Background: an optimization exercise with open tools, aiming at small area. Do not read the settings as production practice. At most, simulation tests tie the RTL to the original design; equivalence was not proved. Some runs may be left out. An edit can pass the tests and still lose a function that they never use. The RTL of run 8 was laid out without a check of its function.

Figure 1. Clock nets (run 1).
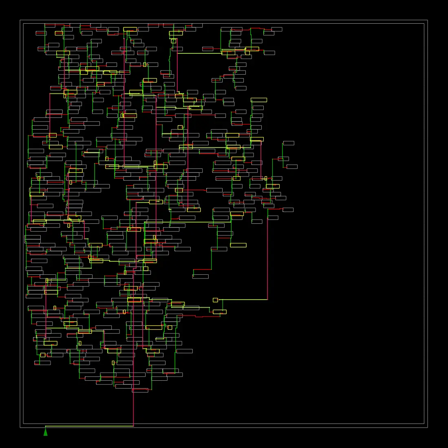
Figure 2. Top view of the die (run 1).
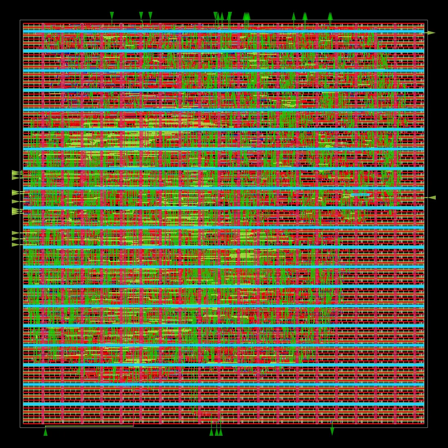
Figure 3. Clock network drawn from the DEF (run 1).
The bar under the picture is 100 um long.
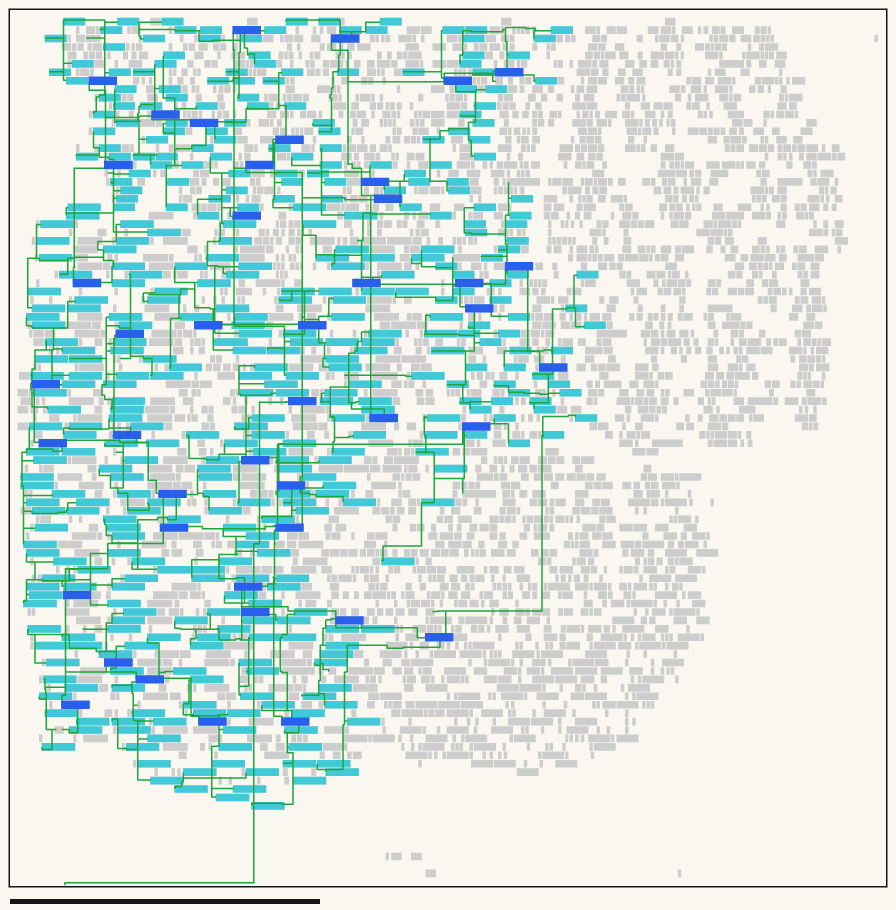
Figure 4. Floorplan with the power grid (run 1).
Pins as bars on the die edge. Tap cells in grey.
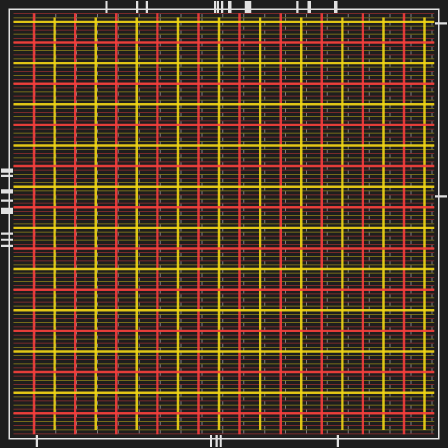
==> flow/design.v <==
module ula(
    input [15:0] A,  
    input [15:0] B,
    input [2:0] opcode,
    output reg signed [15:0] res_com_sinal  
);
    localparam LOAD = 3'b000;
    localparam ADD = 3'b001;
    localparam ADDI = 3'b010;
    localparam SUB = 3'b011;
    localparam SUBI = 3'b100;
    localparam MUL = 3'b101;
    localparam CLR = 3'b110;
    localparam DISP = 3'b111;
    always@(*) begin
        res_com_sinal = 16'd0;
        case(opcode)
            LOAD: res_com_sinal = B;
            ADD,
            ADDI: res_com_sinal = A + B;
            SUB,
            SUBI: res_com_sinal = A - B;
            MUL: res_com_sinal = A * B;
            CLR: res_com_sinal = 16'd0;
            DISP: res_com_sinal = A;
            default: res_com_sinal = 16'd0;
        endcase
    end
endmodule
module memoria(input clk, input enable, input ativar_clear,
input [3:0] endereco_reg1, input [3:0] endereco_reg2, 
input [3:0] endereco_escrita, input [15:0] conteudo_escrita, 
output [15:0] conteudo_reg1, output [15:0] conteudo_reg2);
reg [15:0] banco_mem [15:0];
integer i;  
assign conteudo_reg1 = banco_mem[endereco_reg1];
assign conteudo_reg2 = banco_mem[endereco_reg2];
always@(posedge clk) begin
    if(ativar_clear) begin  
        for (i = 0; i < 16; i = i + 1) begin
            banco_mem[i] <= 16'd0;
        end
    end
    else if (enable) begin  
        banco_mem[endereco_escrita] <= conteudo_escrita; 
    end
end
endmodule
module binario_bcd (
    input [15:0] binario,
    output reg [3:0] dezemilhar,
    output reg [3:0] milhar,
    output reg [3:0] centena,
    output reg [3:0] dezena,
    output reg [3:0] unidade
);
    integer i;
    reg [19:0] bcd;
    always @(binario) begin
        bcd = 20'd0;
        for (i = 15; i >= 0; i = i - 1) begin
            if (bcd[3:0] >= 5) bcd[3:0] = bcd[3:0] + 3;
            if (bcd[7:4] >= 5) bcd[7:4] = bcd[7:4] + 3;
            if (bcd[11:8] >= 5) bcd[11:8] = bcd[11:8] + 3;
            if (bcd[15:12] >= 5) bcd[15:12] = bcd[15:12] + 3;
            if (bcd[19:16] >= 5) bcd[19:16] = bcd[19:16] + 3;
            bcd = bcd << 1;
            bcd[0] = binario[i];
        end
        dezemilhar = bcd[19:16];
        milhar = bcd[15:12];
        centena = bcd[11:8];
        dezena = bcd[7:4];
        unidade = bcd[3:0];
    end
endmodule
module displayLCD (
    input wire clk,
    input wire rst,  
    input wire btn_send,  
    input wire [2:0] op_selc,
    input wire [3:0] logger,
    input wire signed [15:0] result,
    output reg [7:0] lcd_data,
    output reg lcd_rs,
    output reg lcd_rw,
    output reg lcd_e
);
    reg [2:0] reg_op;
    reg [3:0] reg_logger;
    reg signed [15:0] reg_result;
    localparam [7:0] CMD_FUNC_SET = 8'h38;
    localparam [7:0] CMD_DISP_ON = 8'h0C;
    localparam [7:0] CMD_CLEAR = 8'h01;
    localparam [7:0] CMD_ENTRY = 8'h06;
    localparam [31:0] D_INIT_WAIT = 32'd20_000;
    localparam [31:0] D_CMD_STD = 32'd40;
    localparam [31:0] D_CMD_CLR = 32'd1_600;
    localparam [31:0] D_PULSE = 32'd8;
    localparam [31:0] D_SYNC = 32'd16;
    reg [7:0] cmd_rom_data;
    always @(*) begin
        case (cmd_idx[1:0])
            2'd0: cmd_rom_data = CMD_FUNC_SET;
            2'd1: cmd_rom_data = CMD_DISP_ON;
            2'd2: cmd_rom_data = CMD_CLEAR;
            default: cmd_rom_data = CMD_ENTRY;
        endcase
    end
    wire [15:0] magnitude = (reg_result < 0) ? -reg_result : reg_result;
    wire [3:0] w_d4, w_d3, w_d2, w_d1, w_d0;
    binario_bcd conversor (
        .binario(magnitude),
        .dezemilhar(w_d4),
        .milhar(w_d3),
        .centena(w_d2),
        .dezena(w_d1),
        .unidade(w_d0)
    );
    reg [7:0] message [0:31];
    integer i;
    always @(*) begin
        for(i=0; i<32; i=i+1)
            message[i] = " ";
        case (reg_op)
            3'b000: begin message[0]="L"; message[1]="O"; message[2]="A"; message[3]="D"; end
            3'b001: begin message[0]="A"; message[1]="D"; message[2]="D"; message[3]=" "; end
            3'b010: begin message[0]="A"; message[1]="D"; message[2]="D"; message[3]="I"; end
            3'b011: begin message[0]="S"; message[1]="U"; message[2]="B"; message[3]=" "; end
            3'b100: begin message[0]="S"; message[1]="U"; message[2]="B"; message[3]="I"; end
            3'b101: begin message[0]="M"; message[1]="U"; message[2]="L"; message[3]="T"; end
            3'b110: begin message[0]="C"; message[1]="L"; message[2]="R"; message[3]=" "; end
            3'b111: begin message[0]="D"; message[1]="P"; message[2]="L"; message[3]=" "; end
            default:begin message[0]="E"; message[1]="R"; message[2]="R"; message[3]="O"; end
        endcase
        message[10] = "[";
        message[11] = (reg_logger[3]) ? "1" : "0";
        message[12] = (reg_logger[2]) ? "1" : "0";
        message[13] = (reg_logger[1]) ? "1" : "0";
        message[14] = (reg_logger[0]) ? "1" : "0";
        message[15] = "]";
        message[26] = (reg_result < 0) ? "-" : "+";
        message[27] = 8'h30 + w_d4;
        message[28] = 8'h30 + w_d3;
        message[29] = 8'h30 + w_d2;
        message[30] = 8'h30 + w_d1;
        message[31] = 8'h30 + w_d0;
    end
    localparam [4:0]
        S_OFF = 5'd0,
        S_INIT_START = 5'd1,
        S_INIT_PULSE = 5'd2,
        S_INIT_WAIT = 5'd3,
        S_IDLE = 5'd4,
        S_SYNC_CPU = 5'd5,
        S_CMD_ADDR = 5'd6,
        S_CMD_PULSE = 5'd7,
        S_CMD_WAIT = 5'd8,
        S_DATA_WRITE = 5'd9,
        S_DATA_PULSE = 5'd10,
        S_DATA_WAIT = 5'd11,
        S_WAIT_RELEASE = 5'd12;
    reg [4:0] state, next_state;
    reg [31:0] cnt, next_cnt;
    reg [2:0] cmd_idx, next_cmd_idx;
    reg [5:0] msg_idx, next_msg_idx;
    reg load_inputs;
    always @(posedge clk) begin
        if(rst) begin
            state <= S_OFF;
            cnt <= 0;
            cmd_idx <= 0;
            msg_idx <= 0;
            reg_op <= 0;
            reg_logger <= 0;
            reg_result <= 0;
        end
        else begin
            state <= next_state;
            cnt <= next_cnt;
            cmd_idx <= next_cmd_idx;
            msg_idx <= next_msg_idx;
            if (load_inputs) begin
                reg_op <= op_selc;
                reg_logger <= logger;
                reg_result <= result;
            end
        end
    end
    always @(*) begin
        next_state = state;
        next_cnt = cnt;
        next_cmd_idx = cmd_idx;
        next_msg_idx = msg_idx;
        load_inputs = 0;
        case(state)
            S_OFF: begin
                next_cnt = 0;
                next_state = S_INIT_START;
            end
            S_INIT_START: begin
                if (cnt < D_INIT_WAIT)
                    next_cnt = cnt + 1;
                else begin
                    next_cnt = 0;
                    next_cmd_idx = 0;
                    next_state = S_INIT_PULSE;
                end
            end
            S_INIT_PULSE: begin
                if (cnt < D_PULSE)
                    next_cnt = cnt + 1;
                else begin
                    next_cnt = 0;
                    next_state = S_INIT_WAIT;
                end
            end
            S_INIT_WAIT: begin
                if (cnt < (cmd_idx == 2 ? D_CMD_CLR : D_CMD_STD))
                    next_cnt = cnt + 1;
                else begin
                    next_cnt = 0;
                    if (cmd_idx < 3) begin
                        next_cmd_idx = cmd_idx + 1;
                        next_state = S_INIT_PULSE;
                    end
                    else begin
                        next_msg_idx = 0;
                        next_state = S_CMD_ADDR;
                    end
                end
            end
            S_IDLE: begin
                if (btn_send) begin  
                    next_cnt = 0;
                    next_state = S_SYNC_CPU;
                end
            end
            S_SYNC_CPU: begin
                if (cnt < D_SYNC)  
                    next_cnt = cnt + 1;  
                else begin
                    load_inputs = 1;  
                    next_msg_idx = 0;
                    next_cnt = 0;
                    next_state = S_CMD_ADDR;
                end
            end
            S_CMD_ADDR: begin
                if (msg_idx == 0 || msg_idx == 16) begin
                    next_cnt = 0;
                    next_state = S_CMD_PULSE;
                end
                else begin
                    next_cnt = 0;
                    next_state = S_DATA_WRITE;
                end
            end
            S_CMD_PULSE: begin
                if (cnt < D_PULSE)
                    next_cnt = cnt + 1;
                else begin
                    next_cnt = 0;
                    next_state = S_CMD_WAIT;
                end
            end
            S_CMD_WAIT: begin
                if (cnt < D_CMD_STD)
                    next_cnt = cnt + 1;
                else begin
                    next_cnt = 0;
                    next_state = S_DATA_WRITE;
                end
            end
            S_DATA_WRITE: begin
                next_cnt = 0;
                next_state = S_DATA_PULSE;
            end
            S_DATA_PULSE: begin
                if (cnt < D_PULSE)
                    next_cnt = cnt + 1;
                else begin
                    next_cnt = 0;
                    next_state = S_DATA_WAIT;
                end
            end
            S_DATA_WAIT: begin
                if (cnt < D_CMD_STD)
                    next_cnt = cnt + 1;
                else begin
                    next_cnt = 0;
                    if (msg_idx == 31)
                        next_state = S_WAIT_RELEASE;
                    else begin
                        next_msg_idx = msg_idx + 1;
                        next_state = S_CMD_ADDR;
                    end
                end
            end
            S_WAIT_RELEASE: begin
                if (!btn_send)
                    next_state = S_IDLE;
            end
            default: begin
                next_state = S_OFF;
            end
        endcase
    end
    always @(*) begin
        lcd_e = 0;
        lcd_rs = 0;
        lcd_rw = 0;
        lcd_data = 0;
        case(state)
            S_INIT_PULSE: begin
                lcd_e = 1;
                lcd_data = cmd_rom_data;
            end
            S_INIT_WAIT: begin
                lcd_data = cmd_rom_data;
            end
            S_CMD_PULSE: begin
                lcd_e = 1;
                lcd_data = (msg_idx == 0) ? 8'h80 : 8'hC0;
            end
            S_CMD_WAIT: begin
                lcd_data = (msg_idx == 0) ? 8'h80 : 8'hC0;
            end
            S_DATA_PULSE: begin
                lcd_e = 1;
                lcd_rs = 1;
                lcd_data = message[msg_idx];
            end
            S_DATA_WAIT: begin
                lcd_rs = 1;
                lcd_data = message[msg_idx];
            end
        endcase
    end
endmodule
module detector_botao(
    input clk,
    input rst,
    input botao_agora,
    output reg flag_botao
);
    reg [19:0] contador;
    reg estado_estavel;
    reg estado_anterior;
    always @(posedge clk) begin
      if (rst) begin
        contador <= 20'd0;
        estado_estavel <= 1'b0;
        estado_anterior <= 1'b0;
        flag_botao <= 1'b0;
      end
      else begin
        if (botao_agora != estado_estavel) begin
            if (contador < 20'd2_000) begin  
                contador <= contador + 1;
            end
            else begin
                estado_estavel <= botao_agora;
                contador <= 0;
            end
        end
        else begin
            contador <= 0;
        end
        estado_anterior <= estado_estavel;
        if (!estado_anterior && estado_estavel)
            flag_botao <= 1;  
        else
            flag_botao <= 0;
      end
    end
endmodule
module CPU (
    input clk,
    input rst,  
    input botao_ligar_agora,
    input botao_enviar_agora,
    input [17:0] instrucao_completa,
    output reg flag_clear_memoria,  
    output reg flag_escrever,  
    output [7:0] lcd_data,
    output lcd_rs,
    output lcd_rw,
    output lcd_e,
    output lcd_on
);
    assign lcd_on = 1'b1;
    localparam OP_LOAD = 3'b000;
    localparam OP_ADD = 3'b001;
    localparam OP_ADDI = 3'b010;
    localparam OP_SUB = 3'b011;
    localparam OP_SUBI = 3'b100;
    localparam OP_MUL = 3'b101;
    localparam OP_CLEAR = 3'b110;
    localparam OP_DISPLAY = 3'b111;
    localparam S_DESLIGADO = 2'd0,
               S_AGUARDANDO = 2'd1,
               S_EXECUTANDO = 2'd2;
    reg [1:0] estado;
    reg sistema_ligado;
    wire flag_ligar, flag_enviar;
    reg [2:0] lcd_opcode_latched;
    reg [3:0] lcd_logger_latched;
    reg [15:0] lcd_result_latched;
    reg [3:0] reg_1_endereco, reg_2_endereco, escrita_endereco;
    wire [15:0] reg_1_conteudo, reg_2_conteudo;
    reg [15:0] operador_1, operador_2;
    wire [15:0] conteudo_resultado;
    wire [2:0] opcode_chaves = instrucao_completa[17:15];
    wire sinal = instrucao_completa[6];
    wire [5:0] modulo_imediato_curto = instrucao_completa[5:0];
    wire [15:0] imediato_estendido;
    assign imediato_estendido =
        (sinal) ? -{10'd0, modulo_imediato_curto} :
                  {10'd0, modulo_imediato_curto};
    memoria banco_memoria(
        .clk(clk),
        .enable(flag_escrever),
        .ativar_clear(flag_clear_memoria || ~sistema_ligado),  
        .endereco_reg1(reg_1_endereco),
        .endereco_reg2(reg_2_endereco),
        .endereco_escrita(escrita_endereco),
        .conteudo_escrita(conteudo_resultado),
        .conteudo_reg1(reg_1_conteudo),
        .conteudo_reg2(reg_2_conteudo)
    );
    ula ula(
        .A(operador_1),
        .B(operador_2),
        .opcode(opcode_chaves),
        .res_com_sinal(conteudo_resultado)
    );
    displayLCD LCD(
        .clk(clk),
        .rst(~sistema_ligado),  
        .btn_send(flag_enviar),  
        .op_selc(lcd_opcode_latched),
        .logger(lcd_logger_latched),
        .result(lcd_result_latched),
        .lcd_data(lcd_data),
        .lcd_rs(lcd_rs),
        .lcd_rw(lcd_rw),
        .lcd_e(lcd_e)
    );
    detector_botao detector_ligar (
        .clk(clk),
        .rst(rst),
        .botao_agora(botao_ligar_agora),
        .flag_botao(flag_ligar)
    );
    detector_botao detector_enviar(
        .clk(clk),
        .rst(rst),
        .botao_agora(botao_enviar_agora),
        .flag_botao(flag_enviar)
    );
    always@(posedge clk) begin
        if(rst)
            sistema_ligado <= 1'b0;
        else if(flag_ligar)
            sistema_ligado <= ~sistema_ligado;
    end
    always@(posedge clk) begin
        if(~sistema_ligado) begin
            estado <= S_DESLIGADO;
            lcd_opcode_latched <= 0;
            lcd_logger_latched <= 0;
            lcd_result_latched <= 0;
        end
        else begin
            case(estado)
                S_DESLIGADO: begin
                    estado <= S_AGUARDANDO;
                end
                S_AGUARDANDO: begin
                    if (flag_enviar) begin
                        lcd_opcode_latched <= opcode_chaves;
                        lcd_logger_latched <= escrita_endereco;  
                        if (opcode_chaves == OP_DISPLAY)
                            lcd_result_latched <= operador_1;  
                        else
                            lcd_result_latched <= conteudo_resultado;  
                        estado <= S_EXECUTANDO;
                    end
                end
                S_EXECUTANDO: begin
                    estado <= S_AGUARDANDO;
                end
            endcase
        end
    end
    always@(*) begin
        flag_escrever = 0;
        flag_clear_memoria = 0;
        reg_1_endereco = 0;
        reg_2_endereco = 0;
        escrita_endereco = 0;
        operador_1 = 0;
        operador_2 = 0;
        if (estado == S_AGUARDANDO || estado == S_EXECUTANDO) begin
            if (estado == S_EXECUTANDO) begin
                if (opcode_chaves == OP_CLEAR)
                    flag_clear_memoria = 1;
                else if (opcode_chaves != OP_DISPLAY)
                    flag_escrever = 1;
            end
            case (opcode_chaves)
                OP_LOAD: begin
                    escrita_endereco = instrucao_completa[14:11];
                    operador_1 = 16'd0;
                    operador_2 = imediato_estendido;
                end
                OP_ADD,
                OP_SUB: begin
                    escrita_endereco = instrucao_completa[14:11];
                    reg_1_endereco = instrucao_completa[10:7];
                    reg_2_endereco = instrucao_completa[3:0];
                    operador_1 = reg_1_conteudo;
                    operador_2 = reg_2_conteudo;
                end
                OP_ADDI,
                OP_SUBI,
                OP_MUL: begin
                    escrita_endereco = instrucao_completa[14:11];
                    reg_1_endereco = instrucao_completa[10:7];
                    operador_1 = reg_1_conteudo;
                    operador_2 = imediato_estendido;
                end
                OP_DISPLAY: begin
                    reg_1_endereco = instrucao_completa[14:11];
                    escrita_endereco = instrucao_completa[14:11];  
                    operador_1 = reg_1_conteudo;
                end
                default: begin
                end
            endcase
        end
    end
endmodule
==> flow/run.sh <==
#!/bin/bash
# synth_recipe.tcl (not shown) runs the flow's synth.tcl, then flattens the netlist and writes it again
# the make line also repeats each setting of config.mk as NAME=value (left out here)
make -C /OpenROAD-flow-scripts/flow DESIGN_CONFIG=/design/flow/config.mk WORK_HOME=/design/flow/orfs CLKGATE_MAP_FILE= SYNTH_SCRIPT=/design/flow/synth_recipe.tcl finish
==> flow/config.mk <==
export PLATFORM = sky130hd
export DESIGN_NAME = CPU
export DESIGN_NICKNAME = CPU
export VERILOG_FILES = /design/flow/design.v
export SDC_FILE = /design/flow/constraint.sdc
export NUM_CORES = 4
export LEC_CHECK = 0
export CAP_MARGIN = 20
export CORE_MARGIN = 2
export CORE_UTILIZATION = 40
export PLACE_DENSITY = 0.6
export SLEW_MARGIN = 20
==> flow/constraint.sdc <==
create_clock -name core_clock -period 25.0 [get_ports {clk}]
set_input_delay 5.0000 -clock core_clock [delete_from_list [all_inputs] [get_ports {clk}]]
set_output_delay 5.0000 -clock core_clock [all_outputs]
set_load 0.01 [all_outputs]
==> results.toml, run 1 <==
[route]
firstDrtPassIters = 6
dr_wl_met3_mm = 5.48
routed_via_density = 5.74
ant_nets = 0
routed.top_layer = "met5"
wirelength_mm = 87.4
drt_iter0_drc = 2251
avgRoutedWirePerCell_um = 20.2

[worst_setup_path]
r2r_cells = 39
endpoint_kind = "output pin"
cp.depth = 70
cp_num_buf_inv = 8
crit_path_start = "LCD.reg_result[0]"
cp.required_ns = 20.00
cp-endpoint = "lcd_data[0]"
crit_family = "compound AO/OA/AOI/OAI gates"
crit_arrival_ns = 17.78
cp_max_fo = 18
rr_startpoint = "estado[0]"
r2r_setup_slack_ns = 15.01
cpMostUsedCell = "ha_1"

[synth]
yosysSeqAreaShare_pct = 34.9
synth_area_leaders = "edfxtp_1, dfxtp_1, mux4_2, ha_1, nor2_1"
ys_warn_count = 7
ys_types = 114
synth_top_area_cell = "edfxtp_1"
synth.top_cells.by_count = "nor2_1, nand2_1, edfxtp_1"
yosysTopAreaCellShare_pct = 24.8
synth_area_sq_um = 31000
async_reset_ff_share_pct = 0
yosysMostFrequentCell = "nor2_1"

[timing]
hold_viol = 0
rsz0062_at_grt = "no"
final-setup-viol-count = 0
fin_crit_sh_pct = 91.1
fin_worst_skew_ns = 0.0194
slew_headroom_pct = 20.1
fin_tns_setup_ns = 0
whs_ns = 0.372

[run]
maxCapViolCount = 0

[placed_design]
hpwl_mm = 59.6
place.gp.congestion = 0.880
post-place-cells = 4242
io_buffers = 33
post-place-ws_ns = 3.24

[cells_and_area]
regMostFlops = "banco_memoria.banco_mem"
multi_input_area_sq_um = 18800
diodes = 0
seq_area_sq_um = 10800
drive_above_1_share_pct = 9.99
final_nets = 3498
top_regs = "banco_memoria.banco_mem (256), LCD.cnt (32)"
nFillCells = 7444
largest_reg_flops = 256

[worst_hold_path]
hold_path_end = "detector_enviar.flag_botao"
worstHoldStart = "detector_enviar.estado_anterior"

[cts]
cts_resized = 0
postCtsHoldBufs = 0
cts_tree = "built"
cts_sinks = 413
cts_setup_buffers = 0
numCtsBuffers = 43

[floorplan]
core_area_sq_um = 77100
ioPinCount = 36
start_util_pct = 40.3

[global_routing]
busiest_layer = "met2"
grt.met2_usage_pct = 36.7
antenna_found_initial = 1
grt_pass1_vias = 23700
grt_util_met1_pct = 29.8
grt_pass1_wl_mm = 137
track_usage_pct = 21.9

[run_status]
status = "complete, no violations"
Back to the opening pictures, Figure 1:
Clock Buffer Count: 62
Clock Latency Late Sink: 0.56 ns

Back to the opening pictures, Figure 2:
Die Height: 283 um
final core utilization: 44.0%
Chip Width: 283 um
Finished Cell Area: 33,900 sq um
num rows: 102

Back to the opening pictures, Figure 3:
[cyan] flip-flops | count: 413
[blue] clock drivers | count: 43
[green] clock wires | length: 5,400 um
routed clock nets: 44

Back to the opening pictures, Figure 4:
| colour | net |
|---|---|
| red | VSS |
| yellow | VDD |
met5 straps: 20
met4 straps: 20
met1 rails: 103
rows: 102

-- run 1: layout make-up --
cell class,instances,area share (%)
flip-flops and latches,413,31.9
clock buffers,62,3.65
repair buffers,91,2.30
inverters,209,2.31
multi-input cells,2492,55.4
well taps,1040,3.84
clock inverters,16,0.517
-- run 1: kinds of logic (layout without fill, tap and decap cells) --
family	count (synthesis)	after routing	synth area share [%]
multiplexers	227	227	11.9
AO/OA/AOI/OAI	697	697	15.6
other	2	20	0.0242
XOR/XNOR	150	150	4.42
AND/OR/NAND/NOR	1171	1171	17.1
buffers and inverters	408	378	5.05
flip-flops	413	413	34.9
adder cells (fa/ha/maj)	227	227	11.1
-- run 1: cell usage in the layout (no fill, tap or decap), types with 33 or more instances in the layout --
cell	n
a21o_1	51
a21oi_1	185
a221oi_1	39
a22oi_1	45
a31oi_1	33
and2_1	40
and3_1	45
buf_4	56
clkbuf_16	44
clkdlybuf4s50_1	33
dfxtp_1	157
edfxtp_1	256
fa_1	81
ha_1	145
inv_1	200
mux2i_1	99
mux4_2	110
nand2_1	310
nand3_1	52
nor2_1	479
nor2b_1	44
nor3_1	54
o21ai_0	84
xnor2_1	89
xor2_1	55
==> run 2: a larger rewrite; changed files in full <==
==> flow/design.v <==
module ula(
    input [15:0] A,
    input [15:0] B,
    input [5:0] mag,
    input sinal,
    input [2:0] opcode,
    output [15:0] res
);
    wire [15:0] prod = A * mag;
    reg [15:0] x, y;
    reg inv;
    always @(*) begin
        x = 16'd0; y = 16'd0; inv = 1'b0;
        case (opcode)
            3'd0: begin y = {10'd0, mag}; inv = sinal; end
            3'd1: begin x = A; y = B; end
            3'd2: begin x = A; y = {10'd0, mag}; inv = sinal; end
            3'd3: begin x = A; y = B; inv = 1'b1; end
            3'd4: begin x = A; y = {10'd0, mag}; inv = ~sinal; end
            3'd5: begin y = prod; inv = sinal; end
            3'd6: ;
            3'd7: x = A;
        endcase
    end
    assign res = x + (y ^ {16{inv}}) + {15'd0, inv};
endmodule
module memoria(input clk, input enable, input ativar_clear,
    input [3:0] endereco_reg1, input [3:0] endereco_reg2,
    input [3:0] endereco_escrita, input [15:0] conteudo_escrita,
    output [15:0] conteudo_reg1, output [15:0] conteudo_reg2);
    reg [15:0] banco_mem [15:0];
    integer i;
    assign conteudo_reg1 = banco_mem[endereco_reg1];
    assign conteudo_reg2 = banco_mem[endereco_reg2];
    always @(posedge clk) begin
        for (i = 0; i < 16; i = i + 1)
            if (ativar_clear || (enable && endereco_escrita == i))
                banco_mem[i] <= ativar_clear ? 16'd0 : conteudo_escrita;
    end
endmodule
module binario_bcd (
    input [18:0] x,
    input [3:0] k,
    output [18:0] y
);
    wire [18:0] c;
    wire en0 = |k;
    wire en1 = k > 4'd4;
    wire en2 = k > 4'd8;
    wire en3 = k > 4'd12;
    assign c[3:0]   = (en0 && x[3:0]   >= 4'd5) ? x[3:0]   + 4'd3 : x[3:0];
    assign c[7:4]   = (en1 && x[7:4]   >= 4'd5) ? x[7:4]   + 4'd3 : x[7:4];
    assign c[11:8]  = (en2 && x[11:8]  >= 4'd5) ? x[11:8]  + 4'd3 : x[11:8];
    assign c[15:12] = (en3 && x[15:12] >= 4'd5) ? x[15:12] + 4'd3 : x[15:12];
    assign c[18:16] = x[18:16];
    assign y = {c[17:0], c[18]};
endmodule
module displayLCD (
    input wire clk,
    input wire rst,
    input wire btn_send,
    input wire [2:0] op_selc,
    input wire [3:0] logger,
    input wire [15:0] result,
    output reg [7:0] lcd_data,
    output reg lcd_rs,
    output wire lcd_rw,
    output reg lcd_e
);
    assign lcd_rw = 1'b0;
    localparam [3:0]
        S_OFF = 4'd0,
        S_INIT_START = 4'd1,
        S_INIT_PW = 4'd2,
        S_IDLE = 4'd3,
        S_SYNC = 4'd4,
        S_CMD_ADDR = 4'd5,
        S_CMD_PW = 4'd6,
        S_DATA_WRITE = 4'd7,
        S_DATA_PW = 4'd8,
        S_WAIT_RELEASE = 4'd9;
    reg [3:0] state;
    reg [10:0] cnt;
    reg [1:0] cmd_idx;
    reg [4:0] msg_idx;
    reg [2:0] reg_op;
    reg [3:0] reg_logger;
    reg reg_neg;
    reg [18:0] bcd;
    wire [18:0] bcd_step;
    binario_bcd conv(.x(bcd), .k(cnt[3:0]), .y(bcd_step));
    wire [15:0] magnitude = result[15] ? -result : result;
    wire init_end = msg_idx[3] & msg_idx[0] & cnt[10] & cnt[9] & cnt[5];  
    wire pw_end_std = &{cnt[5:4], cnt[0]};                                 
    wire pw_end_clr = &{cnt[10:9], cnt[6], cnt[3], cnt[0]};                
    wire pulse = cnt < 11'd9;
    wire sync_end = cnt[4];                                                
    always @(posedge clk) begin
        if (rst) begin
            state <= S_OFF;
            cnt <= 0;
            cmd_idx <= 0;
            msg_idx <= 0;
            reg_op <= 0;
            reg_logger <= 0;
            reg_neg <= 0;
            bcd <= 0;
        end else begin
            case (state)
                S_OFF: begin
                    cnt <= 0;
                    state <= S_INIT_START;
                end
                S_INIT_START: begin
                    if (init_end) begin
                        cnt <= 0;
                        msg_idx <= 0;
                        cmd_idx <= 0;
                        state <= S_INIT_PW;
                    end else
                        {msg_idx, cnt} <= {msg_idx, cnt} + 16'd1;
                end
                S_INIT_PW: begin
                    if (cmd_idx == 2'd2 ? pw_end_clr : pw_end_std) begin
                        cnt <= 0;
                        cmd_idx <= cmd_idx + 2'd1;
                        if (cmd_idx == 2'd3) begin
                            msg_idx <= 0;
                            state <= S_CMD_ADDR;
                        end
                    end else
                        cnt <= cnt + 11'd1;
                end
                S_IDLE: begin
                    if (btn_send) begin
                        cnt <= 0;
                        reg_op <= op_selc;
                        reg_logger <= logger;
                        reg_neg <= result[15];
                        bcd <= {magnitude, 3'b000};
                        state <= S_SYNC;
                    end
                end
                S_SYNC: begin
                    if (!cnt[4])
                        bcd <= bcd_step;
                    if (sync_end) begin
                        msg_idx <= 0;
                        cnt <= 0;
                        state <= S_CMD_ADDR;
                    end else
                        cnt <= cnt + 11'd1;
                end
                S_CMD_ADDR: begin
                    cnt <= 0;
                    if (msg_idx == 5'd0 || msg_idx == 5'd16)
                        state <= S_CMD_PW;
                    else
                        state <= S_DATA_WRITE;
                end
                S_CMD_PW: begin
                    if (pw_end_std) begin
                        cnt <= 0;
                        state <= S_DATA_WRITE;
                    end else
                        cnt <= cnt + 11'd1;
                end
                S_DATA_WRITE: begin
                    cnt <= 0;
                    state <= S_DATA_PW;
                end
                S_DATA_PW: begin
                    if (pw_end_std) begin
                        cnt <= 0;
                        if (msg_idx == 5'd31)
                            state <= S_WAIT_RELEASE;
                        else begin
                            msg_idx <= msg_idx + 5'd1;
                            state <= S_CMD_ADDR;
                        end
                    end else
                        cnt <= cnt + 11'd1;
                end
                S_WAIT_RELEASE: begin
                    if (!btn_send)
                        state <= S_IDLE;
                end
                default: state <= S_OFF;
            endcase
        end
    end
    reg [7:0] ch;
    reg [3:0] digit;
    always @(*) begin
        case (msg_idx[2:0])
            3'd3: digit = {1'b0, bcd[18:16]};
            3'd4: digit = bcd[15:12];
            3'd5: digit = bcd[11:8];
            3'd6: digit = bcd[7:4];
            default: digit = bcd[3:0];
        endcase
        ch = " ";
        case (msg_idx)
            5'd0: case (reg_op)
                3'd0: ch = "L"; 3'd1: ch = "A"; 3'd2: ch = "A"; 3'd3: ch = "S";
                3'd4: ch = "S"; 3'd5: ch = "M"; 3'd6: ch = "C"; default: ch = "D";
            endcase
            5'd1: case (reg_op)
                3'd0: ch = "O"; 3'd1: ch = "D"; 3'd2: ch = "D"; 3'd3: ch = "U";
                3'd4: ch = "U"; 3'd5: ch = "U"; 3'd6: ch = "L"; default: ch = "P";
            endcase
            5'd2: case (reg_op)
                3'd0: ch = "A"; 3'd1: ch = "D"; 3'd2: ch = "D"; 3'd3: ch = "B";
                3'd4: ch = "B"; 3'd5: ch = "L"; 3'd6: ch = "R"; default: ch = "L";
            endcase
            5'd3: case (reg_op)
                3'd0: ch = "D"; 3'd2: ch = "I"; 3'd4: ch = "I"; 3'd5: ch = "T";
                default: ch = " ";
            endcase
            5'd10: ch = "[";
            5'd11: ch = {7'b0011000, reg_logger[3]};
            5'd12: ch = {7'b0011000, reg_logger[2]};
            5'd13: ch = {7'b0011000, reg_logger[1]};
            5'd14: ch = {7'b0011000, reg_logger[0]};
            5'd15: ch = "]";
            5'd26: ch = reg_neg ? "-" : "+";
            5'd27, 5'd28, 5'd29, 5'd30, 5'd31: ch = {4'b0011, digit};
            default: ch = " ";
        endcase
    end
    always @(*) begin
        lcd_e = 1'b0;
        lcd_rs = 1'b0;
        lcd_data = 8'd0;
        case (state)
            S_INIT_PW: begin
                lcd_e = pulse;
                case (cmd_idx)
                    2'd0: lcd_data = 8'h38;
                    2'd1: lcd_data = 8'h0C;
                    2'd2: lcd_data = 8'h01;
                    default: lcd_data = 8'h06;
                endcase
            end
            S_CMD_PW: begin
                lcd_e = pulse;
                lcd_data = msg_idx[4] ? 8'hC0 : 8'h80;
            end
            S_DATA_PW: begin
                lcd_e = pulse;
                lcd_rs = 1'b1;
                lcd_data = ch;
            end
            default: ;
        endcase
    end
endmodule
module detector_botao(
    input clk,
    input rst,
    input botao_agora,
    output reg flag_botao
);
    reg [10:0] contador;
    reg estado_estavel;
    reg estado_anterior;
    wire fim = &{contador[10:6], contador[4]};
    always @(posedge clk) begin
        if (rst) begin
            contador <= 11'd0;
            estado_estavel <= 1'b0;
            estado_anterior <= 1'b0;
            flag_botao <= 1'b0;
        end else begin
            if (botao_agora != estado_estavel) begin
                if (!fim)
                    contador <= contador + 11'd1;
                else begin
                    estado_estavel <= botao_agora;
                    contador <= 11'd0;
                end
            end else
                contador <= 11'd0;
            estado_anterior <= estado_estavel;
            flag_botao <= estado_estavel & ~estado_anterior;
        end
    end
endmodule
module CPU (
    input clk,
    input rst,  
    input botao_ligar_agora,
    input botao_enviar_agora,
    input [17:0] instrucao_completa,
    output reg flag_clear_memoria,
    output reg flag_escrever,
    output [7:0] lcd_data,
    output lcd_rs,
    output lcd_rw,
    output lcd_e,
    output lcd_on
);
    assign lcd_on = 1'b1;
    localparam OP_CLEAR = 3'b110;
    localparam OP_DISPLAY = 3'b111;
    localparam S_DESLIGADO = 2'd0,
               S_AGUARDANDO = 2'd1,
               S_EXECUTANDO = 2'd2;
    reg [1:0] estado;
    reg sistema_ligado;
    wire flag_ligar, flag_enviar;
    wire [2:0] opcode_chaves = instrucao_completa[17:15];
    wire [3:0] rd = instrucao_completa[14:11];
    wire [15:0] reg_1_conteudo, reg_2_conteudo;
    wire [15:0] conteudo_resultado;
    memoria banco_memoria(
        .clk(clk),
        .enable(flag_escrever),
        .ativar_clear(flag_clear_memoria || ~sistema_ligado),
        .endereco_reg1(opcode_chaves == OP_DISPLAY ? rd : instrucao_completa[10:7]),
        .endereco_reg2(instrucao_completa[3:0]),
        .endereco_escrita(rd),
        .conteudo_escrita(conteudo_resultado),
        .conteudo_reg1(reg_1_conteudo),
        .conteudo_reg2(reg_2_conteudo)
    );
    ula ula(
        .A(reg_1_conteudo),
        .B(reg_2_conteudo),
        .mag(instrucao_completa[5:0]),
        .sinal(instrucao_completa[6]),
        .opcode(opcode_chaves),
        .res(conteudo_resultado)
    );
    displayLCD LCD(
        .clk(clk),
        .rst(~sistema_ligado),
        .btn_send(flag_enviar),
        .op_selc(opcode_chaves),
        .logger(opcode_chaves == OP_CLEAR ? 4'd0 : rd),
        .result(conteudo_resultado),
        .lcd_data(lcd_data),
        .lcd_rs(lcd_rs),
        .lcd_rw(lcd_rw),
        .lcd_e(lcd_e)
    );
    detector_botao detector_ligar (
        .clk(clk), .rst(rst),
        .botao_agora(botao_ligar_agora),
        .flag_botao(flag_ligar)
    );
    detector_botao detector_enviar (
        .clk(clk), .rst(rst),
        .botao_agora(botao_enviar_agora),
        .flag_botao(flag_enviar)
    );
    always @(posedge clk) begin
        if (rst)
            sistema_ligado <= 1'b0;
        else if (flag_ligar)
            sistema_ligado <= ~sistema_ligado;
    end
    always @(posedge clk) begin
        if (~sistema_ligado)
            estado <= S_DESLIGADO;
        else case (estado)
            S_DESLIGADO: estado <= S_AGUARDANDO;
            S_AGUARDANDO: if (flag_enviar) estado <= S_EXECUTANDO;
            default: estado <= S_AGUARDANDO;
        endcase
    end
    always @(*) begin
        flag_escrever = 1'b0;
        flag_clear_memoria = 1'b0;
        if (estado == S_EXECUTANDO) begin
            if (opcode_chaves == OP_CLEAR)
                flag_clear_memoria = 1'b1;
            else if (opcode_chaves != OP_DISPLAY)
                flag_escrever = 1'b1;
        end
    end
endmodule
==> run 2 against run 1 <==
  * Highest routed layer unchanged
  * Non-clock buffer count is 8 lower
  * Via count is 29% lower
  * Sequential share of layout area is 9.0 points higher
  * Clock skew is 0.018 ns higher
  * Fmax is 59% higher
  * Still clean on timing, DRC and antenna
==> results.toml, run 2 <==
[run_status]
status = "complete, no violations"

[cells_and_area]
final_nets = 2143
seq_share_pct = 40.9
multi_input_area_share_pct = 45.2
drive_above_1_share_pct = 8.26
largest_class = "multi-input combinational cells"
inverters = 106
fin_area_sq_um = 22700
seq_area_sq_um = 9290
diodes = 0
regMostFlops = "banco_memoria.banco_mem"
mostFrequentLayoutCells = "edfxtp_1, nor2_1, a22oi_1"
signal_buffers = 83
final_common_cell = "edfxtp_1"
top_regs = "banco_memoria.banco_mem (256), LCD.bcd (19)"
nFillCells = 4777
multi_input_area_sq_um = 10200
post-route-util_pct = 45.3
largest_reg_flops = 256

[route]
ant_nets = 0
drt_iter0_drc = 2344
routed_via_density = 6.50
avgRoutedWirePerCell_um = 26.0
wirelength_mm = 70.6

[worst_hold_path]
hold_path_end = "detector_ligar.flag_botao"
worstHoldStart = "detector_ligar.estado_anterior"

[cts]
cts_resized = 0
cts_setup_buffers = 0
postCtsHoldBufs = 0
cts_tree = "built"

[placed_design]
post-place-ws_ns = 10.37
io_buffers = 33
place.gp.congestion = 0.934
post-place-cells = 2650

[global_routing]
antenna_found_initial = 1
grt_pass1_vias = 16800
grt_pass1_wl_mm = 104

[floorplan]
ioPinCount = 36
core_area_sq_um = 50100
start_util_pct = 40.5
dieHeight_um = 229
tap_cells = 672
die_x_um = 229
rows = 82

[worst_setup_path]
endpoint_kind = "flop"
crit_path_start = "instrucao_completa[15]"
rr_startpoint = "banco_memoria.banco_mem[8][0]"
cp_num_buf_inv = 3
r2r_setup_slack_ns = 16.62
cp.required_ns = 25.22
cp.depth = 30
r2r_cells = 29
slowest_delay_ns = 0.84
cp_max_fo = 24
critPathSlowestCell = "o22ai_1"

[synth]
synth.top_cells.by_count = "edfxtp_1, nor2_1, a22oi_1"
ys_warn_count = 6
synth_area_leaders = "edfxtp_1, dfxtp_1, a22oi_1, fa_1, nor2_1"
yosysTopAreaCellShare_pct = 37.9
async_reset_ff_share_pct = 0
ys_types = 76
synth_top_area_cell = "edfxtp_1"
yosysSeqAreaShare_pct = 45.8

[timing]
slew_headroom_pct = 20.8
whs_ns = 0.380
fin_crit_sh_pct = 57.2
rsz0062_at_grt = "no"
final-setup-viol-count = 0
fin_tns_setup_ns = 0

[run]
maxCapViolCount = 0
[run 2: changes by cell type in the layout (fill, tap and decap cells not counted), moves of 88 or more]
cell and delta:
nor2_1 -257, nand2_1 -203, a22oi_1 +121, mux4_2 -109, inv_1 -98, ha_1 -88
[run 2: logic make-up (layout without fill, tap and decap cells)]
logic type / count (synthesis) / after routing / synth area share [%]
flip-flops: 336 / 336 / 45.8
XOR/XNOR: 96 / 96 / 4.28
adder cells (fa/ha/maj): 103 / 103 / 8.06
multiplexers: 39 / 39 / 2.12
AND/OR/NAND/NOR: 626 / 626 / 15.3
buffers and inverters: 227 / 257 / 4.54
other: 2 / 2 / 0.0371
AO/OA/AOI/OAI: 587 / 587 / 19.9
[run 2: metal layers]
layer  global-route usage [%]  wire, um
met2                     39.8     30600
met1                     34.4     28200
met3                     7.46      8200
met4                     11.7      3600
met5                        0        80
Figure 5. Clock network drawn from the DEF (run 2).
The bar under the picture is 50 um long.
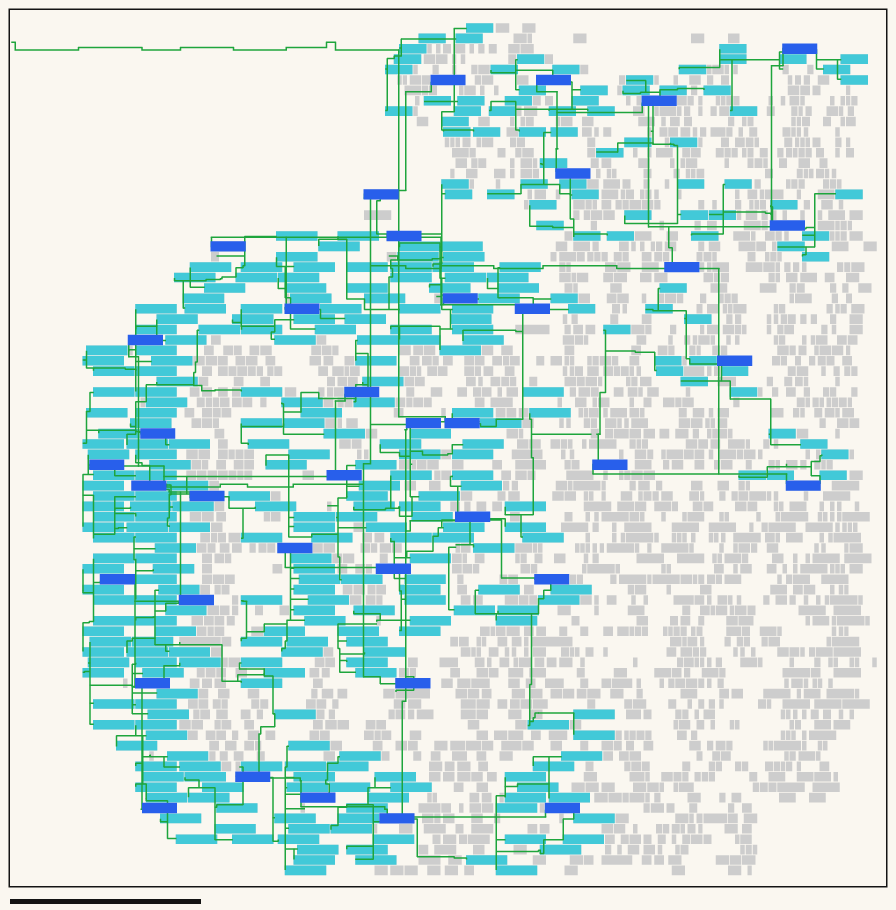
[blue] clock drivers | count: 38
[cyan] flip-flops | count: 336
[green] clock wires | length: 4,430 um
routed clock nets: 39
Clock Latency Late Sink: 0.58 ns
clk_skew: 0.0370 ns

Figure 6. Clock nets (run 2).
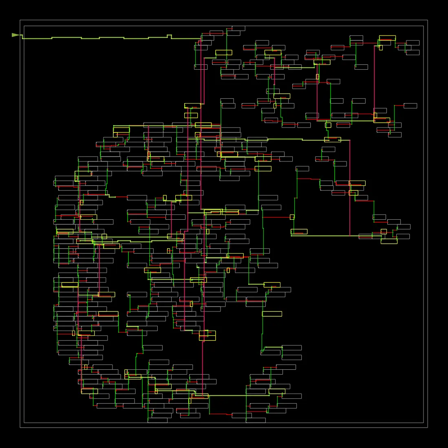
Seq cells: 336
Clock Buffer Count: 49
Sink Count: 336
TritonCTS Buffers: 38

==> run 3, diff against run 2 <==
--- a/flow/design.v
+++ b/flow/design.v
@@ -1,37 +1,112 @@
 module ula(
-    input [15:0] A,
-    input [15:0] B,
-    input [5:0] mag,
-    input sinal,
-    input [2:0] opcode,
-    output [15:0] res
+    input clk,
+    input rst,
+    input start_p,
+    input exec,
+    input [17:0] chaves,
+    input [2:0] op_p,
+    input [3:0] d_p,
+    input [10:0] fonte_p,
+    input [15:0] rd,
+    output [3:0] raddr,
+    output we,
+    output wclr,
+    output [3:0] waddr,
+    output reg [15:0] acc,
+    output neg_step,
+    output xfer_step,
+    output dab_step,
+    output [3:0] k_dab
 );
-    wire [15:0] prod = A * mag;
+    reg [17:0] E;
+    reg [4:0] sc;
+    reg run, pm;
+    wire srcE = sc[3];
+    wire [2:0] op = srcE ? E[17:15] : op_p;
+    wire [3:0] d = srcE ? E[14:11] : d_p;
+    wire [10:0] f = srcE ? E[10:0] : fonte_p;
+    wire [3:0] a = f[10:7];
+    wire s = f[6];
+    wire [5:0] m = f[5:0];
+    wire [3:0] b = f[3:0];
+    wire [2:0] k = sc[2:0];
+    wire step = run && !sc[4] && !(k[2] && k[1]);
+    assign neg_step = run && pm && sc == 5'd6;
+    assign xfer_step = run && pm && sc == 5'd7;
+    assign dab_step = run && pm && sc[4];
+    assign k_dab = sc[3:0];
+    wire wr = run && sc == 5'd14;
+    assign we = wr && (E[17:16] != 2'b11);
+    assign wclr = wr && (E[17:15] == 3'd6);
+    assign waddr = E[14:11];
+    reg mbit;
+    always @(*) begin
+        case (k)
+            3'd0: mbit = m[5];
+            3'd1: mbit = m[4];
+            3'd2: mbit = m[3];
+            3'd3: mbit = m[2];
+            3'd4: mbit = m[1];
+            default: mbit = m[0];
+        endcase
+    end
+    wire k0 = (k == 3'd0);
+    wire k1 = (k == 3'd1);
+    wire addsub = !op[2] && op[0];    
+    assign raddr = (op == 3'd7) ? d : (k1 && addsub) ? b : a;
     reg [15:0] x, y;
     reg inv;
     always @(*) begin
-        x = 16'd0; y = 16'd0; inv = 1'b0;
-        case (opcode)
-            3'd0: begin y = {10'd0, mag}; inv = sinal; end
-            3'd1: begin x = A; y = B; end
-            3'd2: begin x = A; y = {10'd0, mag}; inv = sinal; end
-            3'd3: begin x = A; y = B; inv = 1'b1; end
-            3'd4: begin x = A; y = {10'd0, mag}; inv = ~sinal; end
-            3'd5: begin y = prod; inv = sinal; end
-            3'd6: ;
-            3'd7: x = A;
-        endcase
+        x = acc; y = 16'd0; inv = 1'b0;
+        if (step) begin
+            case (op)
+                3'd0: if (k0) begin x = 0; y = {10'd0, m}; inv = s; end
+                3'd1, 3'd3: if (k0) begin x = 0; y = rd; end
+                            else if (k1) begin y = rd; inv = op[1]; end
+                3'd2, 3'd4: if (k0) begin x = 0; y = rd; end
+                            else if (k1) begin y = {10'd0, m}; inv = s ^ op[2]; end
+                3'd5: begin
+                    x = k0 ? 16'd0 : {acc[14:0], 1'b0};
+                    y = mbit ? rd : 16'd0;
+                    inv = s & mbit;
+                end
+                3'd6: if (k0) x = 0;
+                default: if (k0) begin x = 0; y = rd; end
+            endcase
+        end else if (neg_step) begin
+            x = 0; y = acc; inv = acc[15];
+        end
+    end
+    always @(posedge clk) begin
+        acc <= x + (y ^ {16{inv}}) + {15'd0, inv};
+        if (exec)
+            E <= chaves;
+        if (rst) begin
+            run <= 1'b0;
+            pm <= 1'b0;
+        end else if (start_p) begin
+            run <= 1'b1;
+            pm <= 1'b1;
+            sc <= 5'd0;
+        end else if (exec && !run) begin
+            run <= 1'b1;
+            sc <= 5'd8;
+        end else if (run) begin
+            sc <= sc + 5'd1;
+            if (pm ? (sc == 5'd31) : (sc == 5'd14)) begin
+                run <= 1'b0;
+                pm <= 1'b0;
+            end
+        end
     end
-    assign res = x + (y ^ {16{inv}}) + {15'd0, inv};
 endmodule
 module memoria(input clk, input enable, input ativar_clear,
-    input [3:0] endereco_reg1, input [3:0] endereco_reg2,
+    input [3:0] endereco_leitura,
     input [3:0] endereco_escrita, input [15:0] conteudo_escrita,
-    output [15:0] conteudo_reg1, output [15:0] conteudo_reg2);
+    output [15:0] conteudo_leitura);
     reg [15:0] banco_mem [15:0];
     integer i;
-    assign conteudo_reg1 = banco_mem[endereco_reg1];
-    assign conteudo_reg2 = banco_mem[endereco_reg2];
+    assign conteudo_leitura = banco_mem[endereco_leitura];
     always @(posedge clk) begin
         for (i = 0; i < 16; i = i + 1)
             if (ativar_clear || (enable && endereco_escrita == i))
@@ -61,7 +136,16 @@
     input wire btn_send,
     input wire [2:0] op_selc,
     input wire [3:0] logger,
-    input wire [15:0] result,
+    input wire [10:0] fonte,
+    input wire [15:0] acc,
+    input wire neg_step,
+    input wire xfer_step,
+    input wire dab_step,
+    input wire [3:0] k_dab,
+    output wire start_p,
+    output wire [2:0] op_p,
+    output wire [3:0] d_p,
+    output wire [10:0] fonte_p,
     output reg [7:0] lcd_data,
     output reg lcd_rs,
     output wire lcd_rw,
@@ -88,8 +172,11 @@
     reg reg_neg;
     reg [18:0] bcd;
     wire [18:0] bcd_step;
-    binario_bcd conv(.x(bcd), .k(cnt[3:0]), .y(bcd_step));
-    wire [15:0] magnitude = result[15] ? -result : result;
+    binario_bcd conv(.x(bcd), .k(k_dab), .y(bcd_step));
+    assign start_p = (state == S_IDLE) && btn_send;
+    assign op_p = reg_op;
+    assign d_p = reg_logger;
+    assign fonte_p = bcd[10:0];
     wire init_end = msg_idx[3] & msg_idx[0] & cnt[10] & cnt[9] & cnt[5];  
     wire pw_end_std = &{cnt[5:4], cnt[0]};                                 
     wire pw_end_clr = &{cnt[10:9], cnt[6], cnt[3], cnt[0]};                
@@ -136,14 +223,11 @@
                         cnt <= 0;
                         reg_op <= op_selc;
                         reg_logger <= logger;
-                        reg_neg <= result[15];
-                        bcd <= {magnitude, 3'b000};
+                        bcd[10:0] <= fonte;
                         state <= S_SYNC;
                     end
                 end
                 S_SYNC: begin
-                    if (!cnt[4])
-                        bcd <= bcd_step;
                     if (sync_end) begin
                         msg_idx <= 0;
                         cnt <= 0;
@@ -187,6 +271,12 @@
                 end
                 default: state <= S_OFF;
             endcase
+            if (neg_step)
+                reg_neg <= acc[15];
+            if (xfer_step)
+                bcd <= {acc, 3'b000};
+            if (dab_step)
+                bcd <= bcd_step;
         end
     end
     reg [7:0] ch;
@@ -311,26 +401,41 @@
     wire flag_ligar, flag_enviar;
     wire [2:0] opcode_chaves = instrucao_completa[17:15];
     wire [3:0] rd = instrucao_completa[14:11];
-    wire [15:0] reg_1_conteudo, reg_2_conteudo;
-    wire [15:0] conteudo_resultado;
+    wire [15:0] leitura, acc;
+    wire [3:0] raddr, waddr;
+    wire we, wclr, start_p, neg_step, xfer_step, dab_step;
+    wire [3:0] k_dab;
+    wire [2:0] op_p;
+    wire [3:0] d_p;
+    wire [10:0] fonte_p;
     memoria banco_memoria(
         .clk(clk),
-        .enable(flag_escrever),
-        .ativar_clear(flag_clear_memoria || ~sistema_ligado),
-        .endereco_reg1(opcode_chaves == OP_DISPLAY ? rd : instrucao_completa[10:7]),
-        .endereco_reg2(instrucao_completa[3:0]),
-        .endereco_escrita(rd),
-        .conteudo_escrita(conteudo_resultado),
-        .conteudo_reg1(reg_1_conteudo),
-        .conteudo_reg2(reg_2_conteudo)
+        .enable(we),
+        .ativar_clear(wclr || ~sistema_ligado),
+        .endereco_leitura(raddr),
+        .endereco_escrita(waddr),
+        .conteudo_escrita(acc),
+        .conteudo_leitura(leitura)
     );
     ula ula(
-        .A(reg_1_conteudo),
-        .B(reg_2_conteudo),
-        .mag(instrucao_completa[5:0]),
-        .sinal(instrucao_completa[6]),
-        .opcode(opcode_chaves),
-        .res(conteudo_resultado)
+        .clk(clk),
+        .rst(~sistema_ligado),
+        .start_p(start_p),
+        .exec(estado == S_EXECUTANDO),
+        .chaves(instrucao_completa),
+        .op_p(op_p),
+        .d_p(d_p),
+        .fonte_p(fonte_p),
+        .rd(leitura),
+        .raddr(raddr),
+        .we(we),
+        .wclr(wclr),
+        .waddr(waddr),
+        .acc(acc),
+        .neg_step(neg_step),
+        .xfer_step(xfer_step),
+        .dab_step(dab_step),
+        .k_dab(k_dab)
     );
     displayLCD LCD(
         .clk(clk),
@@ -338,7 +443,16 @@
         .btn_send(flag_enviar),
         .op_selc(opcode_chaves),
         .logger(opcode_chaves == OP_CLEAR ? 4'd0 : rd),
-        .result(conteudo_resultado),
+        .fonte(instrucao_completa[10:0]),
+        .acc(acc),
+        .neg_step(neg_step),
+        .xfer_step(xfer_step),
+        .dab_step(dab_step),
+        .k_dab(k_dab),
+        .start_p(start_p),
+        .op_p(op_p),
+        .d_p(d_p),
+        .fonte_p(fonte_p),
         .lcd_data(lcd_data),
         .lcd_rs(lcd_rs),
         .lcd_rw(lcd_rw),
==> run 3 against run 2 <==
  * Still clean on timing, DRC and antenna
  * Cell count down 16%
  * Synthesized cell count is 20% lower
  * Flip-flop and latch count increased by 41
  * Clock-buffer cell count is the same
  * Via count decreased by 24%
  * Critical path depth is 26 lower
  * Synthesized area decreased by 11%
  * Largest cell class is now sequential cells
==> results.toml, run 3 <==
[worst_setup_path]
r2r_cells = 21
critPathSlowestCell = "clkdlybuf4s50_1"
r2r_setup_slack_ns = 17.46
cp.required_ns = 20.00
cpMostUsedCell = "clkdlybuf4s50_1"
cp_max_fo = 5
slowest_delay_ns = 0.55
cp_num_buf_inv = 2
rr_startpoint = "ula.sc[3]"
cp.depth = 4
crit_family = "buffers and inverters"
endpoint_kind = "output pin"
critPathKind = "input port to output pin"
worstPathCellList = "clkdlybuf4s50_1 -> nand3b_1 -> nor2_1 -> clkdlybuf4s50_1"
r2r_end = "ula.acc[15]"
crit_path_start = "instrucao_completa[15]"

[floorplan]
start_util_pct = 40.6
ioPinCount = 36
dieArea_sq_um = 46800
dieHeight_um = 216
die_x_um = 216
rows = 77
tap_cells = 592

[global_routing]
grt_max_degree = 34
busiest_layer = "met2"
overflow = 0
grt_pass1_vias = 12800
grt_util_met1_pct = 29.9
grt_pass1_wl_mm = 77.4
antenna_found_initial = 0
track_usage_pct = 21.6
grtUsageMet3_pct = 3.66
grt.met2_usage_pct = 34.6

[cells_and_area]
final_nets = 1712
largest_class = "sequential cells"
inverters = 48
buffer_area_share_pct = 3.03
regMostFlops = "banco_memoria.banco_mem"
seq_share_pct = 50.3
clock_buffers = 49
signal_buffers = 72
largest_reg_flops = 256
drive_above_1_share_pct = 8.58
seq_cell_count = 377
multi_input_area_share_pct = 35.4
multi_input_cells = 1105
multi_input_area_sq_um = 7270
nFillCells = 4066
mostFrequentLayoutCells = "edfxtp_1, nand2_1, nor2_1"
final_common_cell = "edfxtp_1"
top_regs = "banco_memoria.banco_mem (256), LCD.bcd (19), ula.E (18)"
diodes = 0
seq_area_sq_um = 10300

[route]
dr_total_vias = 13400
avgRoutedWirePerCell_um = 22.3
routed_via_density = 5.89
wirelength_mm = 50.6
firstDrtPassIters = 5
ant_nets = 0
drt_iter0_drc = 1446
routed.top_layer = "met4"
drc = 0
dr_wl_met3_mm = 3.40
routedLengthMet1_mm = 22.4
wl_met2_mm = 23.4

[timing]
fin_crit_ns = 11.40
final-setup-viol-count = 0
fin_tns_setup_ns = 0
rsz0062_at_grt = "no"
hold_viol = 0
slew_headroom_pct = 35.2
worst_pin_slew_ns = 0.970
fin_crit_sh_pct = 45.6
fin_worst_skew_ns = 0.0403
slew_viol_final = 0

[synth]
ys_warn_count = 6
async_reset_ff_share_pct = 0
synth-compound-area-share_pct = 17.6
ys.flop_type = "edfxtp_1"
synth_simple_gate_area_share_pct = 13.9
yosysTopAreaCellShare_pct = 46.4
ys_types = 87
synth_top_area_cell = "edfxtp_1"
synth_xor_area_share_pct = 3.30
synth_top_family_by_area = "compound AO/OA/AOI/OAI gates"
syn_avg_cell_area_sq_um = 11.2
postSynthCellCount = 1613
synth-adder-area-share_pct = 3.09
synthMuxAreaShare_pct = 1.82
yosysMostFrequentCell = "edfxtp_1"
synth_area_leaders = "edfxtp_1, dfxtp_1, a22oi_1, ha_1, nand2_1"
synth.top_cells.by_count = "edfxtp_1, nand2_1, nor2_1"
yosysSeqAreaShare_pct = 57.3
synth.ff_latch_count = 377

[run]
maxCapViolCount = 0

[placed_design]
hpwl_mm = 32.2
place.gp.congestion = 0.862
io_buffers = 33

[cts]
clk_latency_ns = 0.59
numCtsBuffers = 42
postCtsHoldBufs = 0
cts_setup_buffers = 0
cts_resized = 0
cts_tree = "built"
clk_path_buf_depth = 3
cts_sinks = 377
clk_pin_slew_ns = 0.05

[worst_hold_path]
worstHoldStart = "detector_ligar.estado_anterior"
hold_path.class = "flop to flop"
hold_path_end = "detector_ligar.flag_botao"

[run_status]
status = "complete, no violations"
## run 3: how the worst max path moves through the flow
stage | to | slack (ns)
3_3_place_gp | flag_clear_memoria | 13.64
3_5_place_dp | flag_clear_memoria | 13.60
4_1_cts | flag_clear_memoria | 13.58
2_1_floorplan | flag_clear_memoria | 14.61
5_1_grt | flag_clear_memoria | 13.52
6_report | flag_clear_memoria | 13.60
## run 3: per-stage QoR
step | cell area (sq um) | worst slack [ns] | util [%] | hold WS, ns | cells
floorplan | 18100 | 14.61 | - | 0.367 | 1613
global placement | 19200 | 13.64 | 43.1 | 0.373 | 2194
detailed placement | 19200 | 13.60 | 43.1 | 0.372 | 2194
CTS | 20600 | 13.58 | 46.3 | 0.386 | 2271
global route | 20600 | 13.52 | 46.3 | 0.398 | 2271
finish | 20600 | 13.60 | 46.3 | 0.383 | 2271
Figure 7. Floorplan with the power grid (run 3).
Pins as bars on the die edge. Tap cells in grey.
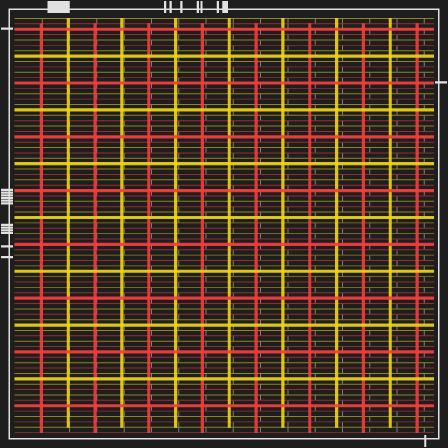
| colour | net |
|---|---|
| red | VSS |
| yellow | VDD |
met4 straps: 15
signal pins: 36
core area: 44,400 sq um

Figure 8. Placed cells, one colour a class (run 3).
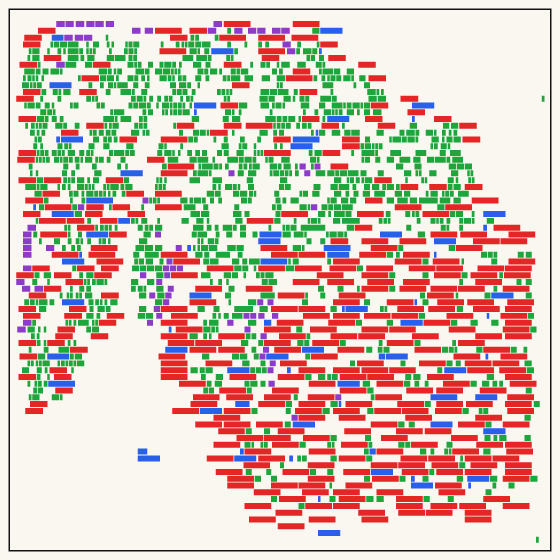
| colour | class | cells |
|---|---|---|
| purple | remaining buffers and delay cells | 72 |
| red | sequential cells | 377 |
| blue | clock drivers and dummy loads | 77 |
| green | combinational and other logic | 1,153 |

==> run 4: a larger rewrite; changed files in full <==
==> flow/design.v <==
module ula(
    input clk,
    input rst,
    input start_p,
    input exec,
    input [17:0] chaves,
    input [2:0] op_p,
    input [3:0] d_p,
    input [10:0] fonte_p,
    input [15:0] rd,
    output [3:0] raddr,
    output we,
    output wclr,
    output [3:0] waddr,
    output reg [15:0] acc,
    output neg_step,
    output dab_step
);
    reg [17:0] E;
    reg [4:0] sc;
    reg run, pm;
    wire srcE = sc[4];
    wire [2:0] op = srcE ? E[17:15] : op_p;
    wire [3:0] d = srcE ? E[14:11] : d_p;
    wire [10:0] f = srcE ? E[10:0] : fonte_p;
    wire [3:0] a = f[10:7];
    wire s = f[6];
    wire [5:0] m = f[5:0];
    wire [3:0] b = f[3:0];
    wire [2:0] k = sc[2:0];
    wire step = run && (sc[4] == sc[3]) && !(k[2] && k[1]);
    assign neg_step = run && pm && sc == 5'd6;
    assign dab_step = run && pm && (sc[4] != sc[3]);
    wire wr = run && sc == 5'd30;
    assign we = wr && (E[17:16] != 2'b11);
    assign wclr = wr && (E[17:15] == 3'd6);
    assign waddr = E[14:11];
    reg mbit;
    always @(*) begin
        case (k)
            3'd0: mbit = m[5];
            3'd1: mbit = m[4];
            3'd2: mbit = m[3];
            3'd3: mbit = m[2];
            3'd4: mbit = m[1];
            default: mbit = m[0];
        endcase
    end
    wire k0 = (k == 3'd0);
    wire k1 = (k == 3'd1);
    wire addsub = !op[2] && op[0];    
    assign raddr = (op == 3'd7) ? d : (k1 && addsub) ? b : a;
    reg x_acc, x_dbl, y_rd, y_mag, y_acc, inv;
    always @(*) begin
        x_acc = 1'b1; x_dbl = 1'b0; y_rd = 1'b0; y_mag = 1'b0; y_acc = 1'b0; inv = 1'b0;
        if (step) begin
            case (op)
                3'd0: if (k0) begin x_acc = 0; y_mag = 1; inv = s; end
                3'd1, 3'd3: if (k0) begin x_acc = 0; y_rd = 1; end
                            else if (k1) begin y_rd = 1; inv = op[1]; end
                3'd2, 3'd4: if (k0) begin x_acc = 0; y_rd = 1; end
                            else if (k1) begin y_mag = 1; inv = s ^ op[2]; end
                3'd5: begin
                    x_acc = 0; x_dbl = !k0;
                    y_rd = mbit;
                    inv = s & mbit;
                end
                3'd6: if (k0) x_acc = 0;
                default: if (k0) begin x_acc = 0; y_rd = 1; end
            endcase
        end else if (neg_step) begin
            x_acc = 0; y_acc = 1; inv = acc[15];
        end else if (dab_step) begin
            x_acc = 0; x_dbl = 1;
        end
    end
    wire [15:0] x = ({16{x_acc}} & acc) | ({16{x_dbl}} & {acc[14:0], 1'b0});
    wire [15:0] y = (({16{y_rd}} & rd) | ({16{y_mag}} & {10'd0, m}) | ({16{y_acc}} & acc))
                    ^ {16{inv}};
    wire [16:0] c;
    wire [15:0] sum;
    assign c[0] = inv;
    genvar i;
    generate for (i = 0; i < 16; i = i + 1) begin : RC
        assign sum[i] = x[i] ^ y[i] ^ c[i];
        assign c[i+1] = (x[i] & y[i]) | (c[i] & (x[i] ^ y[i]));
    end endgenerate
    always @(posedge clk) begin
        acc <= sum;
        if (exec)
            E <= chaves;
        if (rst) begin
            run <= 1'b0;
            pm <= 1'b0;
        end else if (start_p) begin
            run <= 1'b1;
            pm <= 1'b1;
            sc <= 5'd0;
        end else if (exec && !run) begin
            run <= 1'b1;
            sc <= 5'd24;
        end else if (run) begin
            sc <= sc + 5'd1;
            if (sc == 5'd30) begin
                run <= 1'b0;
                pm <= 1'b0;
            end
        end
    end
endmodule
module memoria(input clk, input enable, input ativar_clear,
    input [3:0] endereco_leitura,
    input [3:0] endereco_escrita, input [15:0] conteudo_escrita,
    output [15:0] conteudo_leitura);
    reg [15:0] banco_mem [15:0];
    integer i;
    assign conteudo_leitura = banco_mem[endereco_leitura];
    always @(posedge clk) begin
        for (i = 0; i < 16; i = i + 1)
            if (ativar_clear || (enable && endereco_escrita == i))
                banco_mem[i] <= ativar_clear ? 16'd0 : conteudo_escrita;
    end
endmodule
module binario_bcd (
    input [18:0] x,
    input bit_in,
    output [18:0] y
);
    function [3:0] corr(input [3:0] d);
        corr = (d >= 4'd5) ? d + 4'd3 : d;
    endfunction
    wire [17:0] c = {x[17:16], corr(x[15:12]), corr(x[11:8]), corr(x[7:4]), corr(x[3:0])};
    assign y = {c, bit_in};
endmodule
module displayLCD (
    input wire clk,
    input wire rst,
    input wire btn_send,
    input wire [2:0] op_selc,
    input wire [3:0] logger,
    input wire [10:0] fonte,
    input wire [15:0] acc,
    input wire neg_step,
    input wire dab_step,
    output wire start_p,
    output wire [2:0] op_p,
    output wire [3:0] d_p,
    output wire [10:0] fonte_p,
    output reg [7:0] lcd_data,
    output reg lcd_rs,
    output wire lcd_rw,
    output reg lcd_e
);
    assign lcd_rw = 1'b0;
    localparam [3:0]
        S_OFF = 4'd0,
        S_INIT_START = 4'd1,
        S_INIT_PW = 4'd2,
        S_IDLE = 4'd3,
        S_SYNC = 4'd4,
        S_CMD_ADDR = 4'd5,
        S_CMD_PW = 4'd6,
        S_DATA_WRITE = 4'd7,
        S_DATA_PW = 4'd8,
        S_WAIT_RELEASE = 4'd9;
    reg [3:0] state;
    reg [10:0] cnt;
    reg [1:0] cmd_idx;
    reg [4:0] msg_idx;
    reg [2:0] reg_op;
    reg [3:0] reg_logger;
    reg reg_neg;
    reg [18:0] bcd;
    wire [18:0] bcd_step;
    binario_bcd conv(.x(bcd), .bit_in(acc[15]), .y(bcd_step));
    assign start_p = (state == S_IDLE) && btn_send;
    assign op_p = reg_op;
    assign d_p = reg_logger;
    assign fonte_p = bcd[10:0];
    wire init_end = msg_idx[3] & msg_idx[0] & cnt[10] & cnt[9] & cnt[5];  
    wire pw_end_std = &{cnt[5:4], cnt[0]};                                 
    wire pw_end_clr = &{cnt[10:9], cnt[6], cnt[3], cnt[0]};                
    wire pulse = cnt < 11'd9;
    wire sync_end = cnt[4];                                                
    wire [15:0] mc = {msg_idx, cnt};
    wire [16:0] ci;
    wire [15:0] mc_inc;
    wire [5:0] cm;
    wire [4:0] msg_inc;
    assign ci[0] = 1'b1;
    assign cm[0] = 1'b1;
    genvar gi;
    generate for (gi = 0; gi < 16; gi = gi + 1) begin : INC
        assign mc_inc[gi] = mc[gi] ^ ci[gi];
        assign ci[gi+1] = mc[gi] & ci[gi];
    end
    for (gi = 0; gi < 5; gi = gi + 1) begin : INCM
        assign msg_inc[gi] = msg_idx[gi] ^ cm[gi];
        assign cm[gi+1] = msg_idx[gi] & cm[gi];
    end endgenerate
    wire [10:0] cnt_inc = mc_inc[10:0];
    always @(posedge clk) begin
        if (rst) begin
            state <= S_OFF;
            cnt <= 0;
            cmd_idx <= 0;
            msg_idx <= 0;
            reg_op <= 0;
            reg_logger <= 0;
            reg_neg <= 0;
            bcd <= 0;
        end else begin
            case (state)
                S_OFF: begin
                    cnt <= 0;
                    state <= S_INIT_START;
                end
                S_INIT_START: begin
                    if (init_end) begin
                        cnt <= 0;
                        msg_idx <= 0;
                        cmd_idx <= 0;
                        state <= S_INIT_PW;
                    end else
                        {msg_idx, cnt} <= mc_inc;
                end
                S_INIT_PW: begin
                    if (cmd_idx == 2'd2 ? pw_end_clr : pw_end_std) begin
                        cnt <= 0;
                        cmd_idx <= cmd_idx + 2'd1;
                        if (cmd_idx == 2'd3) begin
                            msg_idx <= 0;
                            state <= S_CMD_ADDR;
                        end
                    end else
                        cnt <= cnt_inc;
                end
                S_IDLE: begin
                    if (btn_send) begin
                        cnt <= 0;
                        reg_op <= op_selc;
                        reg_logger <= logger;
                        bcd[10:0] <= fonte;
                        state <= S_SYNC;
                    end
                end
                S_SYNC: begin
                    if (sync_end) begin
                        msg_idx <= 0;
                        cnt <= 0;
                        state <= S_CMD_ADDR;
                    end else
                        cnt <= cnt_inc;
                end
                S_CMD_ADDR: begin
                    cnt <= 0;
                    if (msg_idx == 5'd0 || msg_idx == 5'd16)
                        state <= S_CMD_PW;
                    else
                        state <= S_DATA_WRITE;
                end
                S_CMD_PW: begin
                    if (pw_end_std) begin
                        cnt <= 0;
                        state <= S_DATA_WRITE;
                    end else
                        cnt <= cnt_inc;
                end
                S_DATA_WRITE: begin
                    cnt <= 0;
                    state <= S_DATA_PW;
                end
                S_DATA_PW: begin
                    if (pw_end_std) begin
                        cnt <= 0;
                        if (msg_idx == 5'd31)
                            state <= S_WAIT_RELEASE;
                        else begin
                            msg_idx <= msg_inc;
                            state <= S_CMD_ADDR;
                        end
                    end else
                        cnt <= cnt_inc;
                end
                S_WAIT_RELEASE: begin
                    if (!btn_send)
                        state <= S_IDLE;
                end
                default: state <= S_OFF;
            endcase
            if (neg_step) begin
                reg_neg <= acc[15];
                bcd <= 19'd0;
            end
            if (dab_step)
                bcd <= bcd_step;
        end
    end
    reg [7:0] ch;
    reg [3:0] digit;
    always @(*) begin
        case (msg_idx[2:0])
            3'd3: digit = {1'b0, bcd[18:16]};
            3'd4: digit = bcd[15:12];
            3'd5: digit = bcd[11:8];
            3'd6: digit = bcd[7:4];
            default: digit = bcd[3:0];
        endcase
        ch = " ";
        case (msg_idx)
            5'd0: case (reg_op)
                3'd0: ch = "L"; 3'd1: ch = "A"; 3'd2: ch = "A"; 3'd3: ch = "S";
                3'd4: ch = "S"; 3'd5: ch = "M"; 3'd6: ch = "C"; default: ch = "D";
            endcase
            5'd1: case (reg_op)
                3'd0: ch = "O"; 3'd1: ch = "D"; 3'd2: ch = "D"; 3'd3: ch = "U";
                3'd4: ch = "U"; 3'd5: ch = "U"; 3'd6: ch = "L"; default: ch = "P";
            endcase
            5'd2: case (reg_op)
                3'd0: ch = "A"; 3'd1: ch = "D"; 3'd2: ch = "D"; 3'd3: ch = "B";
                3'd4: ch = "B"; 3'd5: ch = "L"; 3'd6: ch = "R"; default: ch = "L";
            endcase
            5'd3: case (reg_op)
                3'd0: ch = "D"; 3'd2: ch = "I"; 3'd4: ch = "I"; 3'd5: ch = "T";
                default: ch = " ";
            endcase
            5'd10: ch = "[";
            5'd11: ch = {7'b0011000, reg_logger[3]};
            5'd12: ch = {7'b0011000, reg_logger[2]};
            5'd13: ch = {7'b0011000, reg_logger[1]};
            5'd14: ch = {7'b0011000, reg_logger[0]};
            5'd15: ch = "]";
            5'd26: ch = reg_neg ? "-" : "+";
            5'd27, 5'd28, 5'd29, 5'd30, 5'd31: ch = {4'b0011, digit};
            default: ch = " ";
        endcase
    end
    always @(*) begin
        lcd_e = 1'b0;
        lcd_rs = 1'b0;
        lcd_data = 8'd0;
        case (state)
            S_INIT_PW: begin
                lcd_e = pulse;
                case (cmd_idx)
                    2'd0: lcd_data = 8'h38;
                    2'd1: lcd_data = 8'h0C;
                    2'd2: lcd_data = 8'h01;
                    default: lcd_data = 8'h06;
                endcase
            end
            S_CMD_PW: begin
                lcd_e = pulse;
                lcd_data = msg_idx[4] ? 8'hC0 : 8'h80;
            end
            S_DATA_PW: begin
                lcd_e = pulse;
                lcd_rs = 1'b1;
                lcd_data = ch;
            end
            default: ;
        endcase
    end
endmodule
module detector_botao(
    input clk,
    input rst,
    input botao_agora,
    output reg flag_botao
);
    reg [10:0] contador;
    reg estado_estavel;
    reg estado_anterior;
    wire fim = (contador == 11'b01110100111);
    wire difere = botao_agora ^ estado_estavel;
    wire [10:0] prox = {contador[9:0], ~(contador[10] ^ contador[8])};
    always @(posedge clk) begin
        if (rst || !difere || fim)
            contador <= 11'd0;
        else
            contador <= prox;
        if (rst) begin
            estado_estavel <= 1'b0;
            estado_anterior <= 1'b0;
            flag_botao <= 1'b0;
        end else begin
            if (difere && fim)
                estado_estavel <= botao_agora;
            estado_anterior <= estado_estavel;
            flag_botao <= estado_estavel & ~estado_anterior;
        end
    end
endmodule
module CPU (
    input clk,
    input rst,  
    input botao_ligar_agora,
    input botao_enviar_agora,
    input [17:0] instrucao_completa,
    output reg flag_clear_memoria,
    output reg flag_escrever,
    output [7:0] lcd_data,
    output lcd_rs,
    output lcd_rw,
    output lcd_e,
    output lcd_on
);
    assign lcd_on = 1'b1;
    localparam OP_CLEAR = 3'b110;
    localparam OP_DISPLAY = 3'b111;
    localparam S_DESLIGADO = 2'd0,
               S_AGUARDANDO = 2'd1,
               S_EXECUTANDO = 2'd2;
    reg [1:0] estado;
    reg sistema_ligado;
    wire flag_ligar, flag_enviar;
    wire [2:0] opcode_chaves = instrucao_completa[17:15];
    wire [3:0] rd = instrucao_completa[14:11];
    wire [15:0] leitura, acc;
    wire [3:0] raddr, waddr;
    wire we, wclr, start_p, neg_step, dab_step;
    wire [2:0] op_p;
    wire [3:0] d_p;
    wire [10:0] fonte_p;
    memoria banco_memoria(
        .clk(clk),
        .enable(we),
        .ativar_clear(wclr || ~sistema_ligado),
        .endereco_leitura(raddr),
        .endereco_escrita(waddr),
        .conteudo_escrita(acc),
        .conteudo_leitura(leitura)
    );
    ula ula(
        .clk(clk),
        .rst(~sistema_ligado),
        .start_p(start_p),
        .exec(estado == S_EXECUTANDO),
        .chaves(instrucao_completa),
        .op_p(op_p),
        .d_p(d_p),
        .fonte_p(fonte_p),
        .rd(leitura),
        .raddr(raddr),
        .we(we),
        .wclr(wclr),
        .waddr(waddr),
        .acc(acc),
        .neg_step(neg_step),
        .dab_step(dab_step)
    );
    displayLCD LCD(
        .clk(clk),
        .rst(~sistema_ligado),
        .btn_send(flag_enviar),
        .op_selc(opcode_chaves),
        .logger(opcode_chaves == OP_CLEAR ? 4'd0 : rd),
        .fonte(instrucao_completa[10:0]),
        .acc(acc),
        .neg_step(neg_step),
        .dab_step(dab_step),
        .start_p(start_p),
        .op_p(op_p),
        .d_p(d_p),
        .fonte_p(fonte_p),
        .lcd_data(lcd_data),
        .lcd_rs(lcd_rs),
        .lcd_rw(lcd_rw),
        .lcd_e(lcd_e)
    );
    detector_botao detector_ligar (
        .clk(clk), .rst(rst),
        .botao_agora(botao_ligar_agora),
        .flag_botao(flag_ligar)
    );
    detector_botao detector_enviar (
        .clk(clk), .rst(rst),
        .botao_agora(botao_enviar_agora),
        .flag_botao(flag_enviar)
    );
    always @(posedge clk) begin
        if (rst)
            sistema_ligado <= 1'b0;
        else if (flag_ligar)
            sistema_ligado <= ~sistema_ligado;
    end
    always @(posedge clk) begin
        if (~sistema_ligado)
            estado <= S_DESLIGADO;
        else case (estado)
            S_DESLIGADO: estado <= S_AGUARDANDO;
            S_AGUARDANDO: if (flag_enviar) estado <= S_EXECUTANDO;
            default: estado <= S_AGUARDANDO;
        endcase
    end
    always @(*) begin
        flag_escrever = 1'b0;
        flag_clear_memoria = 1'b0;
        if (estado == S_EXECUTANDO) begin
            if (opcode_chaves == OP_CLEAR)
                flag_clear_memoria = 1'b1;
            else if (opcode_chaves != OP_DISPLAY)
                flag_escrever = 1'b1;
        end
    end
endmodule
==> flow/config.mk <==
export PLATFORM = sky130hd
export DESIGN_NAME = CPU
export DESIGN_NICKNAME = CPU
export VERILOG_FILES = /design/flow/design.v
export SDC_FILE = /design/flow/constraint.sdc
export NUM_CORES = 4
export LEC_CHECK = 0
export CAP_MARGIN = 20
export CORE_MARGIN = 2
export CORE_UTILIZATION = 60
export CTS_BUF_LIST = sky130_fd_sc_hd__clkbuf_4
export PLACE_DENSITY = 0.7
export SLEW_MARGIN = 20
==> run 4 against run 3 <==
  * Still clean on timing, DRC and antenna
  * Global-route usage is 12 points higher
  * Clock-buffer cell count is 100 higher
  * Cell area is 1.1% lower
  * Non-clock buffer count is 3 higher
  * Die area is 32% lower
  * Worst setup slack better by 0.031 ns
  * Critical path type unchanged
==> results.toml, run 4 <==
[run_status]
status = "complete, no violations"

[global_routing]
grt_pass1_wl_mm = 80.8
grt.met2_usage_pct = 54.1
track_usage_pct = 33.9
busiest_layer = "met2"
grt_max_degree = 45
overflow = 0
grt_pass1_vias = 13700
antenna_found_initial = 2
grt_util_met1_pct = 44.2
grtUsageMet3_pct = 6.91

[route]
drc = 0
firstDrtPassIters = 6
routed_via_density = 6.65
wl_met2_mm = 24.9
routed.top_layer = "met4"
ant_nets = 0
routedLengthMet1_mm = 20.9
dr_wl_met3_mm = 5.26
drt_iter0_drc = 1925

[cts]
cts_resized = 0
clk_latency_ns = 0.77
clk_pin_slew_ns = 0.07
cts_sinks = 377
cts_setup_buffers = 0
postCtsHoldBufs = 0
cts_tree = "built"
clk_path_buf_depth = 3
cts-root-buf = "clkbuf_4"
htree_levels = 3
numCtsBuffers = 96

[synth]
async_reset_ff_share_pct = 0
synth_area_leaders = "edfxtp_1, dfxtp_1, o21ai_0, ha_1, nand3_1"
ys_warn_count = 7
yosysMostFrequentCell = "edfxtp_1"
postSynthCellCount = 1607
synth.ff_latch_count = 377
yosysTopAreaCellShare_pct = 45.6
ys_types = 100
ys.flop_type = "edfxtp_1"
synth_top_area_cell = "edfxtp_1"
synth-edff-count = 279
syn_avg_cell_area_sq_um = 11.4
yosysSeqAreaShare_pct = 56.2
synth_area_sq_um = 18400
synth.top_cells.by_count = "edfxtp_1, o21ai_0, nand2_1"

[timing]
slew_headroom_pct = 32.4
whs_ns = 0.373
hold_viol = 0
slew_viol_final = 0
fmax_ghz = 0.0879
worst_pin_slew_ns = 1.01
fin_crit_sh_pct = 45.5
rsz0062_at_grt = "no"
fin_crit_ns = 11.37
fin_tns_setup_ns = 0
final-setup-viol-count = 0
fin_worst_skew_ns = 0.0372
layout_setup_ws_ns = 13.63

[placed_design]
place_area_sq_um = 19100
io_buffers = 33
hpwl_mm = 33.7
place.gp.congestion = 0.914
post-place-cells = 1975
post-place-ws_ns = 13.65

[worst_setup_path]
slowest_delay_ns = 0.54
r2r_cells = 27
critPathKind = "input port to output pin"
critPathSlowestCell = "clkdlybuf4s50_1"
r2r_setup_slack_ns = 14.77
worstPathCellList = "clkdlybuf4s50_1 -> nand3b_1 -> nor2_1 -> clkdlybuf4s50_1"
crit_arrival_ns = 6.37
cp_max_fo = 5
cp.required_ns = 20.00
endpoint_kind = "output pin"
cpMostUsedCell = "clkdlybuf4s50_1"
rr_startpoint = "ula.sc[4]"
worstSetupStartpointType = "input port"
r2r_end = "ula.acc[15]"

[worst_hold_path]
hold_path.class = "flop to flop"
worstHoldStart = "detector_ligar.estado_anterior"
min_path_cells = 1
hold_path_end = "detector_ligar.flag_botao"

[cells_and_area]
synthToLayoutAreaGrowth_pct = 10.6
seq_area_sq_um = 10300
regMostFlops = "banco_memoria.banco_mem"
fin_area_sq_um = 20300
top_regs = "banco_memoria.banco_mem (256), LCD.bcd (19), ula.E (18)"
instances_no_fill = 2152
final_common_cell = "edfxtp_1"
largest_reg_flops = 256
final_nets = 1753
multi_input_area_sq_um = 7470
drive_above_1_share_pct = 15.2
nFillCells = 2352
post-route-util_pct = 67.0
mostFrequentLayoutCells = "edfxtp_1, clkbuf_4, o21ai_0"

[floorplan]
dieHeight_um = 179
ioPinCount = 36
die_x_um = 179
dieArea_sq_um = 32100
rows = 64
core_area_sq_um = 30300
start_util_pct = 60.6

[run]
maxCapViolCount = 0
[run 4: critical path: cells and delay by family]
family        cells  cell delay [ns]
buf+inv           2             1.07
simple gates      2             0.31
[run 4: worst max path at each step]
stage               cells after the start            endpoint                    from
floorplan                               2  flag_clear_memoria  instrucao_completa[15]
CTS                                     4  flag_clear_memoria  instrucao_completa[16]
global placement                        4  flag_clear_memoria  instrucao_completa[17]
detailed placement                      4  flag_clear_memoria  instrucao_completa[16]
global route                            4  flag_clear_memoria  instrucao_completa[17]
finish                                  4  flag_clear_memoria  instrucao_completa[16]
[run 4: kinds of logic after synthesis]
group / share of synthesized area, %
compound gates: 19.1
simple gates: 12.6
flops: 56.2
buf+inv: 3.56
fa+ha+maj: 4.25
mux: 2.76
xor+xnor: 1.48
other cells: 0.0408
[run 4: final cells by class]
type,count,area share [%]
timing repair buffer,75,3.17
clock buffer,149,5.50
antenna,3,0.0369
sequential,377,50.8
clock inverter,25,0.658
multi-input combinational,1095,36.8
tap,396,2.44
inverter,32,0.591
Figure 9. Signal wires by layer (run 4).
The bar under the picture is 50 um long.
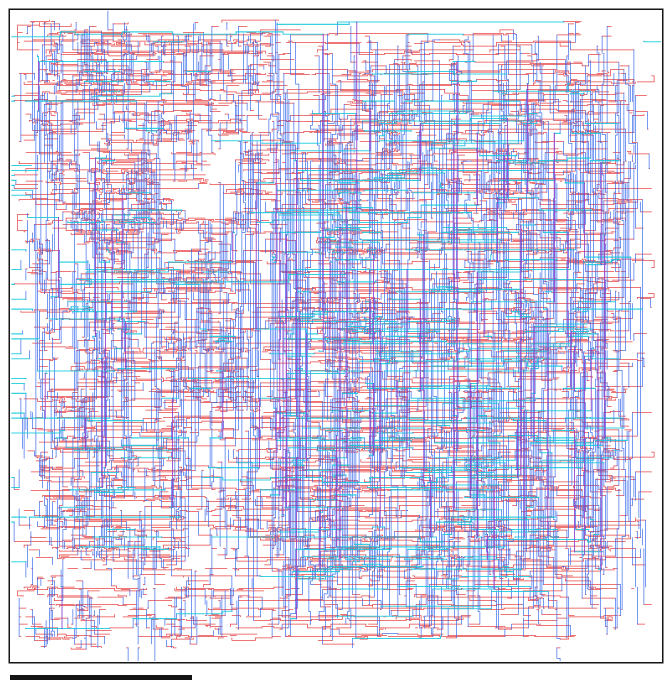
| colour | layer | wire length |
|---|---|---|
| blue | metal 2 | 24.9 mm |
| cyan | metal 3 | 5,260 um |
| red | metal 1 | 20.9 mm |
| purple | metal 4 | 2,630 um |
DR WL/cell: 24.9 um
Detailed Route WL: 53.7 mm
via count: 14,300

Figure 10. Floorplan with the power grid (run 4).
Pins as bars on the die edge. Tap cells in grey.
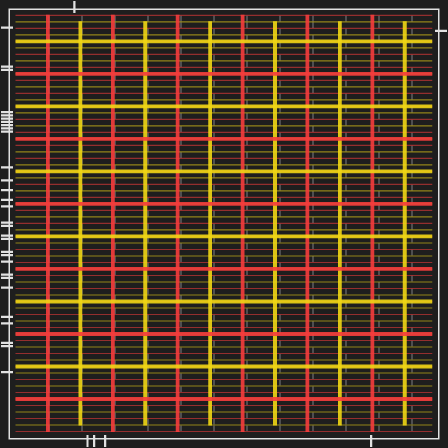
| colour | net |
|---|---|
| yellow | VDD |
| red | VSS |
rows: 64
met5 straps: 12

==> run 5, diff against run 4 <==
--- a/flow/config.mk
+++ b/flow/config.mk
@@ -8,6 +8,7 @@
 export CAP_MARGIN = 20
 export CORE_MARGIN = 2
 export CORE_UTILIZATION = 60
-export CTS_BUF_LIST = sky130_fd_sc_hd__clkbuf_4
+export CTS_BUF_LIST = sky130_fd_sc_hd__clkbuf_2 sky130_fd_sc_hd__clkbuf_4 sky130_fd_sc_hd__clkbuf_8
+export CTS_CLUSTER_SIZE = 40
 export PLACE_DENSITY = 0.7
 export SLEW_MARGIN = 20
==> run 5 against run 4 <==
  * Routed wire length decreased by 0.60%
  * Critical path type unchanged
  * Largest cell class unchanged
==> results.toml, run 5 <==
[run_status]
status = "complete, no violations"

[synth]
syn_avg_cell_area_sq_um = 11.4
synth_area_sq_um = 18400
yosysSeqAreaShare_pct = 56.2
postSynthCellCount = 1607
synth.ff_latch_count = 377
ys.flop_type = "edfxtp_1"
synth-edff-count = 279
synth.top_cells.by_count = "edfxtp_1, o21ai_0, nand2_1"
async_reset_ff_share_pct = 0
yosysMostFrequentCell = "edfxtp_1"
yosysTopAreaCellShare_pct = 45.6
synth_top_area_cell = "edfxtp_1"
synth_area_leaders = "edfxtp_1, dfxtp_1, o21ai_0, ha_1, nand3_1"
ys_warn_count = 7
ys_types = 100

[worst_setup_path]
cp_num_buf_inv = 2
r2r_cells = 27
crit_family = "buffers and inverters"
r2r_setup_slack_ns = 14.75
critPathSlowestCell = "clkdlybuf4s50_1"
crit_arrival_ns = 6.37
worstSetupStartpointType = "input port"
critPathKind = "input port to output pin"
slowest_delay_ns = 0.54
cp_max_fo = 5
rr_startpoint = "ula.sc[4]"
endpoint_kind = "output pin"
cpMostUsedCell = "clkdlybuf4s50_1"
worstPathCellList = "clkdlybuf4s50_1 -> nand3b_1 -> nor2_1 -> clkdlybuf4s50_1"
r2r_end = "ula.acc[15]"
cp.required_ns = 20.00

[timing]
hold_viol = 0
fin_crit_sh_pct = 45.5
slew_viol_final = 0
fmax_ghz = 0.0880
fin_tns_setup_ns = 0
whs_ns = 0.387
fin_crit_ns = 11.37
slew_headroom_pct = 33.3
worst_pin_slew_ns = 0.997
final-setup-viol-count = 0
rsz0062_at_grt = "no"

[cells_and_area]
multi_input_area_share_pct = 37.0
regMostFlops = "banco_memoria.banco_mem"
inverters = 32
buffer_area_share_pct = 3.19
diodes = 0
final_nets = 1716
nFillCells = 2335
seq_area_sq_um = 10300
clk_share_pct = 5.68
mostFrequentLayoutCells = "edfxtp_1, o21ai_0, nand2_1"
drive_above_1_share_pct = 12.3
seq_cell_count = 377
multi_input_area_sq_um = 7470
largest_reg_flops = 256
clock_buffers = 86
synthToLayoutAreaGrowth_pct = 10.0
top_regs = "banco_memoria.banco_mem (256), LCD.bcd (19), ula.E (18)"
signal_buffers = 75
multi_input_cells = 1095
largest_class = "sequential cells"
final_common_cell = "edfxtp_1"

[route]
avgRoutedWirePerCell_um = 25.6
drt_iter0_drc = 1706
dr_total_vias = 14100
routedLengthMet1_mm = 20.6
wirelength_mm = 53.3
routed.top_layer = "met4"
ant_nets = 0
drc = 0
wl_met2_mm = 24.8
firstDrtPassIters = 6
routed_via_density = 6.77
dr_wl_met3_mm = 5.28

[cts]
cts_tree = "built"
htree_levels = 2
clk_path_buf_depth = 3
numCtsBuffers = 59
cts_resized = 0
cts_sinks = 377
postCtsHoldBufs = 0
clk_latency_ns = 0.63
cts-root-buf = "clkbuf_8"
cts_setup_buffers = 0
clk_pin_slew_ns = 0.06

[global_routing]
overflow = 0
busiest_layer = "met2"
grt_max_degree = 45
antenna_found_initial = 0
grt_util_met1_pct = 44.4
grt_pass1_vias = 13400
track_usage_pct = 33.5
grt.met2_usage_pct = 54.3
grt_pass1_wl_mm = 80.2
grtUsageMet3_pct = 5.53

[placed_design]
place_area_sq_um = 19100
place.gp.congestion = 0.914
hpwl_mm = 33.7
io_buffers = 33

[floorplan]
tap_cells = 396
dieArea_sq_um = 32100
dieHeight_um = 179
ioPinCount = 36
die_x_um = 179
start_util_pct = 60.6

[worst_hold_path]
hold_path.class = "flop to flop"
worstHoldStart = "detector_enviar.estado_anterior"
min_path_cells = 1
hold_path_end = "detector_enviar.flag_botao"

[run]
maxCapViolCount = 0
==> run 5: cell count changes in the layout (fill, tap and decap cells not counted), moves of 2 or more <==
cell	change
diode_2	-3
clkinv_2	+7
clkbuf_4	-125
inv_2	-2
clkbuf_8	+62
clkinv_1	-6
==> run 5: worst max-delay path by stage <==
stage | start | endpoint | depth (start not counted)
3_3_place_gp | instrucao_completa[17] | flag_clear_memoria | 4
4_1_cts | instrucao_completa[16] | flag_clear_memoria | 4
5_1_grt | instrucao_completa[17] | flag_clear_memoria | 4
3_5_place_dp | instrucao_completa[16] | flag_clear_memoria | 4
2_1_floorplan | instrucao_completa[15] | flag_clear_memoria | 2
6_report | instrucao_completa[17] | flag_clear_memoria | 4
==> run 5: cell families after synthesis <==
kind of cell             synth area share (%)
AO/OA/AOI/OAI                            19.1
AND/OR/NAND/NOR                          12.6
flip-flops                               56.2
buffers and inverters                    3.56
adder cells (fa/ha/maj)                  4.25
multiplexers                             2.76
XOR/XNOR                                 1.48
other                                  0.0408
==> run 5: through the flow <==
step	instances	setup WS (ns)
final	2084	13.63
after floorplan	1607	14.61
after detailed placement	1975	13.65
after global routing	2084	13.52
after global placement	1975	13.64
after CTS	2084	13.63
Figure 11. Clock network drawn from the DEF (run 5).
The bar under the picture is 50 um long.
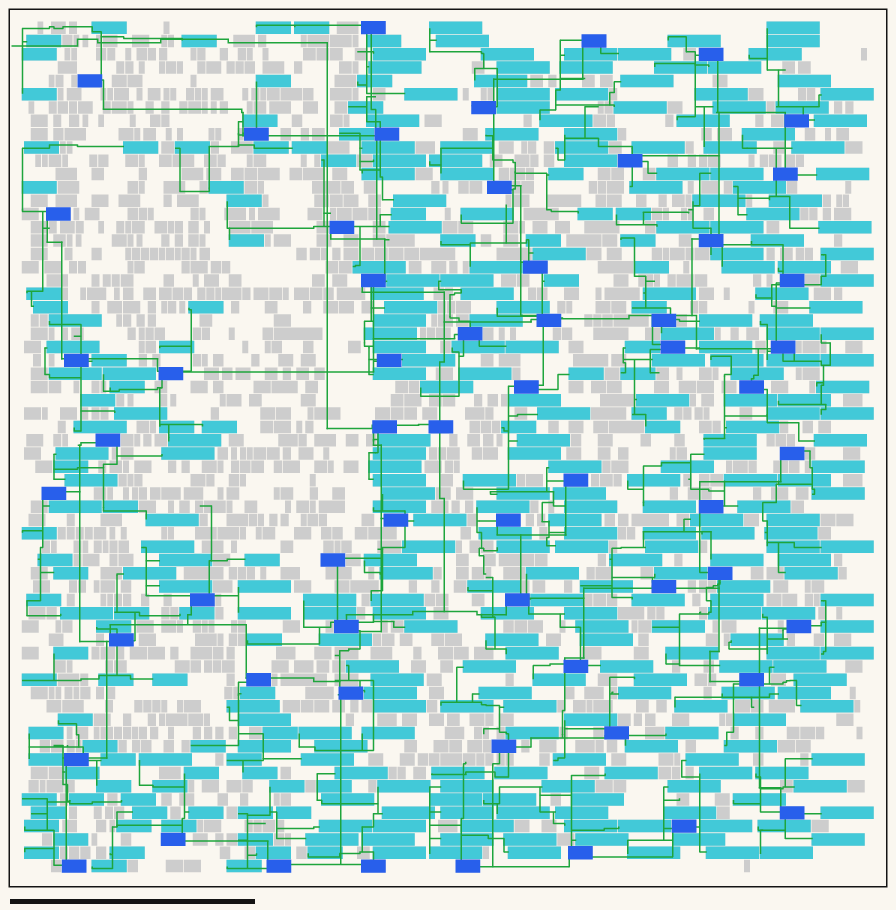
[cyan] flip-flops | count: 377
[blue] clock drivers | count: 59
[green] clock wires | length: 4,700 um
routed clock nets: 60
clk_skew: 0.0320 ns

Figure 12. Placed cells, one colour a class (run 5).
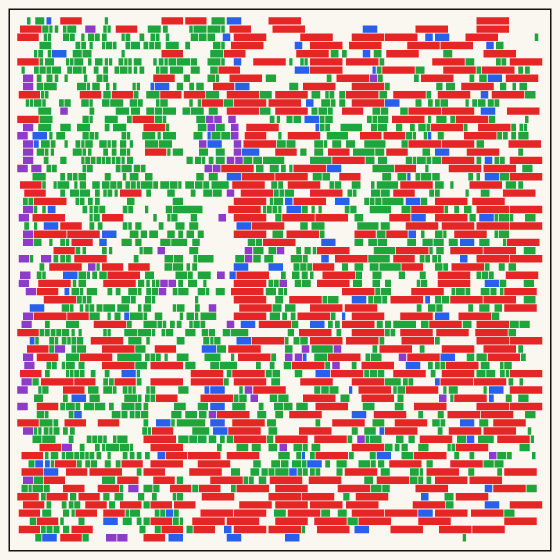
| colour | class | cells |
|---|---|---|
| green | combinational and other logic | 1,127 |
| blue | clock drivers and dummy loads | 109 |
| purple | remaining buffers and delay cells | 75 |
| red | sequential cells | 377 |
Seq area share: 51.1%
final core utilization: 66.6%
core area: 30,300 sq um
Finished Cell Area: 20,200 sq um
num rows: 64

==> run 6, diff against run 5 <==
==> flow/config.mk (replaced) <==
export PLATFORM = sky130hd
export DESIGN_NAME = CPU
export DESIGN_NICKNAME = CPU
export VERILOG_FILES = /design/flow/design.v
export SDC_FILE = /design/flow/constraint.sdc
export NUM_CORES = 4
export LEC_CHECK = 0
export CAP_MARGIN = 20
export CORE_MARGIN = 2
export CORE_UTILIZATION = 40
export PLACE_DENSITY = 0.6
export SLEW_MARGIN = 20
==> run 6 against run 5 <==
  * Still clean
  * Routed wire length up 5.3%
  * Die area up 49%
  * Sequential share of layout area fell by 1.4 points
  * Fmax decreased by 0.77%
  * Clock skew fell by 0.0088 ns
  * Core utilization is 21 points lower
  * Flip-flop and latch count did not move
  * Cell count up 8.4%
  * Critical path type unchanged
  * Largest cell class unchanged
  * Highest routed layer unchanged
==> results.toml, run 6 <==
[run_status]
status = "complete, no violations"

[timing]
slew_headroom_pct = 25.6
fin_worst_skew_ns = 0.0233
fin_crit_ns = 11.45
fmax_ghz = 0.0873
rsz0062_at_grt = "no"
hold_viol = 0
whs_ns = 0.400
slew_viol_final = 0
final-setup-viol-count = 0
fin_tns_setup_ns = 0
worst_pin_slew_ns = 1.12
fin_crit_sh_pct = 45.8

[worst_setup_path]
endpoint_kind = "output pin"
rr_startpoint = "ula.sc[4]"
critPathSlowestCell = "clkdlybuf4s50_1"
worstSetupStartpointType = "input port"
cp_num_buf_inv = 2
cp_max_fo = 5
slowest_delay_ns = 0.56
crit_family = "buffers and inverters"
cpMostUsedCell = "clkdlybuf4s50_1"
worstPathCellList = "clkdlybuf4s50_1 -> nand3b_1 -> nor2_1 -> clkdlybuf4s50_1"
crit_path_start = "instrucao_completa[16]"
crit_arrival_ns = 6.45
critPathKind = "input port to output pin"
cp.required_ns = 20.00

[synth]
yosysSeqAreaShare_pct = 56.2
synth_area_leaders = "edfxtp_1, dfxtp_1, o21ai_0, ha_1, nand3_1"
synth_xor_area_share_pct = 1.48
synth_simple_gate_area_share_pct = 12.6
yosysTopAreaCellShare_pct = 45.6
syn_avg_cell_area_sq_um = 11.4
yosysMostFrequentCell = "edfxtp_1"
ys.flop_type = "edfxtp_1"
ys_types = 100
synth_top_family_by_area = "compound AO/OA/AOI/OAI gates"
ys_warn_count = 7
postSynthCellCount = 1607
async_reset_ff_share_pct = 0
synth-edff-count = 279
synth_top_area_cell = "edfxtp_1"
synth-adder-area-share_pct = 4.25
synth.ff_latch_count = 377
synth-compound-area-share_pct = 19.1
synthMuxAreaShare_pct = 2.76
synth.top_cells.by_count = "edfxtp_1, o21ai_0, nand2_1"
synth_area_sq_um = 18400

[floorplan]
ioPinCount = 36
dieArea_sq_um = 47700
die_x_um = 218
rows = 78
core_area_sq_um = 45400
start_util_pct = 40.5

[cells_and_area]
top_regs = "banco_memoria.banco_mem (256), LCD.bcd (19), ula.E (18)"
drive_above_1_share_pct = 10.8
mostFrequentLayoutCells = "edfxtp_1, o21ai_0, nand2_1"
final_common_cell = "edfxtp_1"
regMostFlops = "banco_memoria.banco_mem"
final_nets = 1705
synthToLayoutAreaGrowth_pct = 13.1
largest_reg_flops = 256
diodes = 0

[worst_hold_path]
worstHoldStart = "detector_ligar.estado_anterior"
hold_path.class = "flop to flop"

[cts]
cts-root-buf = "clkbuf_16"
clk_pin_slew_ns = 0.05
cts_resized = 0
clk_path_buf_depth = 3
clk_latency_ns = 0.58
cts_tree = "built"
postCtsHoldBufs = 0
cts_setup_buffers = 0
htree_levels = 2
numCtsBuffers = 41
cts_sinks = 377

[route]
drt_iter0_drc = 1609
routed_via_density = 6.16
ant_nets = 0
firstDrtPassIters = 6
avgRoutedWirePerCell_um = 24.8
drc = 0

[placed_design]
hpwl_mm = 35.5
place.gp.congestion = 0.856
io_buffers = 33
post-place-cells = 2186

[global_routing]
grt_max_degree = 44
overflow = 0
antenna_found_initial = 0
grt_pass1_vias = 13400
grt_pass1_wl_mm = 84.4

[run]
maxCapViolCount = 0
## run 6: cell counts after synthesis
No cell type changed its count.
## run 6: through the flow
step / instance area (sq um) / util [%] / setup WS [ns]
3_3_place_gp: 19400 / 42.7 / 13.53
6_report: 20800 / 45.8 / 13.55
3_5_place_dp: 19400 / 42.7 / 13.54
5_1_grt: 20800 / 45.8 / 13.47
4_1_cts: 20800 / 45.8 / 13.52
2_1_floorplan: 18400 / - / 14.61
## run 6: worst paths after layout
kind         slack, ns  depth (start not counted)                        end
max              13.55                          4         flag_clear_memoria
min               0.40                          1  detector_ligar.flag_botao
max reg2reg      14.52                         27                ula.acc[15]
min reg2reg       0.40                          1  detector_ligar.flag_botao
## run 6: cell type report
type / count / area (sq um)
clock buffer: 54 / 1150
clock inverter: 20 / 240
fill: 4085 / 24600
inverter: 32 / 120
multi-input combinational: 1095 / 7490
sequential: 377 / 10300
tap: 600 / 751
timing repair buffer: 82 / 698
## run 6: metal layers
layer / GRT usage [%] / part of all wire (%)
met5: 0 / 0
met3: 5.27 / 9.9
met2: 35.9 / 45
met1: 33.0 / 42
met4: 8.48 / 3.6
Figure 13. Top view of the die (run 6).
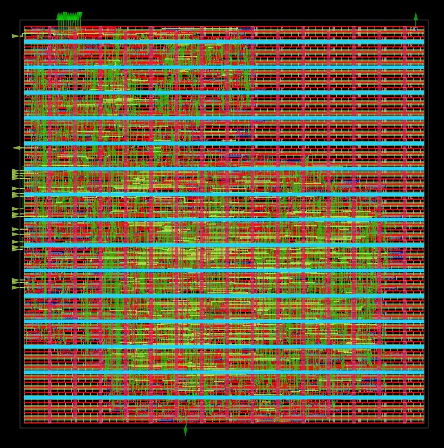
Die Height: 218 um
final core utilization: 45.8%
fin cells: 2,260

Figure 14. Signal wires by layer (run 6).
The bar under the picture is 50 um long.
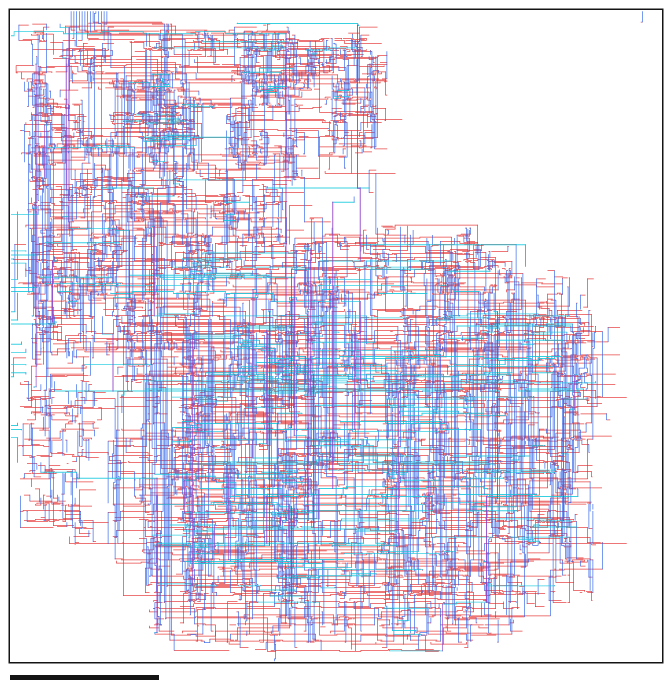
| colour | layer | wire length |
|---|---|---|
| red | metal 1 | 23.5 mm |
| purple | metal 4 | 2,030 um |
| cyan | metal 3 | 5,590 um |
| blue | metal 2 | 25.0 mm |
via count: 13,900
Total Routing Usage GR: 23.6%
Detailed Route WL: 56.2 mm

==> run 7, diff against run 6 <==
--- a/flow/design.v
+++ b/flow/design.v
@@ -8,18 +8,19 @@
     input [3:0] d_p,
     input [10:0] fonte_p,
     input [15:0] rd,
-    output [3:0] raddr,
+    input [3:0] pos,
     output we,
     output wclr,
-    output [3:0] waddr,
     output reg [15:0] acc,
     output neg_step,
     output dab_step
 );
+    localparam [2:0] F_IDLE = 3'd0, F_RP = 3'd1, F_NEG = 3'd2, F_DAB = 3'd3,
+                     F_RE = 3'd4, F_WR = 3'd5;
     reg [17:0] E;
-    reg [4:0] sc;
-    reg run, pm;
-    wire srcE = sc[4];
+    reg [2:0] fase;
+    reg [2:0] k;
+    wire srcE = fase[2];
     wire [2:0] op = srcE ? E[17:15] : op_p;
     wire [3:0] d = srcE ? E[14:11] : d_p;
     wire [10:0] f = srcE ? E[10:0] : fonte_p;
@@ -27,14 +28,18 @@
     wire s = f[6];
     wire [5:0] m = f[5:0];
     wire [3:0] b = f[3:0];
-    wire [2:0] k = sc[2:0];
-    wire step = run && (sc[4] == sc[3]) && !(k[2] && k[1]);
-    assign neg_step = run && pm && sc == 5'd6;
-    assign dab_step = run && pm && (sc[4] != sc[3]);
-    wire wr = run && sc == 5'd30;
-    assign we = wr && (E[17:16] != 2'b11);
-    assign wclr = wr && (E[17:15] == 3'd6);
-    assign waddr = E[14:11];
+    wire k0 = (k == 3'd0);
+    wire k1 = (k == 3'd1);
+    wire k5 = (k == 3'd5);
+    wire addsub = !op[2] && op[0];    
+    wire [3:0] raddr = (fase == F_WR || op == 3'd7) ? d : (k1 && addsub) ? b : a;
+    wire hit = (pos == raddr);
+    wire pos15 = &pos;
+    wire step = (fase == F_RP || fase == F_RE) && hit;
+    assign neg_step = (fase == F_NEG) && pos15;
+    assign dab_step = (fase == F_DAB);
+    assign we = (fase == F_WR) && hit && (E[17:16] != 2'b11);
+    assign wclr = (fase == F_RE) && (E[17:15] == 3'd6);
     reg mbit;
     always @(*) begin
         case (k)
@@ -46,10 +51,6 @@
             default: mbit = m[0];
         endcase
     end
-    wire k0 = (k == 3'd0);
-    wire k1 = (k == 3'd1);
-    wire addsub = !op[2] && op[0];    
-    assign raddr = (op == 3'd7) ? d : (k1 && addsub) ? b : a;
     reg x_acc, x_dbl, y_rd, y_mag, y_acc, inv;
     always @(*) begin
         x_acc = 1'b1; x_dbl = 1'b0; y_rd = 1'b0; y_mag = 1'b0; y_acc = 1'b0; inv = 1'b0;
@@ -90,35 +91,36 @@
         if (exec)
             E <= chaves;
         if (rst) begin
-            run <= 1'b0;
-            pm <= 1'b0;
-        end else if (start_p) begin
-            run <= 1'b1;
-            pm <= 1'b1;
-            sc <= 5'd0;
-        end else if (exec && !run) begin
-            run <= 1'b1;
-            sc <= 5'd24;
-        end else if (run) begin
-            sc <= sc + 5'd1;
-            if (sc == 5'd30) begin
-                run <= 1'b0;
-                pm <= 1'b0;
-            end
+            fase <= F_IDLE;
+            k <= 3'd0;
+        end else begin
+            if (step)
+                k <= k5 ? 3'd0 : k + 3'd1;
+            case (fase)
+                F_IDLE: if (start_p) fase <= F_RP;
+                        else if (exec) fase <= F_RE;
+                F_RP:  if (step && k5) fase <= F_NEG;
+                F_NEG: if (pos15) fase <= F_DAB;
+                F_DAB: if (pos15) fase <= F_RE;
+                F_RE:  if (step && k5) fase <= F_WR;
+                default: if (hit) fase <= F_IDLE;
+            endcase
         end
     end
 endmodule
-module memoria(input clk, input enable, input ativar_clear,
-    input [3:0] endereco_leitura,
-    input [3:0] endereco_escrita, input [15:0] conteudo_escrita,
+module memoria(input clk, input rst, input enable, input ativar_clear,
+    input [15:0] conteudo_escrita,
+    output [3:0] pos,
     output [15:0] conteudo_leitura);
-    reg [15:0] banco_mem [15:0];
-    integer i;
-    assign conteudo_leitura = banco_mem[endereco_leitura];
+    reg [255:0] anel;    
+    reg [3:0] p;
+    assign pos = p;
+    assign conteudo_leitura = anel[255:240];
+    wire [15:0] entrada = ativar_clear ? 16'd0 :
+                          enable ? conteudo_escrita : anel[255:240];
     always @(posedge clk) begin
-        for (i = 0; i < 16; i = i + 1)
-            if (ativar_clear || (enable && endereco_escrita == i))
-                banco_mem[i] <= ativar_clear ? 16'd0 : conteudo_escrita;
+        anel <= {anel[239:0], entrada};
+        p <= rst ? 4'd0 : p + 4'd1;
     end
 endmodule
 module binario_bcd (
@@ -417,18 +419,18 @@
     wire [2:0] opcode_chaves = instrucao_completa[17:15];
     wire [3:0] rd = instrucao_completa[14:11];
     wire [15:0] leitura, acc;
-    wire [3:0] raddr, waddr;
     wire we, wclr, start_p, neg_step, dab_step;
     wire [2:0] op_p;
     wire [3:0] d_p;
     wire [10:0] fonte_p;
+    wire [3:0] pos;
     memoria banco_memoria(
         .clk(clk),
+        .rst(~sistema_ligado),
         .enable(we),
         .ativar_clear(wclr || ~sistema_ligado),
-        .endereco_leitura(raddr),
-        .endereco_escrita(waddr),
         .conteudo_escrita(acc),
+        .pos(pos),
         .conteudo_leitura(leitura)
     );
     ula ula(
@@ -441,10 +443,9 @@
         .d_p(d_p),
         .fonte_p(fonte_p),
         .rd(leitura),
-        .raddr(raddr),
+        .pos(pos),
         .we(we),
         .wclr(wclr),
-        .waddr(waddr),
         .acc(acc),
         .neg_step(neg_step),
         .dab_step(dab_step)
==> run 7 against run 6 <==
  * Largest cell class unchanged
  * Critical endpoint unchanged
  * Routed wire length fell by 51%
  * Global-route usage is 7.5 points lower
  * Critical path type unchanged
==> results.toml, run 7 <==
[synth]
yosysTopAreaCellShare_pct = 55.0
synth_top_family_by_area = "compound AO/OA/AOI/OAI gates"
synth.top_cells.by_count = "dfxtp_1, nor2_1, nand2_1"
synth-edff-count = 18
ys.flop_type = "dfxtp_1"
synth_simple_gate_area_share_pct = 12.8
synthMuxAreaShare_pct = 3.24
postSynthCellCount = 1223
ys_warn_count = 6
yosysMostFrequentCell = "dfxtp_1"
ys_types = 75
synth_area_leaders = "dfxtp_1, edfxtp_1, ha_1, nor2_1, a21oi_1"
synth_area_sq_um = 13200

[worst_setup_path]
critPathKind = "input port to output pin"
crit_arrival_ns = 6.40

[cells_and_area]
clk_share_pct = 8.83
diodes = 1
mostFrequentLayoutCells = "dfxtp_1, nor2_1, nand2_1"
multi_input_area_sq_um = 5000
seq_cell_count = 380
signal_buffers = 41
final_common_cell = "dfxtp_1"
fin_area_sq_um = 15200
largest_reg_flops = 256
top_regs = "banco_memoria.anel (256), LCD.bcd (19), ula.E (18)"
post-route-util_pct = 46.8
seq_share_pct = 51.2
instances_no_fill = 1714
drive_above_1_share_pct = 7.16
buffer_area_share_pct = 2.57
seq_area_sq_um = 7790
nFillCells = 2977
largest_class = "sequential cells"
multi_input_area_share_pct = 32.9
clock_buffers = 51
regMostFlops = "banco_memoria.anel"

[global_routing]
grt_max_degree = 52
busiest_layer = "met2"
track_usage_pct = 16.1
antenna_found_initial = 1
grt.met2_usage_pct = 23.7
grtUsageMet3_pct = 3.44
grt_util_met1_pct = 23.7
grt_pass1_vias = 8277
grt_pass1_wl_mm = 44.0

[placed_design]
post-place-ws_ns = 13.61
post-place-cells = 1645
place_area_sq_um = 13900
hpwl_mm = 17.8

[timing]
final-setup-viol-count = 0
worst_pin_slew_ns = 0.980
fmax_ghz = 0.0877
slew_viol_final = 0
whs_ns = 0.319
rsz0062_at_grt = "no"
slew_headroom_pct = 34.2
hold_viol = 0
layout_setup_ws_ns = 13.60
fin_crit_sh_pct = 45.6

[cts]
clk_pin_slew_ns = 0.06
cts_resized = 0
cts-root-buf = "clkbuf_16"

[floorplan]
die_x_um = 186
core_area_sq_um = 32500
tap_cells = 442
rows = 66

[run_status]
status = "complete, no violations"

[route]
ant_nets = 0
drc = 0
dr_total_vias = 8920
routed_via_density = 5.20
avgRoutedWirePerCell_um = 15.9
dr_wl_met3_mm = 1.65
wirelength_mm = 27.3
[run 7: cell types whose count changed after synthesis, sizes merged, moves of 10 or more]
cell,change
dfxtp,+264
and2,-17
a22o,-11
nand4,-14
xor2,+14
buf,-39
a22oi,-16
nand3,-44
edfxtp,-261
o21ai,-90
xnor2,-10
o211ai,-14
nand2,-31
[run 7: critical path, stage by stage]
cell and delay (ns):
clkdlybuf4s50_1 0.55, nand3b_1 0.19, nor2_1 0.12, clkdlybuf4s50_1 0.54
[run 7: final timing paths]
check / end / depth (start not counted) / slack [ns] / startpoint
setup / recovery: flag_clear_memoria / 4 / 13.60 / instrucao_completa[16]
hold / removal: banco_memoria.anel[204] / 0 / 0.32 / banco_memoria.anel[188]
setup reg to reg: ula.acc[15] / 25 / 14.95 / ula.fase[2]
hold reg to reg: banco_memoria.anel[204] / 0 / 0.32 / banco_memoria.anel[188]
[run 7: kinds of logic (layout without fill, tap and decap cells)]
family | after synthesis | in the layout
AO/OA/AOI/OAI | 274 | 274
adder cells (fa/ha/maj) | 50 | 50
XOR/XNOR | 35 | 35
flip-flops | 380 | 380
buffers and inverters | 94 | 142
AND/OR/NAND/NOR | 348 | 348
multiplexers | 40 | 40
other | 2 | 3
Figure 15. Floorplan with the power grid (run 7).
Pins as bars on the die edge. Tap cells in grey.
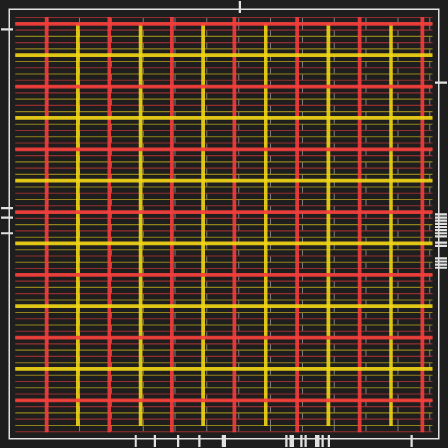
| colour | net |
|---|---|
| red | VSS |
| yellow | VDD |
met4 straps: 13
met5 straps: 13

Figure 16. Clock network drawn from the DEF (run 7).
The bar under the picture is 50 um long.
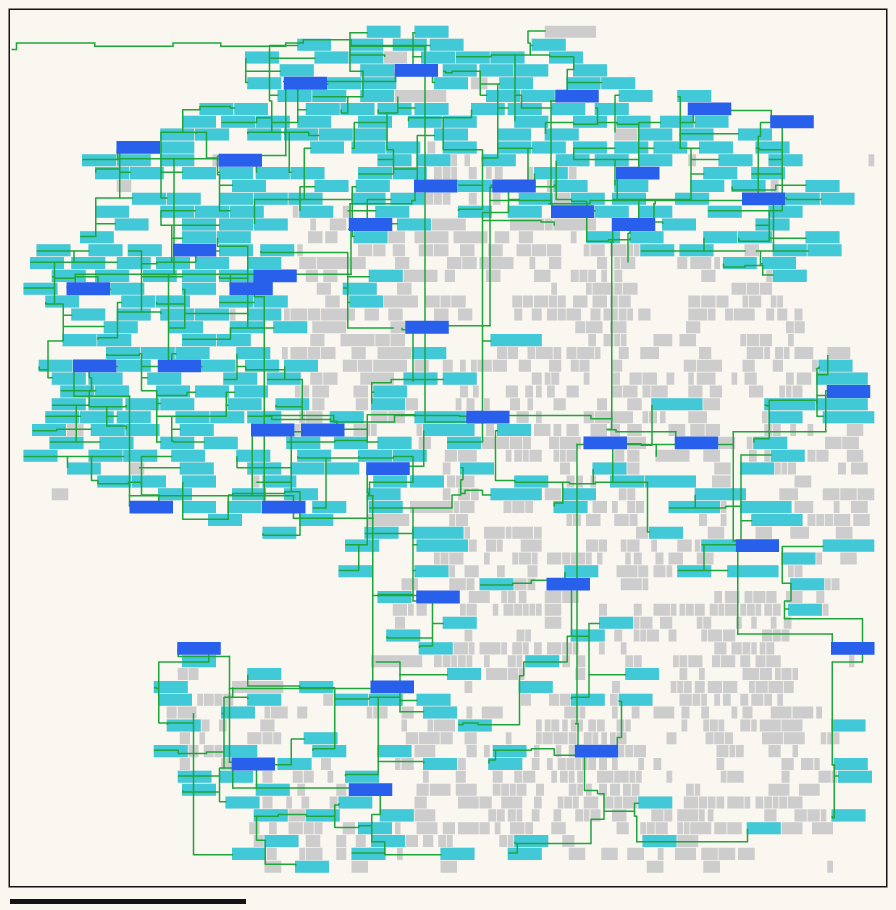
[green] clock wires | length: 4,350 um
[blue] clock drivers | count: 39
[cyan] flip-flops | count: 380
flops lie: widely spread
routed clock nets: 40
Clock Latency Late Sink: 0.53 ns
clk_skew: 0.0178 ns

==> run 8, diff against run 7 <==
--- a/flow/design.v
+++ b/flow/design.v
@@ -154,18 +154,16 @@
     output reg lcd_e
 );
     assign lcd_rw = 1'b0;
-    localparam [3:0]
-        S_OFF = 4'd0,
-        S_INIT_START = 4'd1,
-        S_INIT_PW = 4'd2,
-        S_IDLE = 4'd3,
-        S_SYNC = 4'd4,
-        S_CMD_ADDR = 4'd5,
-        S_CMD_PW = 4'd6,
-        S_DATA_WRITE = 4'd7,
-        S_DATA_PW = 4'd8,
-        S_WAIT_RELEASE = 4'd9;
-    reg [3:0] state;
+    localparam [2:0]
+        S_OFF = 3'd0,
+        S_INIT_START = 3'd1,
+        S_INIT = 3'd2,
+        S_IDLE = 3'd3,
+        S_SYNC = 3'd4,
+        S_CMD = 3'd5,
+        S_DATA = 3'd6,
+        S_WAIT_RELEASE = 3'd7;
+    reg [2:0] state;
     reg [10:0] cnt;
     reg [1:0] cmd_idx;
     reg [4:0] msg_idx;
@@ -179,124 +177,105 @@
     assign op_p = reg_op;
     assign d_p = reg_logger;
     assign fonte_p = bcd[10:0];
-    wire init_end = msg_idx[3] & msg_idx[0] & cnt[10] & cnt[9] & cnt[5];  
-    wire pw_end_std = &{cnt[5:4], cnt[0]};                                 
-    wire pw_end_clr = &{cnt[10:9], cnt[6], cnt[3], cnt[0]};                
-    wire pulse = cnt < 11'd9;
-    wire sync_end = cnt[4];                                                
-    wire [15:0] mc = {msg_idx, cnt};
+    wire msg_step;
     wire [16:0] ci;
+    wire [15:0] mc = {msg_idx, cnt};
     wire [15:0] mc_inc;
-    wire [5:0] cm;
-    wire [4:0] msg_inc;
     assign ci[0] = 1'b1;
-    assign cm[0] = 1'b1;
     genvar gi;
     generate for (gi = 0; gi < 16; gi = gi + 1) begin : INC
-        assign mc_inc[gi] = mc[gi] ^ ci[gi];
-        assign ci[gi+1] = mc[gi] & ci[gi];
-    end
-    for (gi = 0; gi < 5; gi = gi + 1) begin : INCM
-        assign msg_inc[gi] = msg_idx[gi] ^ cm[gi];
-        assign cm[gi+1] = msg_idx[gi] & cm[gi];
+        wire cin = (gi == 11) ? (ci[gi] | msg_step) : ci[gi];
+        assign mc_inc[gi] = mc[gi] ^ cin;
+        assign ci[gi+1] = mc[gi] & cin;
     end endgenerate
-    wire [10:0] cnt_inc = mc_inc[10:0];
+    wire init_end = msg_idx[3] & msg_idx[0] & cnt[10] & cnt[9] & cnt[5];  
+    wire end50 = cnt[5] & cnt[4] & cnt[1];                                 
+    wire end1610 = cnt[10] & cnt[9] & cnt[6] & cnt[3] & cnt[1];            
+    wire zero = ~|cnt;
+    wire pulse = ~zero & (cnt < 11'd10);
+    wire sync_end = cnt[4];                                                
+    wire cmd_char = ~|msg_idx[3:0];                                        
+    wire unit_end = (state == S_INIT) ? (cmd_idx == 2'd2 ? end1610 : end50) :
+                    (state == S_CMD) ? (end50 | (zero & ~cmd_char)) : end50;
+    assign msg_step = (state == S_DATA) && end50;
+    reg [2:0] next_state;
+    reg cnt_clr, cnt_one, msg_clr, msg_en;
+    always @(*) begin
+        next_state = state;
+        cnt_clr = 1'b0; cnt_one = 1'b0; msg_clr = 1'b0; msg_en = 1'b0;
+        case (state)
+            S_OFF: begin
+                cnt_clr = 1'b1; msg_clr = 1'b1;
+                next_state = S_INIT_START;
+            end
+            S_INIT_START: begin
+                msg_en = 1'b1;
+                if (init_end) begin
+                    cnt_one = 1'b1; msg_clr = 1'b1;
+                    next_state = S_INIT;
+                end
+            end
+            S_INIT: if (unit_end) begin
+                cnt_one = 1'b1;
+                if (cmd_idx == 2'd3) begin
+                    cnt_clr = 1'b1; msg_clr = 1'b1;
+                    next_state = S_CMD;
+                end
+            end
+            S_IDLE: begin
+                cnt_clr = 1'b1;
+                if (btn_send) next_state = S_SYNC;
+            end
+            S_SYNC: if (sync_end) begin
+                cnt_clr = 1'b1; msg_clr = 1'b1;
+                next_state = S_CMD;
+            end
+            S_CMD: if (unit_end) begin
+                cnt_clr = 1'b1;
+                next_state = S_DATA;
+            end
+            S_DATA: if (end50) begin
+                cnt_clr = 1'b1;
+                if (msg_idx == 5'd31)
+                    next_state = S_WAIT_RELEASE;
+                else begin
+                    msg_en = 1'b1;
+                    next_state = S_CMD;
+                end
+            end
+            default: begin
+                cnt_clr = 1'b1;
+                if (!btn_send) next_state = S_IDLE;
+            end
+        endcase
+    end
     always @(posedge clk) begin
         if (rst) begin
             state <= S_OFF;
-            cnt <= 0;
             cmd_idx <= 0;
-            msg_idx <= 0;
             reg_op <= 0;
             reg_logger <= 0;
-            reg_neg <= 0;
-            bcd <= 0;
         end else begin
-            case (state)
-                S_OFF: begin
-                    cnt <= 0;
-                    state <= S_INIT_START;
-                end
-                S_INIT_START: begin
-                    if (init_end) begin
-                        cnt <= 0;
-                        msg_idx <= 0;
-                        cmd_idx <= 0;
-                        state <= S_INIT_PW;
-                    end else
-                        {msg_idx, cnt} <= mc_inc;
-                end
-                S_INIT_PW: begin
-                    if (cmd_idx == 2'd2 ? pw_end_clr : pw_end_std) begin
-                        cnt <= 0;
-                        cmd_idx <= cmd_idx + 2'd1;
-                        if (cmd_idx == 2'd3) begin
-                            msg_idx <= 0;
-                            state <= S_CMD_ADDR;
-                        end
-                    end else
-                        cnt <= cnt_inc;
-                end
-                S_IDLE: begin
-                    if (btn_send) begin
-                        cnt <= 0;
-                        reg_op <= op_selc;
-                        reg_logger <= logger;
-                        bcd[10:0] <= fonte;
-                        state <= S_SYNC;
-                    end
-                end
-                S_SYNC: begin
-                    if (sync_end) begin
-                        msg_idx <= 0;
-                        cnt <= 0;
-                        state <= S_CMD_ADDR;
-                    end else
-                        cnt <= cnt_inc;
-                end
-                S_CMD_ADDR: begin
-                    cnt <= 0;
-                    if (msg_idx == 5'd0 || msg_idx == 5'd16)
-                        state <= S_CMD_PW;
-                    else
-                        state <= S_DATA_WRITE;
-                end
-                S_CMD_PW: begin
-                    if (pw_end_std) begin
-                        cnt <= 0;
-                        state <= S_DATA_WRITE;
-                    end else
-                        cnt <= cnt_inc;
-                end
-                S_DATA_WRITE: begin
-                    cnt <= 0;
-                    state <= S_DATA_PW;
-                end
-                S_DATA_PW: begin
-                    if (pw_end_std) begin
-                        cnt <= 0;
-                        if (msg_idx == 5'd31)
-                            state <= S_WAIT_RELEASE;
-                        else begin
-                            msg_idx <= msg_inc;
-                            state <= S_CMD_ADDR;
-                        end
-                    end else
-                        cnt <= cnt_inc;
-                end
-                S_WAIT_RELEASE: begin
-                    if (!btn_send)
-                        state <= S_IDLE;
-                end
-                default: state <= S_OFF;
-            endcase
-            if (neg_step) begin
-                reg_neg <= acc[15];
-                bcd <= 19'd0;
+            state <= next_state;
+            if (state == S_INIT && unit_end)
+                cmd_idx <= cmd_idx + 2'd1;
+            if (start_p) begin
+                reg_op <= op_selc;
+                reg_logger <= logger;
             end
-            if (dab_step)
-                bcd <= bcd_step;
         end
+        cnt <= (rst || cnt_clr) ? 11'd0 : cnt_one ? 11'd1 : mc_inc[10:0];
+        if (rst || msg_clr)
+            msg_idx <= 5'd0;
+        else if (msg_en)
+            msg_idx <= mc_inc[15:11];
+        if (rst || neg_step) begin
+            reg_neg <= rst ? 1'b0 : acc[15];
+            bcd <= 19'd0;
+        end else if (start_p)
+            bcd[10:0] <= fonte;
+        else if (dab_step)
+            bcd <= bcd_step;
     end
     reg [7:0] ch;
     reg [3:0] digit;
@@ -308,7 +287,6 @@
             3'd6: digit = bcd[7:4];
             default: digit = bcd[3:0];
         endcase
-        ch = " ";
         case (msg_idx)
             5'd0: case (reg_op)
                 3'd0: ch = "L"; 3'd1: ch = "A"; 3'd2: ch = "A"; 3'd3: ch = "S";
@@ -341,8 +319,8 @@
         lcd_e = 1'b0;
         lcd_rs = 1'b0;
         lcd_data = 8'd0;
-        case (state)
-            S_INIT_PW: begin
+        if (!zero) case (state)
+            S_INIT: begin
                 lcd_e = pulse;
                 case (cmd_idx)
                     2'd0: lcd_data = 8'h38;
@@ -351,11 +329,11 @@
                     default: lcd_data = 8'h06;
                 endcase
             end
-            S_CMD_PW: begin
+            S_CMD: begin
                 lcd_e = pulse;
                 lcd_data = msg_idx[4] ? 8'hC0 : 8'h80;
             end
-            S_DATA_PW: begin
+            S_DATA: begin
                 lcd_e = pulse;
                 lcd_rs = 1'b1;
                 lcd_data = ch;
==> flow/flow/run.sh (new file) <==
#!/bin/bash
# Own layout flow: the standard ORFS flow with
#  - an area-oriented ABC script for the combinational logic in synthesis
#    (flow/abc_area.script, used through ABC_AREA=1 and a copy of ORFS's
#    scripts folder in which only that file differs);
#  - clock tree synthesis without dummy loads, with larger sink clusters;
#  - the smallest buffer for the port buffers;
#  - power recovery (downsizing of gates off the critical paths).
# Each tool's output goes to the ORFS logs under orfs/logs and to
# standard.log in this folder.
set -euo pipefail
HERE=$(pwd)
rm -rf "$HERE/scripts_area"
cp -r "$FLOW_HOME/scripts" "$HERE/scripts_area"
cp "$HERE/flow/abc_area.script" "$HERE/scripts_area/abc_area.script"
CTS="-sink_clustering_enable -repair_clock_nets -dont_use_dummy_load -sink_clustering_size 12 -sink_clustering_max_diameter 60 -buf_list sky130_fd_sc_hd__clkbuf_8"
bash standard.sh SCRIPTS_DIR="$HERE/scripts_area" ABC_AREA=1 \
  CTS_ARGS="$CTS" \
  BUFFER_PORTS_ARGS="-buffer_cell sky130_fd_sc_hd__buf_1" \
  RECOVER_POWER=100 \
  finish > "$HERE/standard.log" 2>&1
==> flow/flow/abc_area.script (new file) <==
strash
ifraig
dch -f
amap
topo
==> flow/standard.sh (new file) <==
#!/bin/bash
# synth_recipe.tcl (not shown) runs the flow's synth.tcl, then flattens the netlist and writes it again
# the make line also repeats each setting of config.mk as NAME=value (left out here)
make -C /OpenROAD-flow-scripts/flow DESIGN_CONFIG=/design/flow/config.mk WORK_HOME=/design/flow/orfs CLKGATE_MAP_FILE= SYNTH_SCRIPT=/design/flow/synth_recipe.tcl "${@:-finish}"
removed: flow/run.sh
==> run 8 against run 7 <==
  * Register-to-register slack worse by 1.4 ns
  * Via count down 12%
  * Still clean on timing, DRC and antenna
  * Critical endpoint is now ula.acc[15]
  * Non-clock buffer count unchanged
==> results.toml, run 8 <==
[run_status]
status = "complete, no violations"

[timing]
fin_worst_skew_ns = 0.0703
worst_pin_slew_ns = 1.25
final-setup-viol-count = 0
slew_headroom_pct = 16.7
fmax_ghz = 0.0876
hold_viol = 0
fin_tns_setup_ns = 0
slew_viol_final = 0
fin_crit_sh_pct = 45.6
whs_ns = 0.274
layout_setup_ws_ns = 13.59
fin_crit_ns = 11.41
rsz0062_at_grt = "no"

[worst_setup_path]
cp_num_buf_inv = 4
r2r_setup_slack_ns = 13.59
endpoint_kind = "flop"
critPathKind = "flop to flop"
crit_path_start = "ula.fase[2]"
r2r_end = "ula.acc[15]"
worstSetupStartpointType = "flop"
cpMostUsedCell = "fa_1"
r2r_cells = 34
slowest_delay_ns = 0.79
critPathSlowestCell = "dfxtp_1"
cp_max_fo = 23
crit_arrival_ns = 11.83
rr_startpoint = "ula.fase[2]"
cp.required_ns = 25.42
crit_family = "adder cells"

[cells_and_area]
mostFrequentLayoutCells = "dfxtp_1, nor2_1, clkinv_1"
largest_reg_flops = 256
regMostFlops = "banco_memoria.anel"
final_common_cell = "dfxtp_1"
drive_above_1_share_pct = 3.90
fin_area_sq_um = 13100
diodes = 0
synthToLayoutAreaGrowth_pct = 9.99
top_regs = "banco_memoria.anel (256), LCD.bcd (19), ula.E (18)"
final_nets = 1249
nFillCells = 2794

[floorplan]
start_util_pct = 40.4
die_x_um = 177
core_area_sq_um = 29500
ioPinCount = 36
dieHeight_um = 177
dieArea_sq_um = 31200

[synth]
synth_area_sq_um = 11900
synth-edff-count = 19
ys_types = 42
postSynthCellCount = 1102
syn_avg_cell_area_sq_um = 10.8
synth_xor_area_share_pct = 0.0735
synthMuxAreaShare_pct = 0
synth_area_leaders = "dfxtp_1, edfxtp_1, nor2_1, clkinv_1, ha_1"
ys.flop_type = "dfxtp_1"
synth_top_family_by_area = "compound AO/OA/AOI/OAI gates"
synth_top_area_cell = "dfxtp_1"
async_reset_ff_share_pct = 0
synth-adder-area-share_pct = 5.61
yosysSeqAreaShare_pct = 65.3
ys_warn_count = 6
yosysTopAreaCellShare_pct = 60.5
synth.top_cells.by_count = "dfxtp_1, nor2_1, clkinv_1"
yosysMostFrequentCell = "dfxtp_1"
synth_simple_gate_area_share_pct = 10.4
synth-compound-area-share_pct = 14.6
synth.ff_latch_count = 379

[route]
routed.top_layer = "met4"
wl_met2_mm = 9.45
drc = 0
dr_wl_met3_mm = 1.03
firstDrtPassIters = 5
ant_nets = 0
routedLengthMet1_mm = 11.6
routed_via_density = 5.02
drt_iter0_drc = 553

[cts]
clk_latency_ns = 0.55
cts_setup_buffers = 0
clk_path_buf_depth = 3
htree_levels = 2
numCtsBuffers = 39
cts-root-buf = "clkbuf_8"
cts_tree = "built"
cts_sinks = 379
clk_pin_slew_ns = 0.08
cts_resized = 0
postCtsHoldBufs = 0

[global_routing]
grt_pass1_wl_mm = 37.5
grt_max_degree = 33
grt_util_met1_pct = 21.5
grt.met2_usage_pct = 22.2
grtUsageMet3_pct = 2.91
grt_pass1_vias = 7420
busiest_layer = "met2"
overflow = 0
antenna_found_initial = 0

[worst_hold_path]
worstHoldStart = "banco_memoria.anel[138]"
hold_path_end = "banco_memoria.anel[154]"
hold_path.class = "flop to flop"
min_path_cells = 0

[placed_design]
place_area_sq_um = 12600
post-place-cells = 1530
post-place-ws_ns = 13.25
hpwl_mm = 15.4
place.gp.congestion = 0.881
io_buffers = 33

[run]
maxCapViolCount = 0
run 8: cells by family after synthesis:
kind of cell / after synthesis
xor+xnor: 1
buf+inv: 123
flops: 379
compound gates: 271
other cells: 2
fa+ha+maj: 45
simple gates: 281
run 8: area by class of cell:
cell class	instances	area (sq um)	area share (%)
Sequential cell	379	7780	59.4
Tap cell	390	488	3.72
Multi-Input combinational cell	600	3670	28.0
Inverter	121	454	3.47
Timing Repair Buffer	41	176	1.35
Clock buffer	39	537	4.10
run 8: worst max path at each step:
stage | endpoint | slack (ns) | depth (start not counted)
after floorplan | flag_clear_memoria | 14.37 | 3
after global placement | ula.acc[15] | 13.64 | 34
after detailed placement | ula.acc[15] | 13.25 | 34
after CTS | ula.acc[15] | 13.21 | 34
after global routing | ula.acc[15] | 12.71 | 35
final | ula.acc[15] | 13.59 | 34
Figure 17. Top view of the die (run 8).
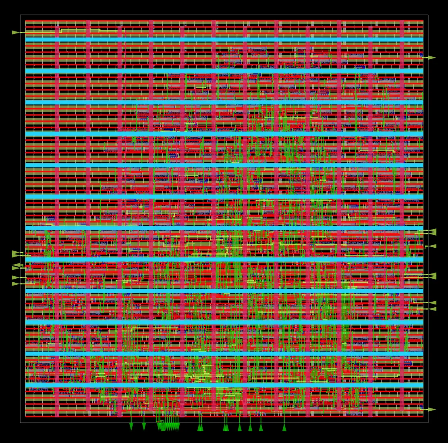
num rows: 63
final core utilization: 44.4%
fin cells: 1,570
Detailed Route WL: 22.6 mm

Figure 18. Signal wires by layer (run 8).
The bar under the picture is 50 um long.
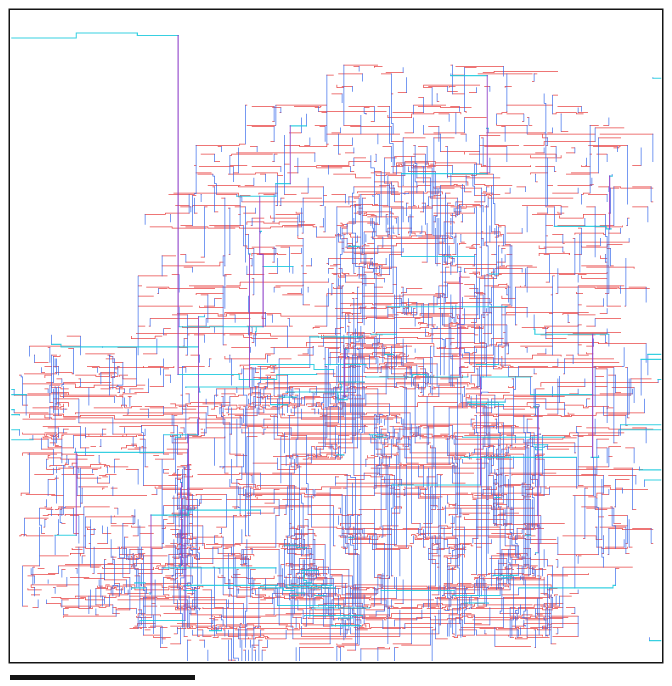
| colour | layer | wire length |
|---|---|---|
| purple | metal 4 | 512 um |
| red | metal 1 | 11,600 um |
| blue | metal 2 | 9,450 um |
| cyan | metal 3 | 1,030 um |
Total Routing Usage GR: 14.8%
via count: 7,878
DR WL/cell: 14.4 um

==> port drivers added, routing unchanged <==
Ports are ideal in the flow. The routed layouts listed here were re-timed in OpenROAD. Step 1: set_driving_cell puts a clkbuf_16 on clk and a buf_2 on each other input, an assumption about the parent block. Step 2 moves the port delays by t, midway between the first and last clock arrival at a register: inputs arrive t later, outputs are due t later. That takes back most of the time a late clock gives input paths. Three values: no drivers, after step 1, after step 2; two values: the first two.
run	t, ns	setup WS [ns]	worst setup path at the end
run 1	0.603	2.217 / 2.160 / 2.763	register to output
run 2	0.613	10.695 / 10.722 / 10.109	input to register
run 3	0.623	13.599 / 13.572 / 13.572	input to output
run 4	0.804	13.629 / 13.607 / 13.607	input to output
run 5	0.658	13.634 / 13.612 / 13.612	input to output
run 6	0.625	13.546 / 13.523 / 13.523	input to output
run 7	0.577	13.595 / 13.566 / 13.566	input to output
run 8	0.564	13.590 / 13.590 / 13.590	register to register
After both steps every run listed still meets setup and hold. For run 2, which loses most, drivers alone change the setup slack by +0.027 ns; drivers and shift together by -0.586 ns.
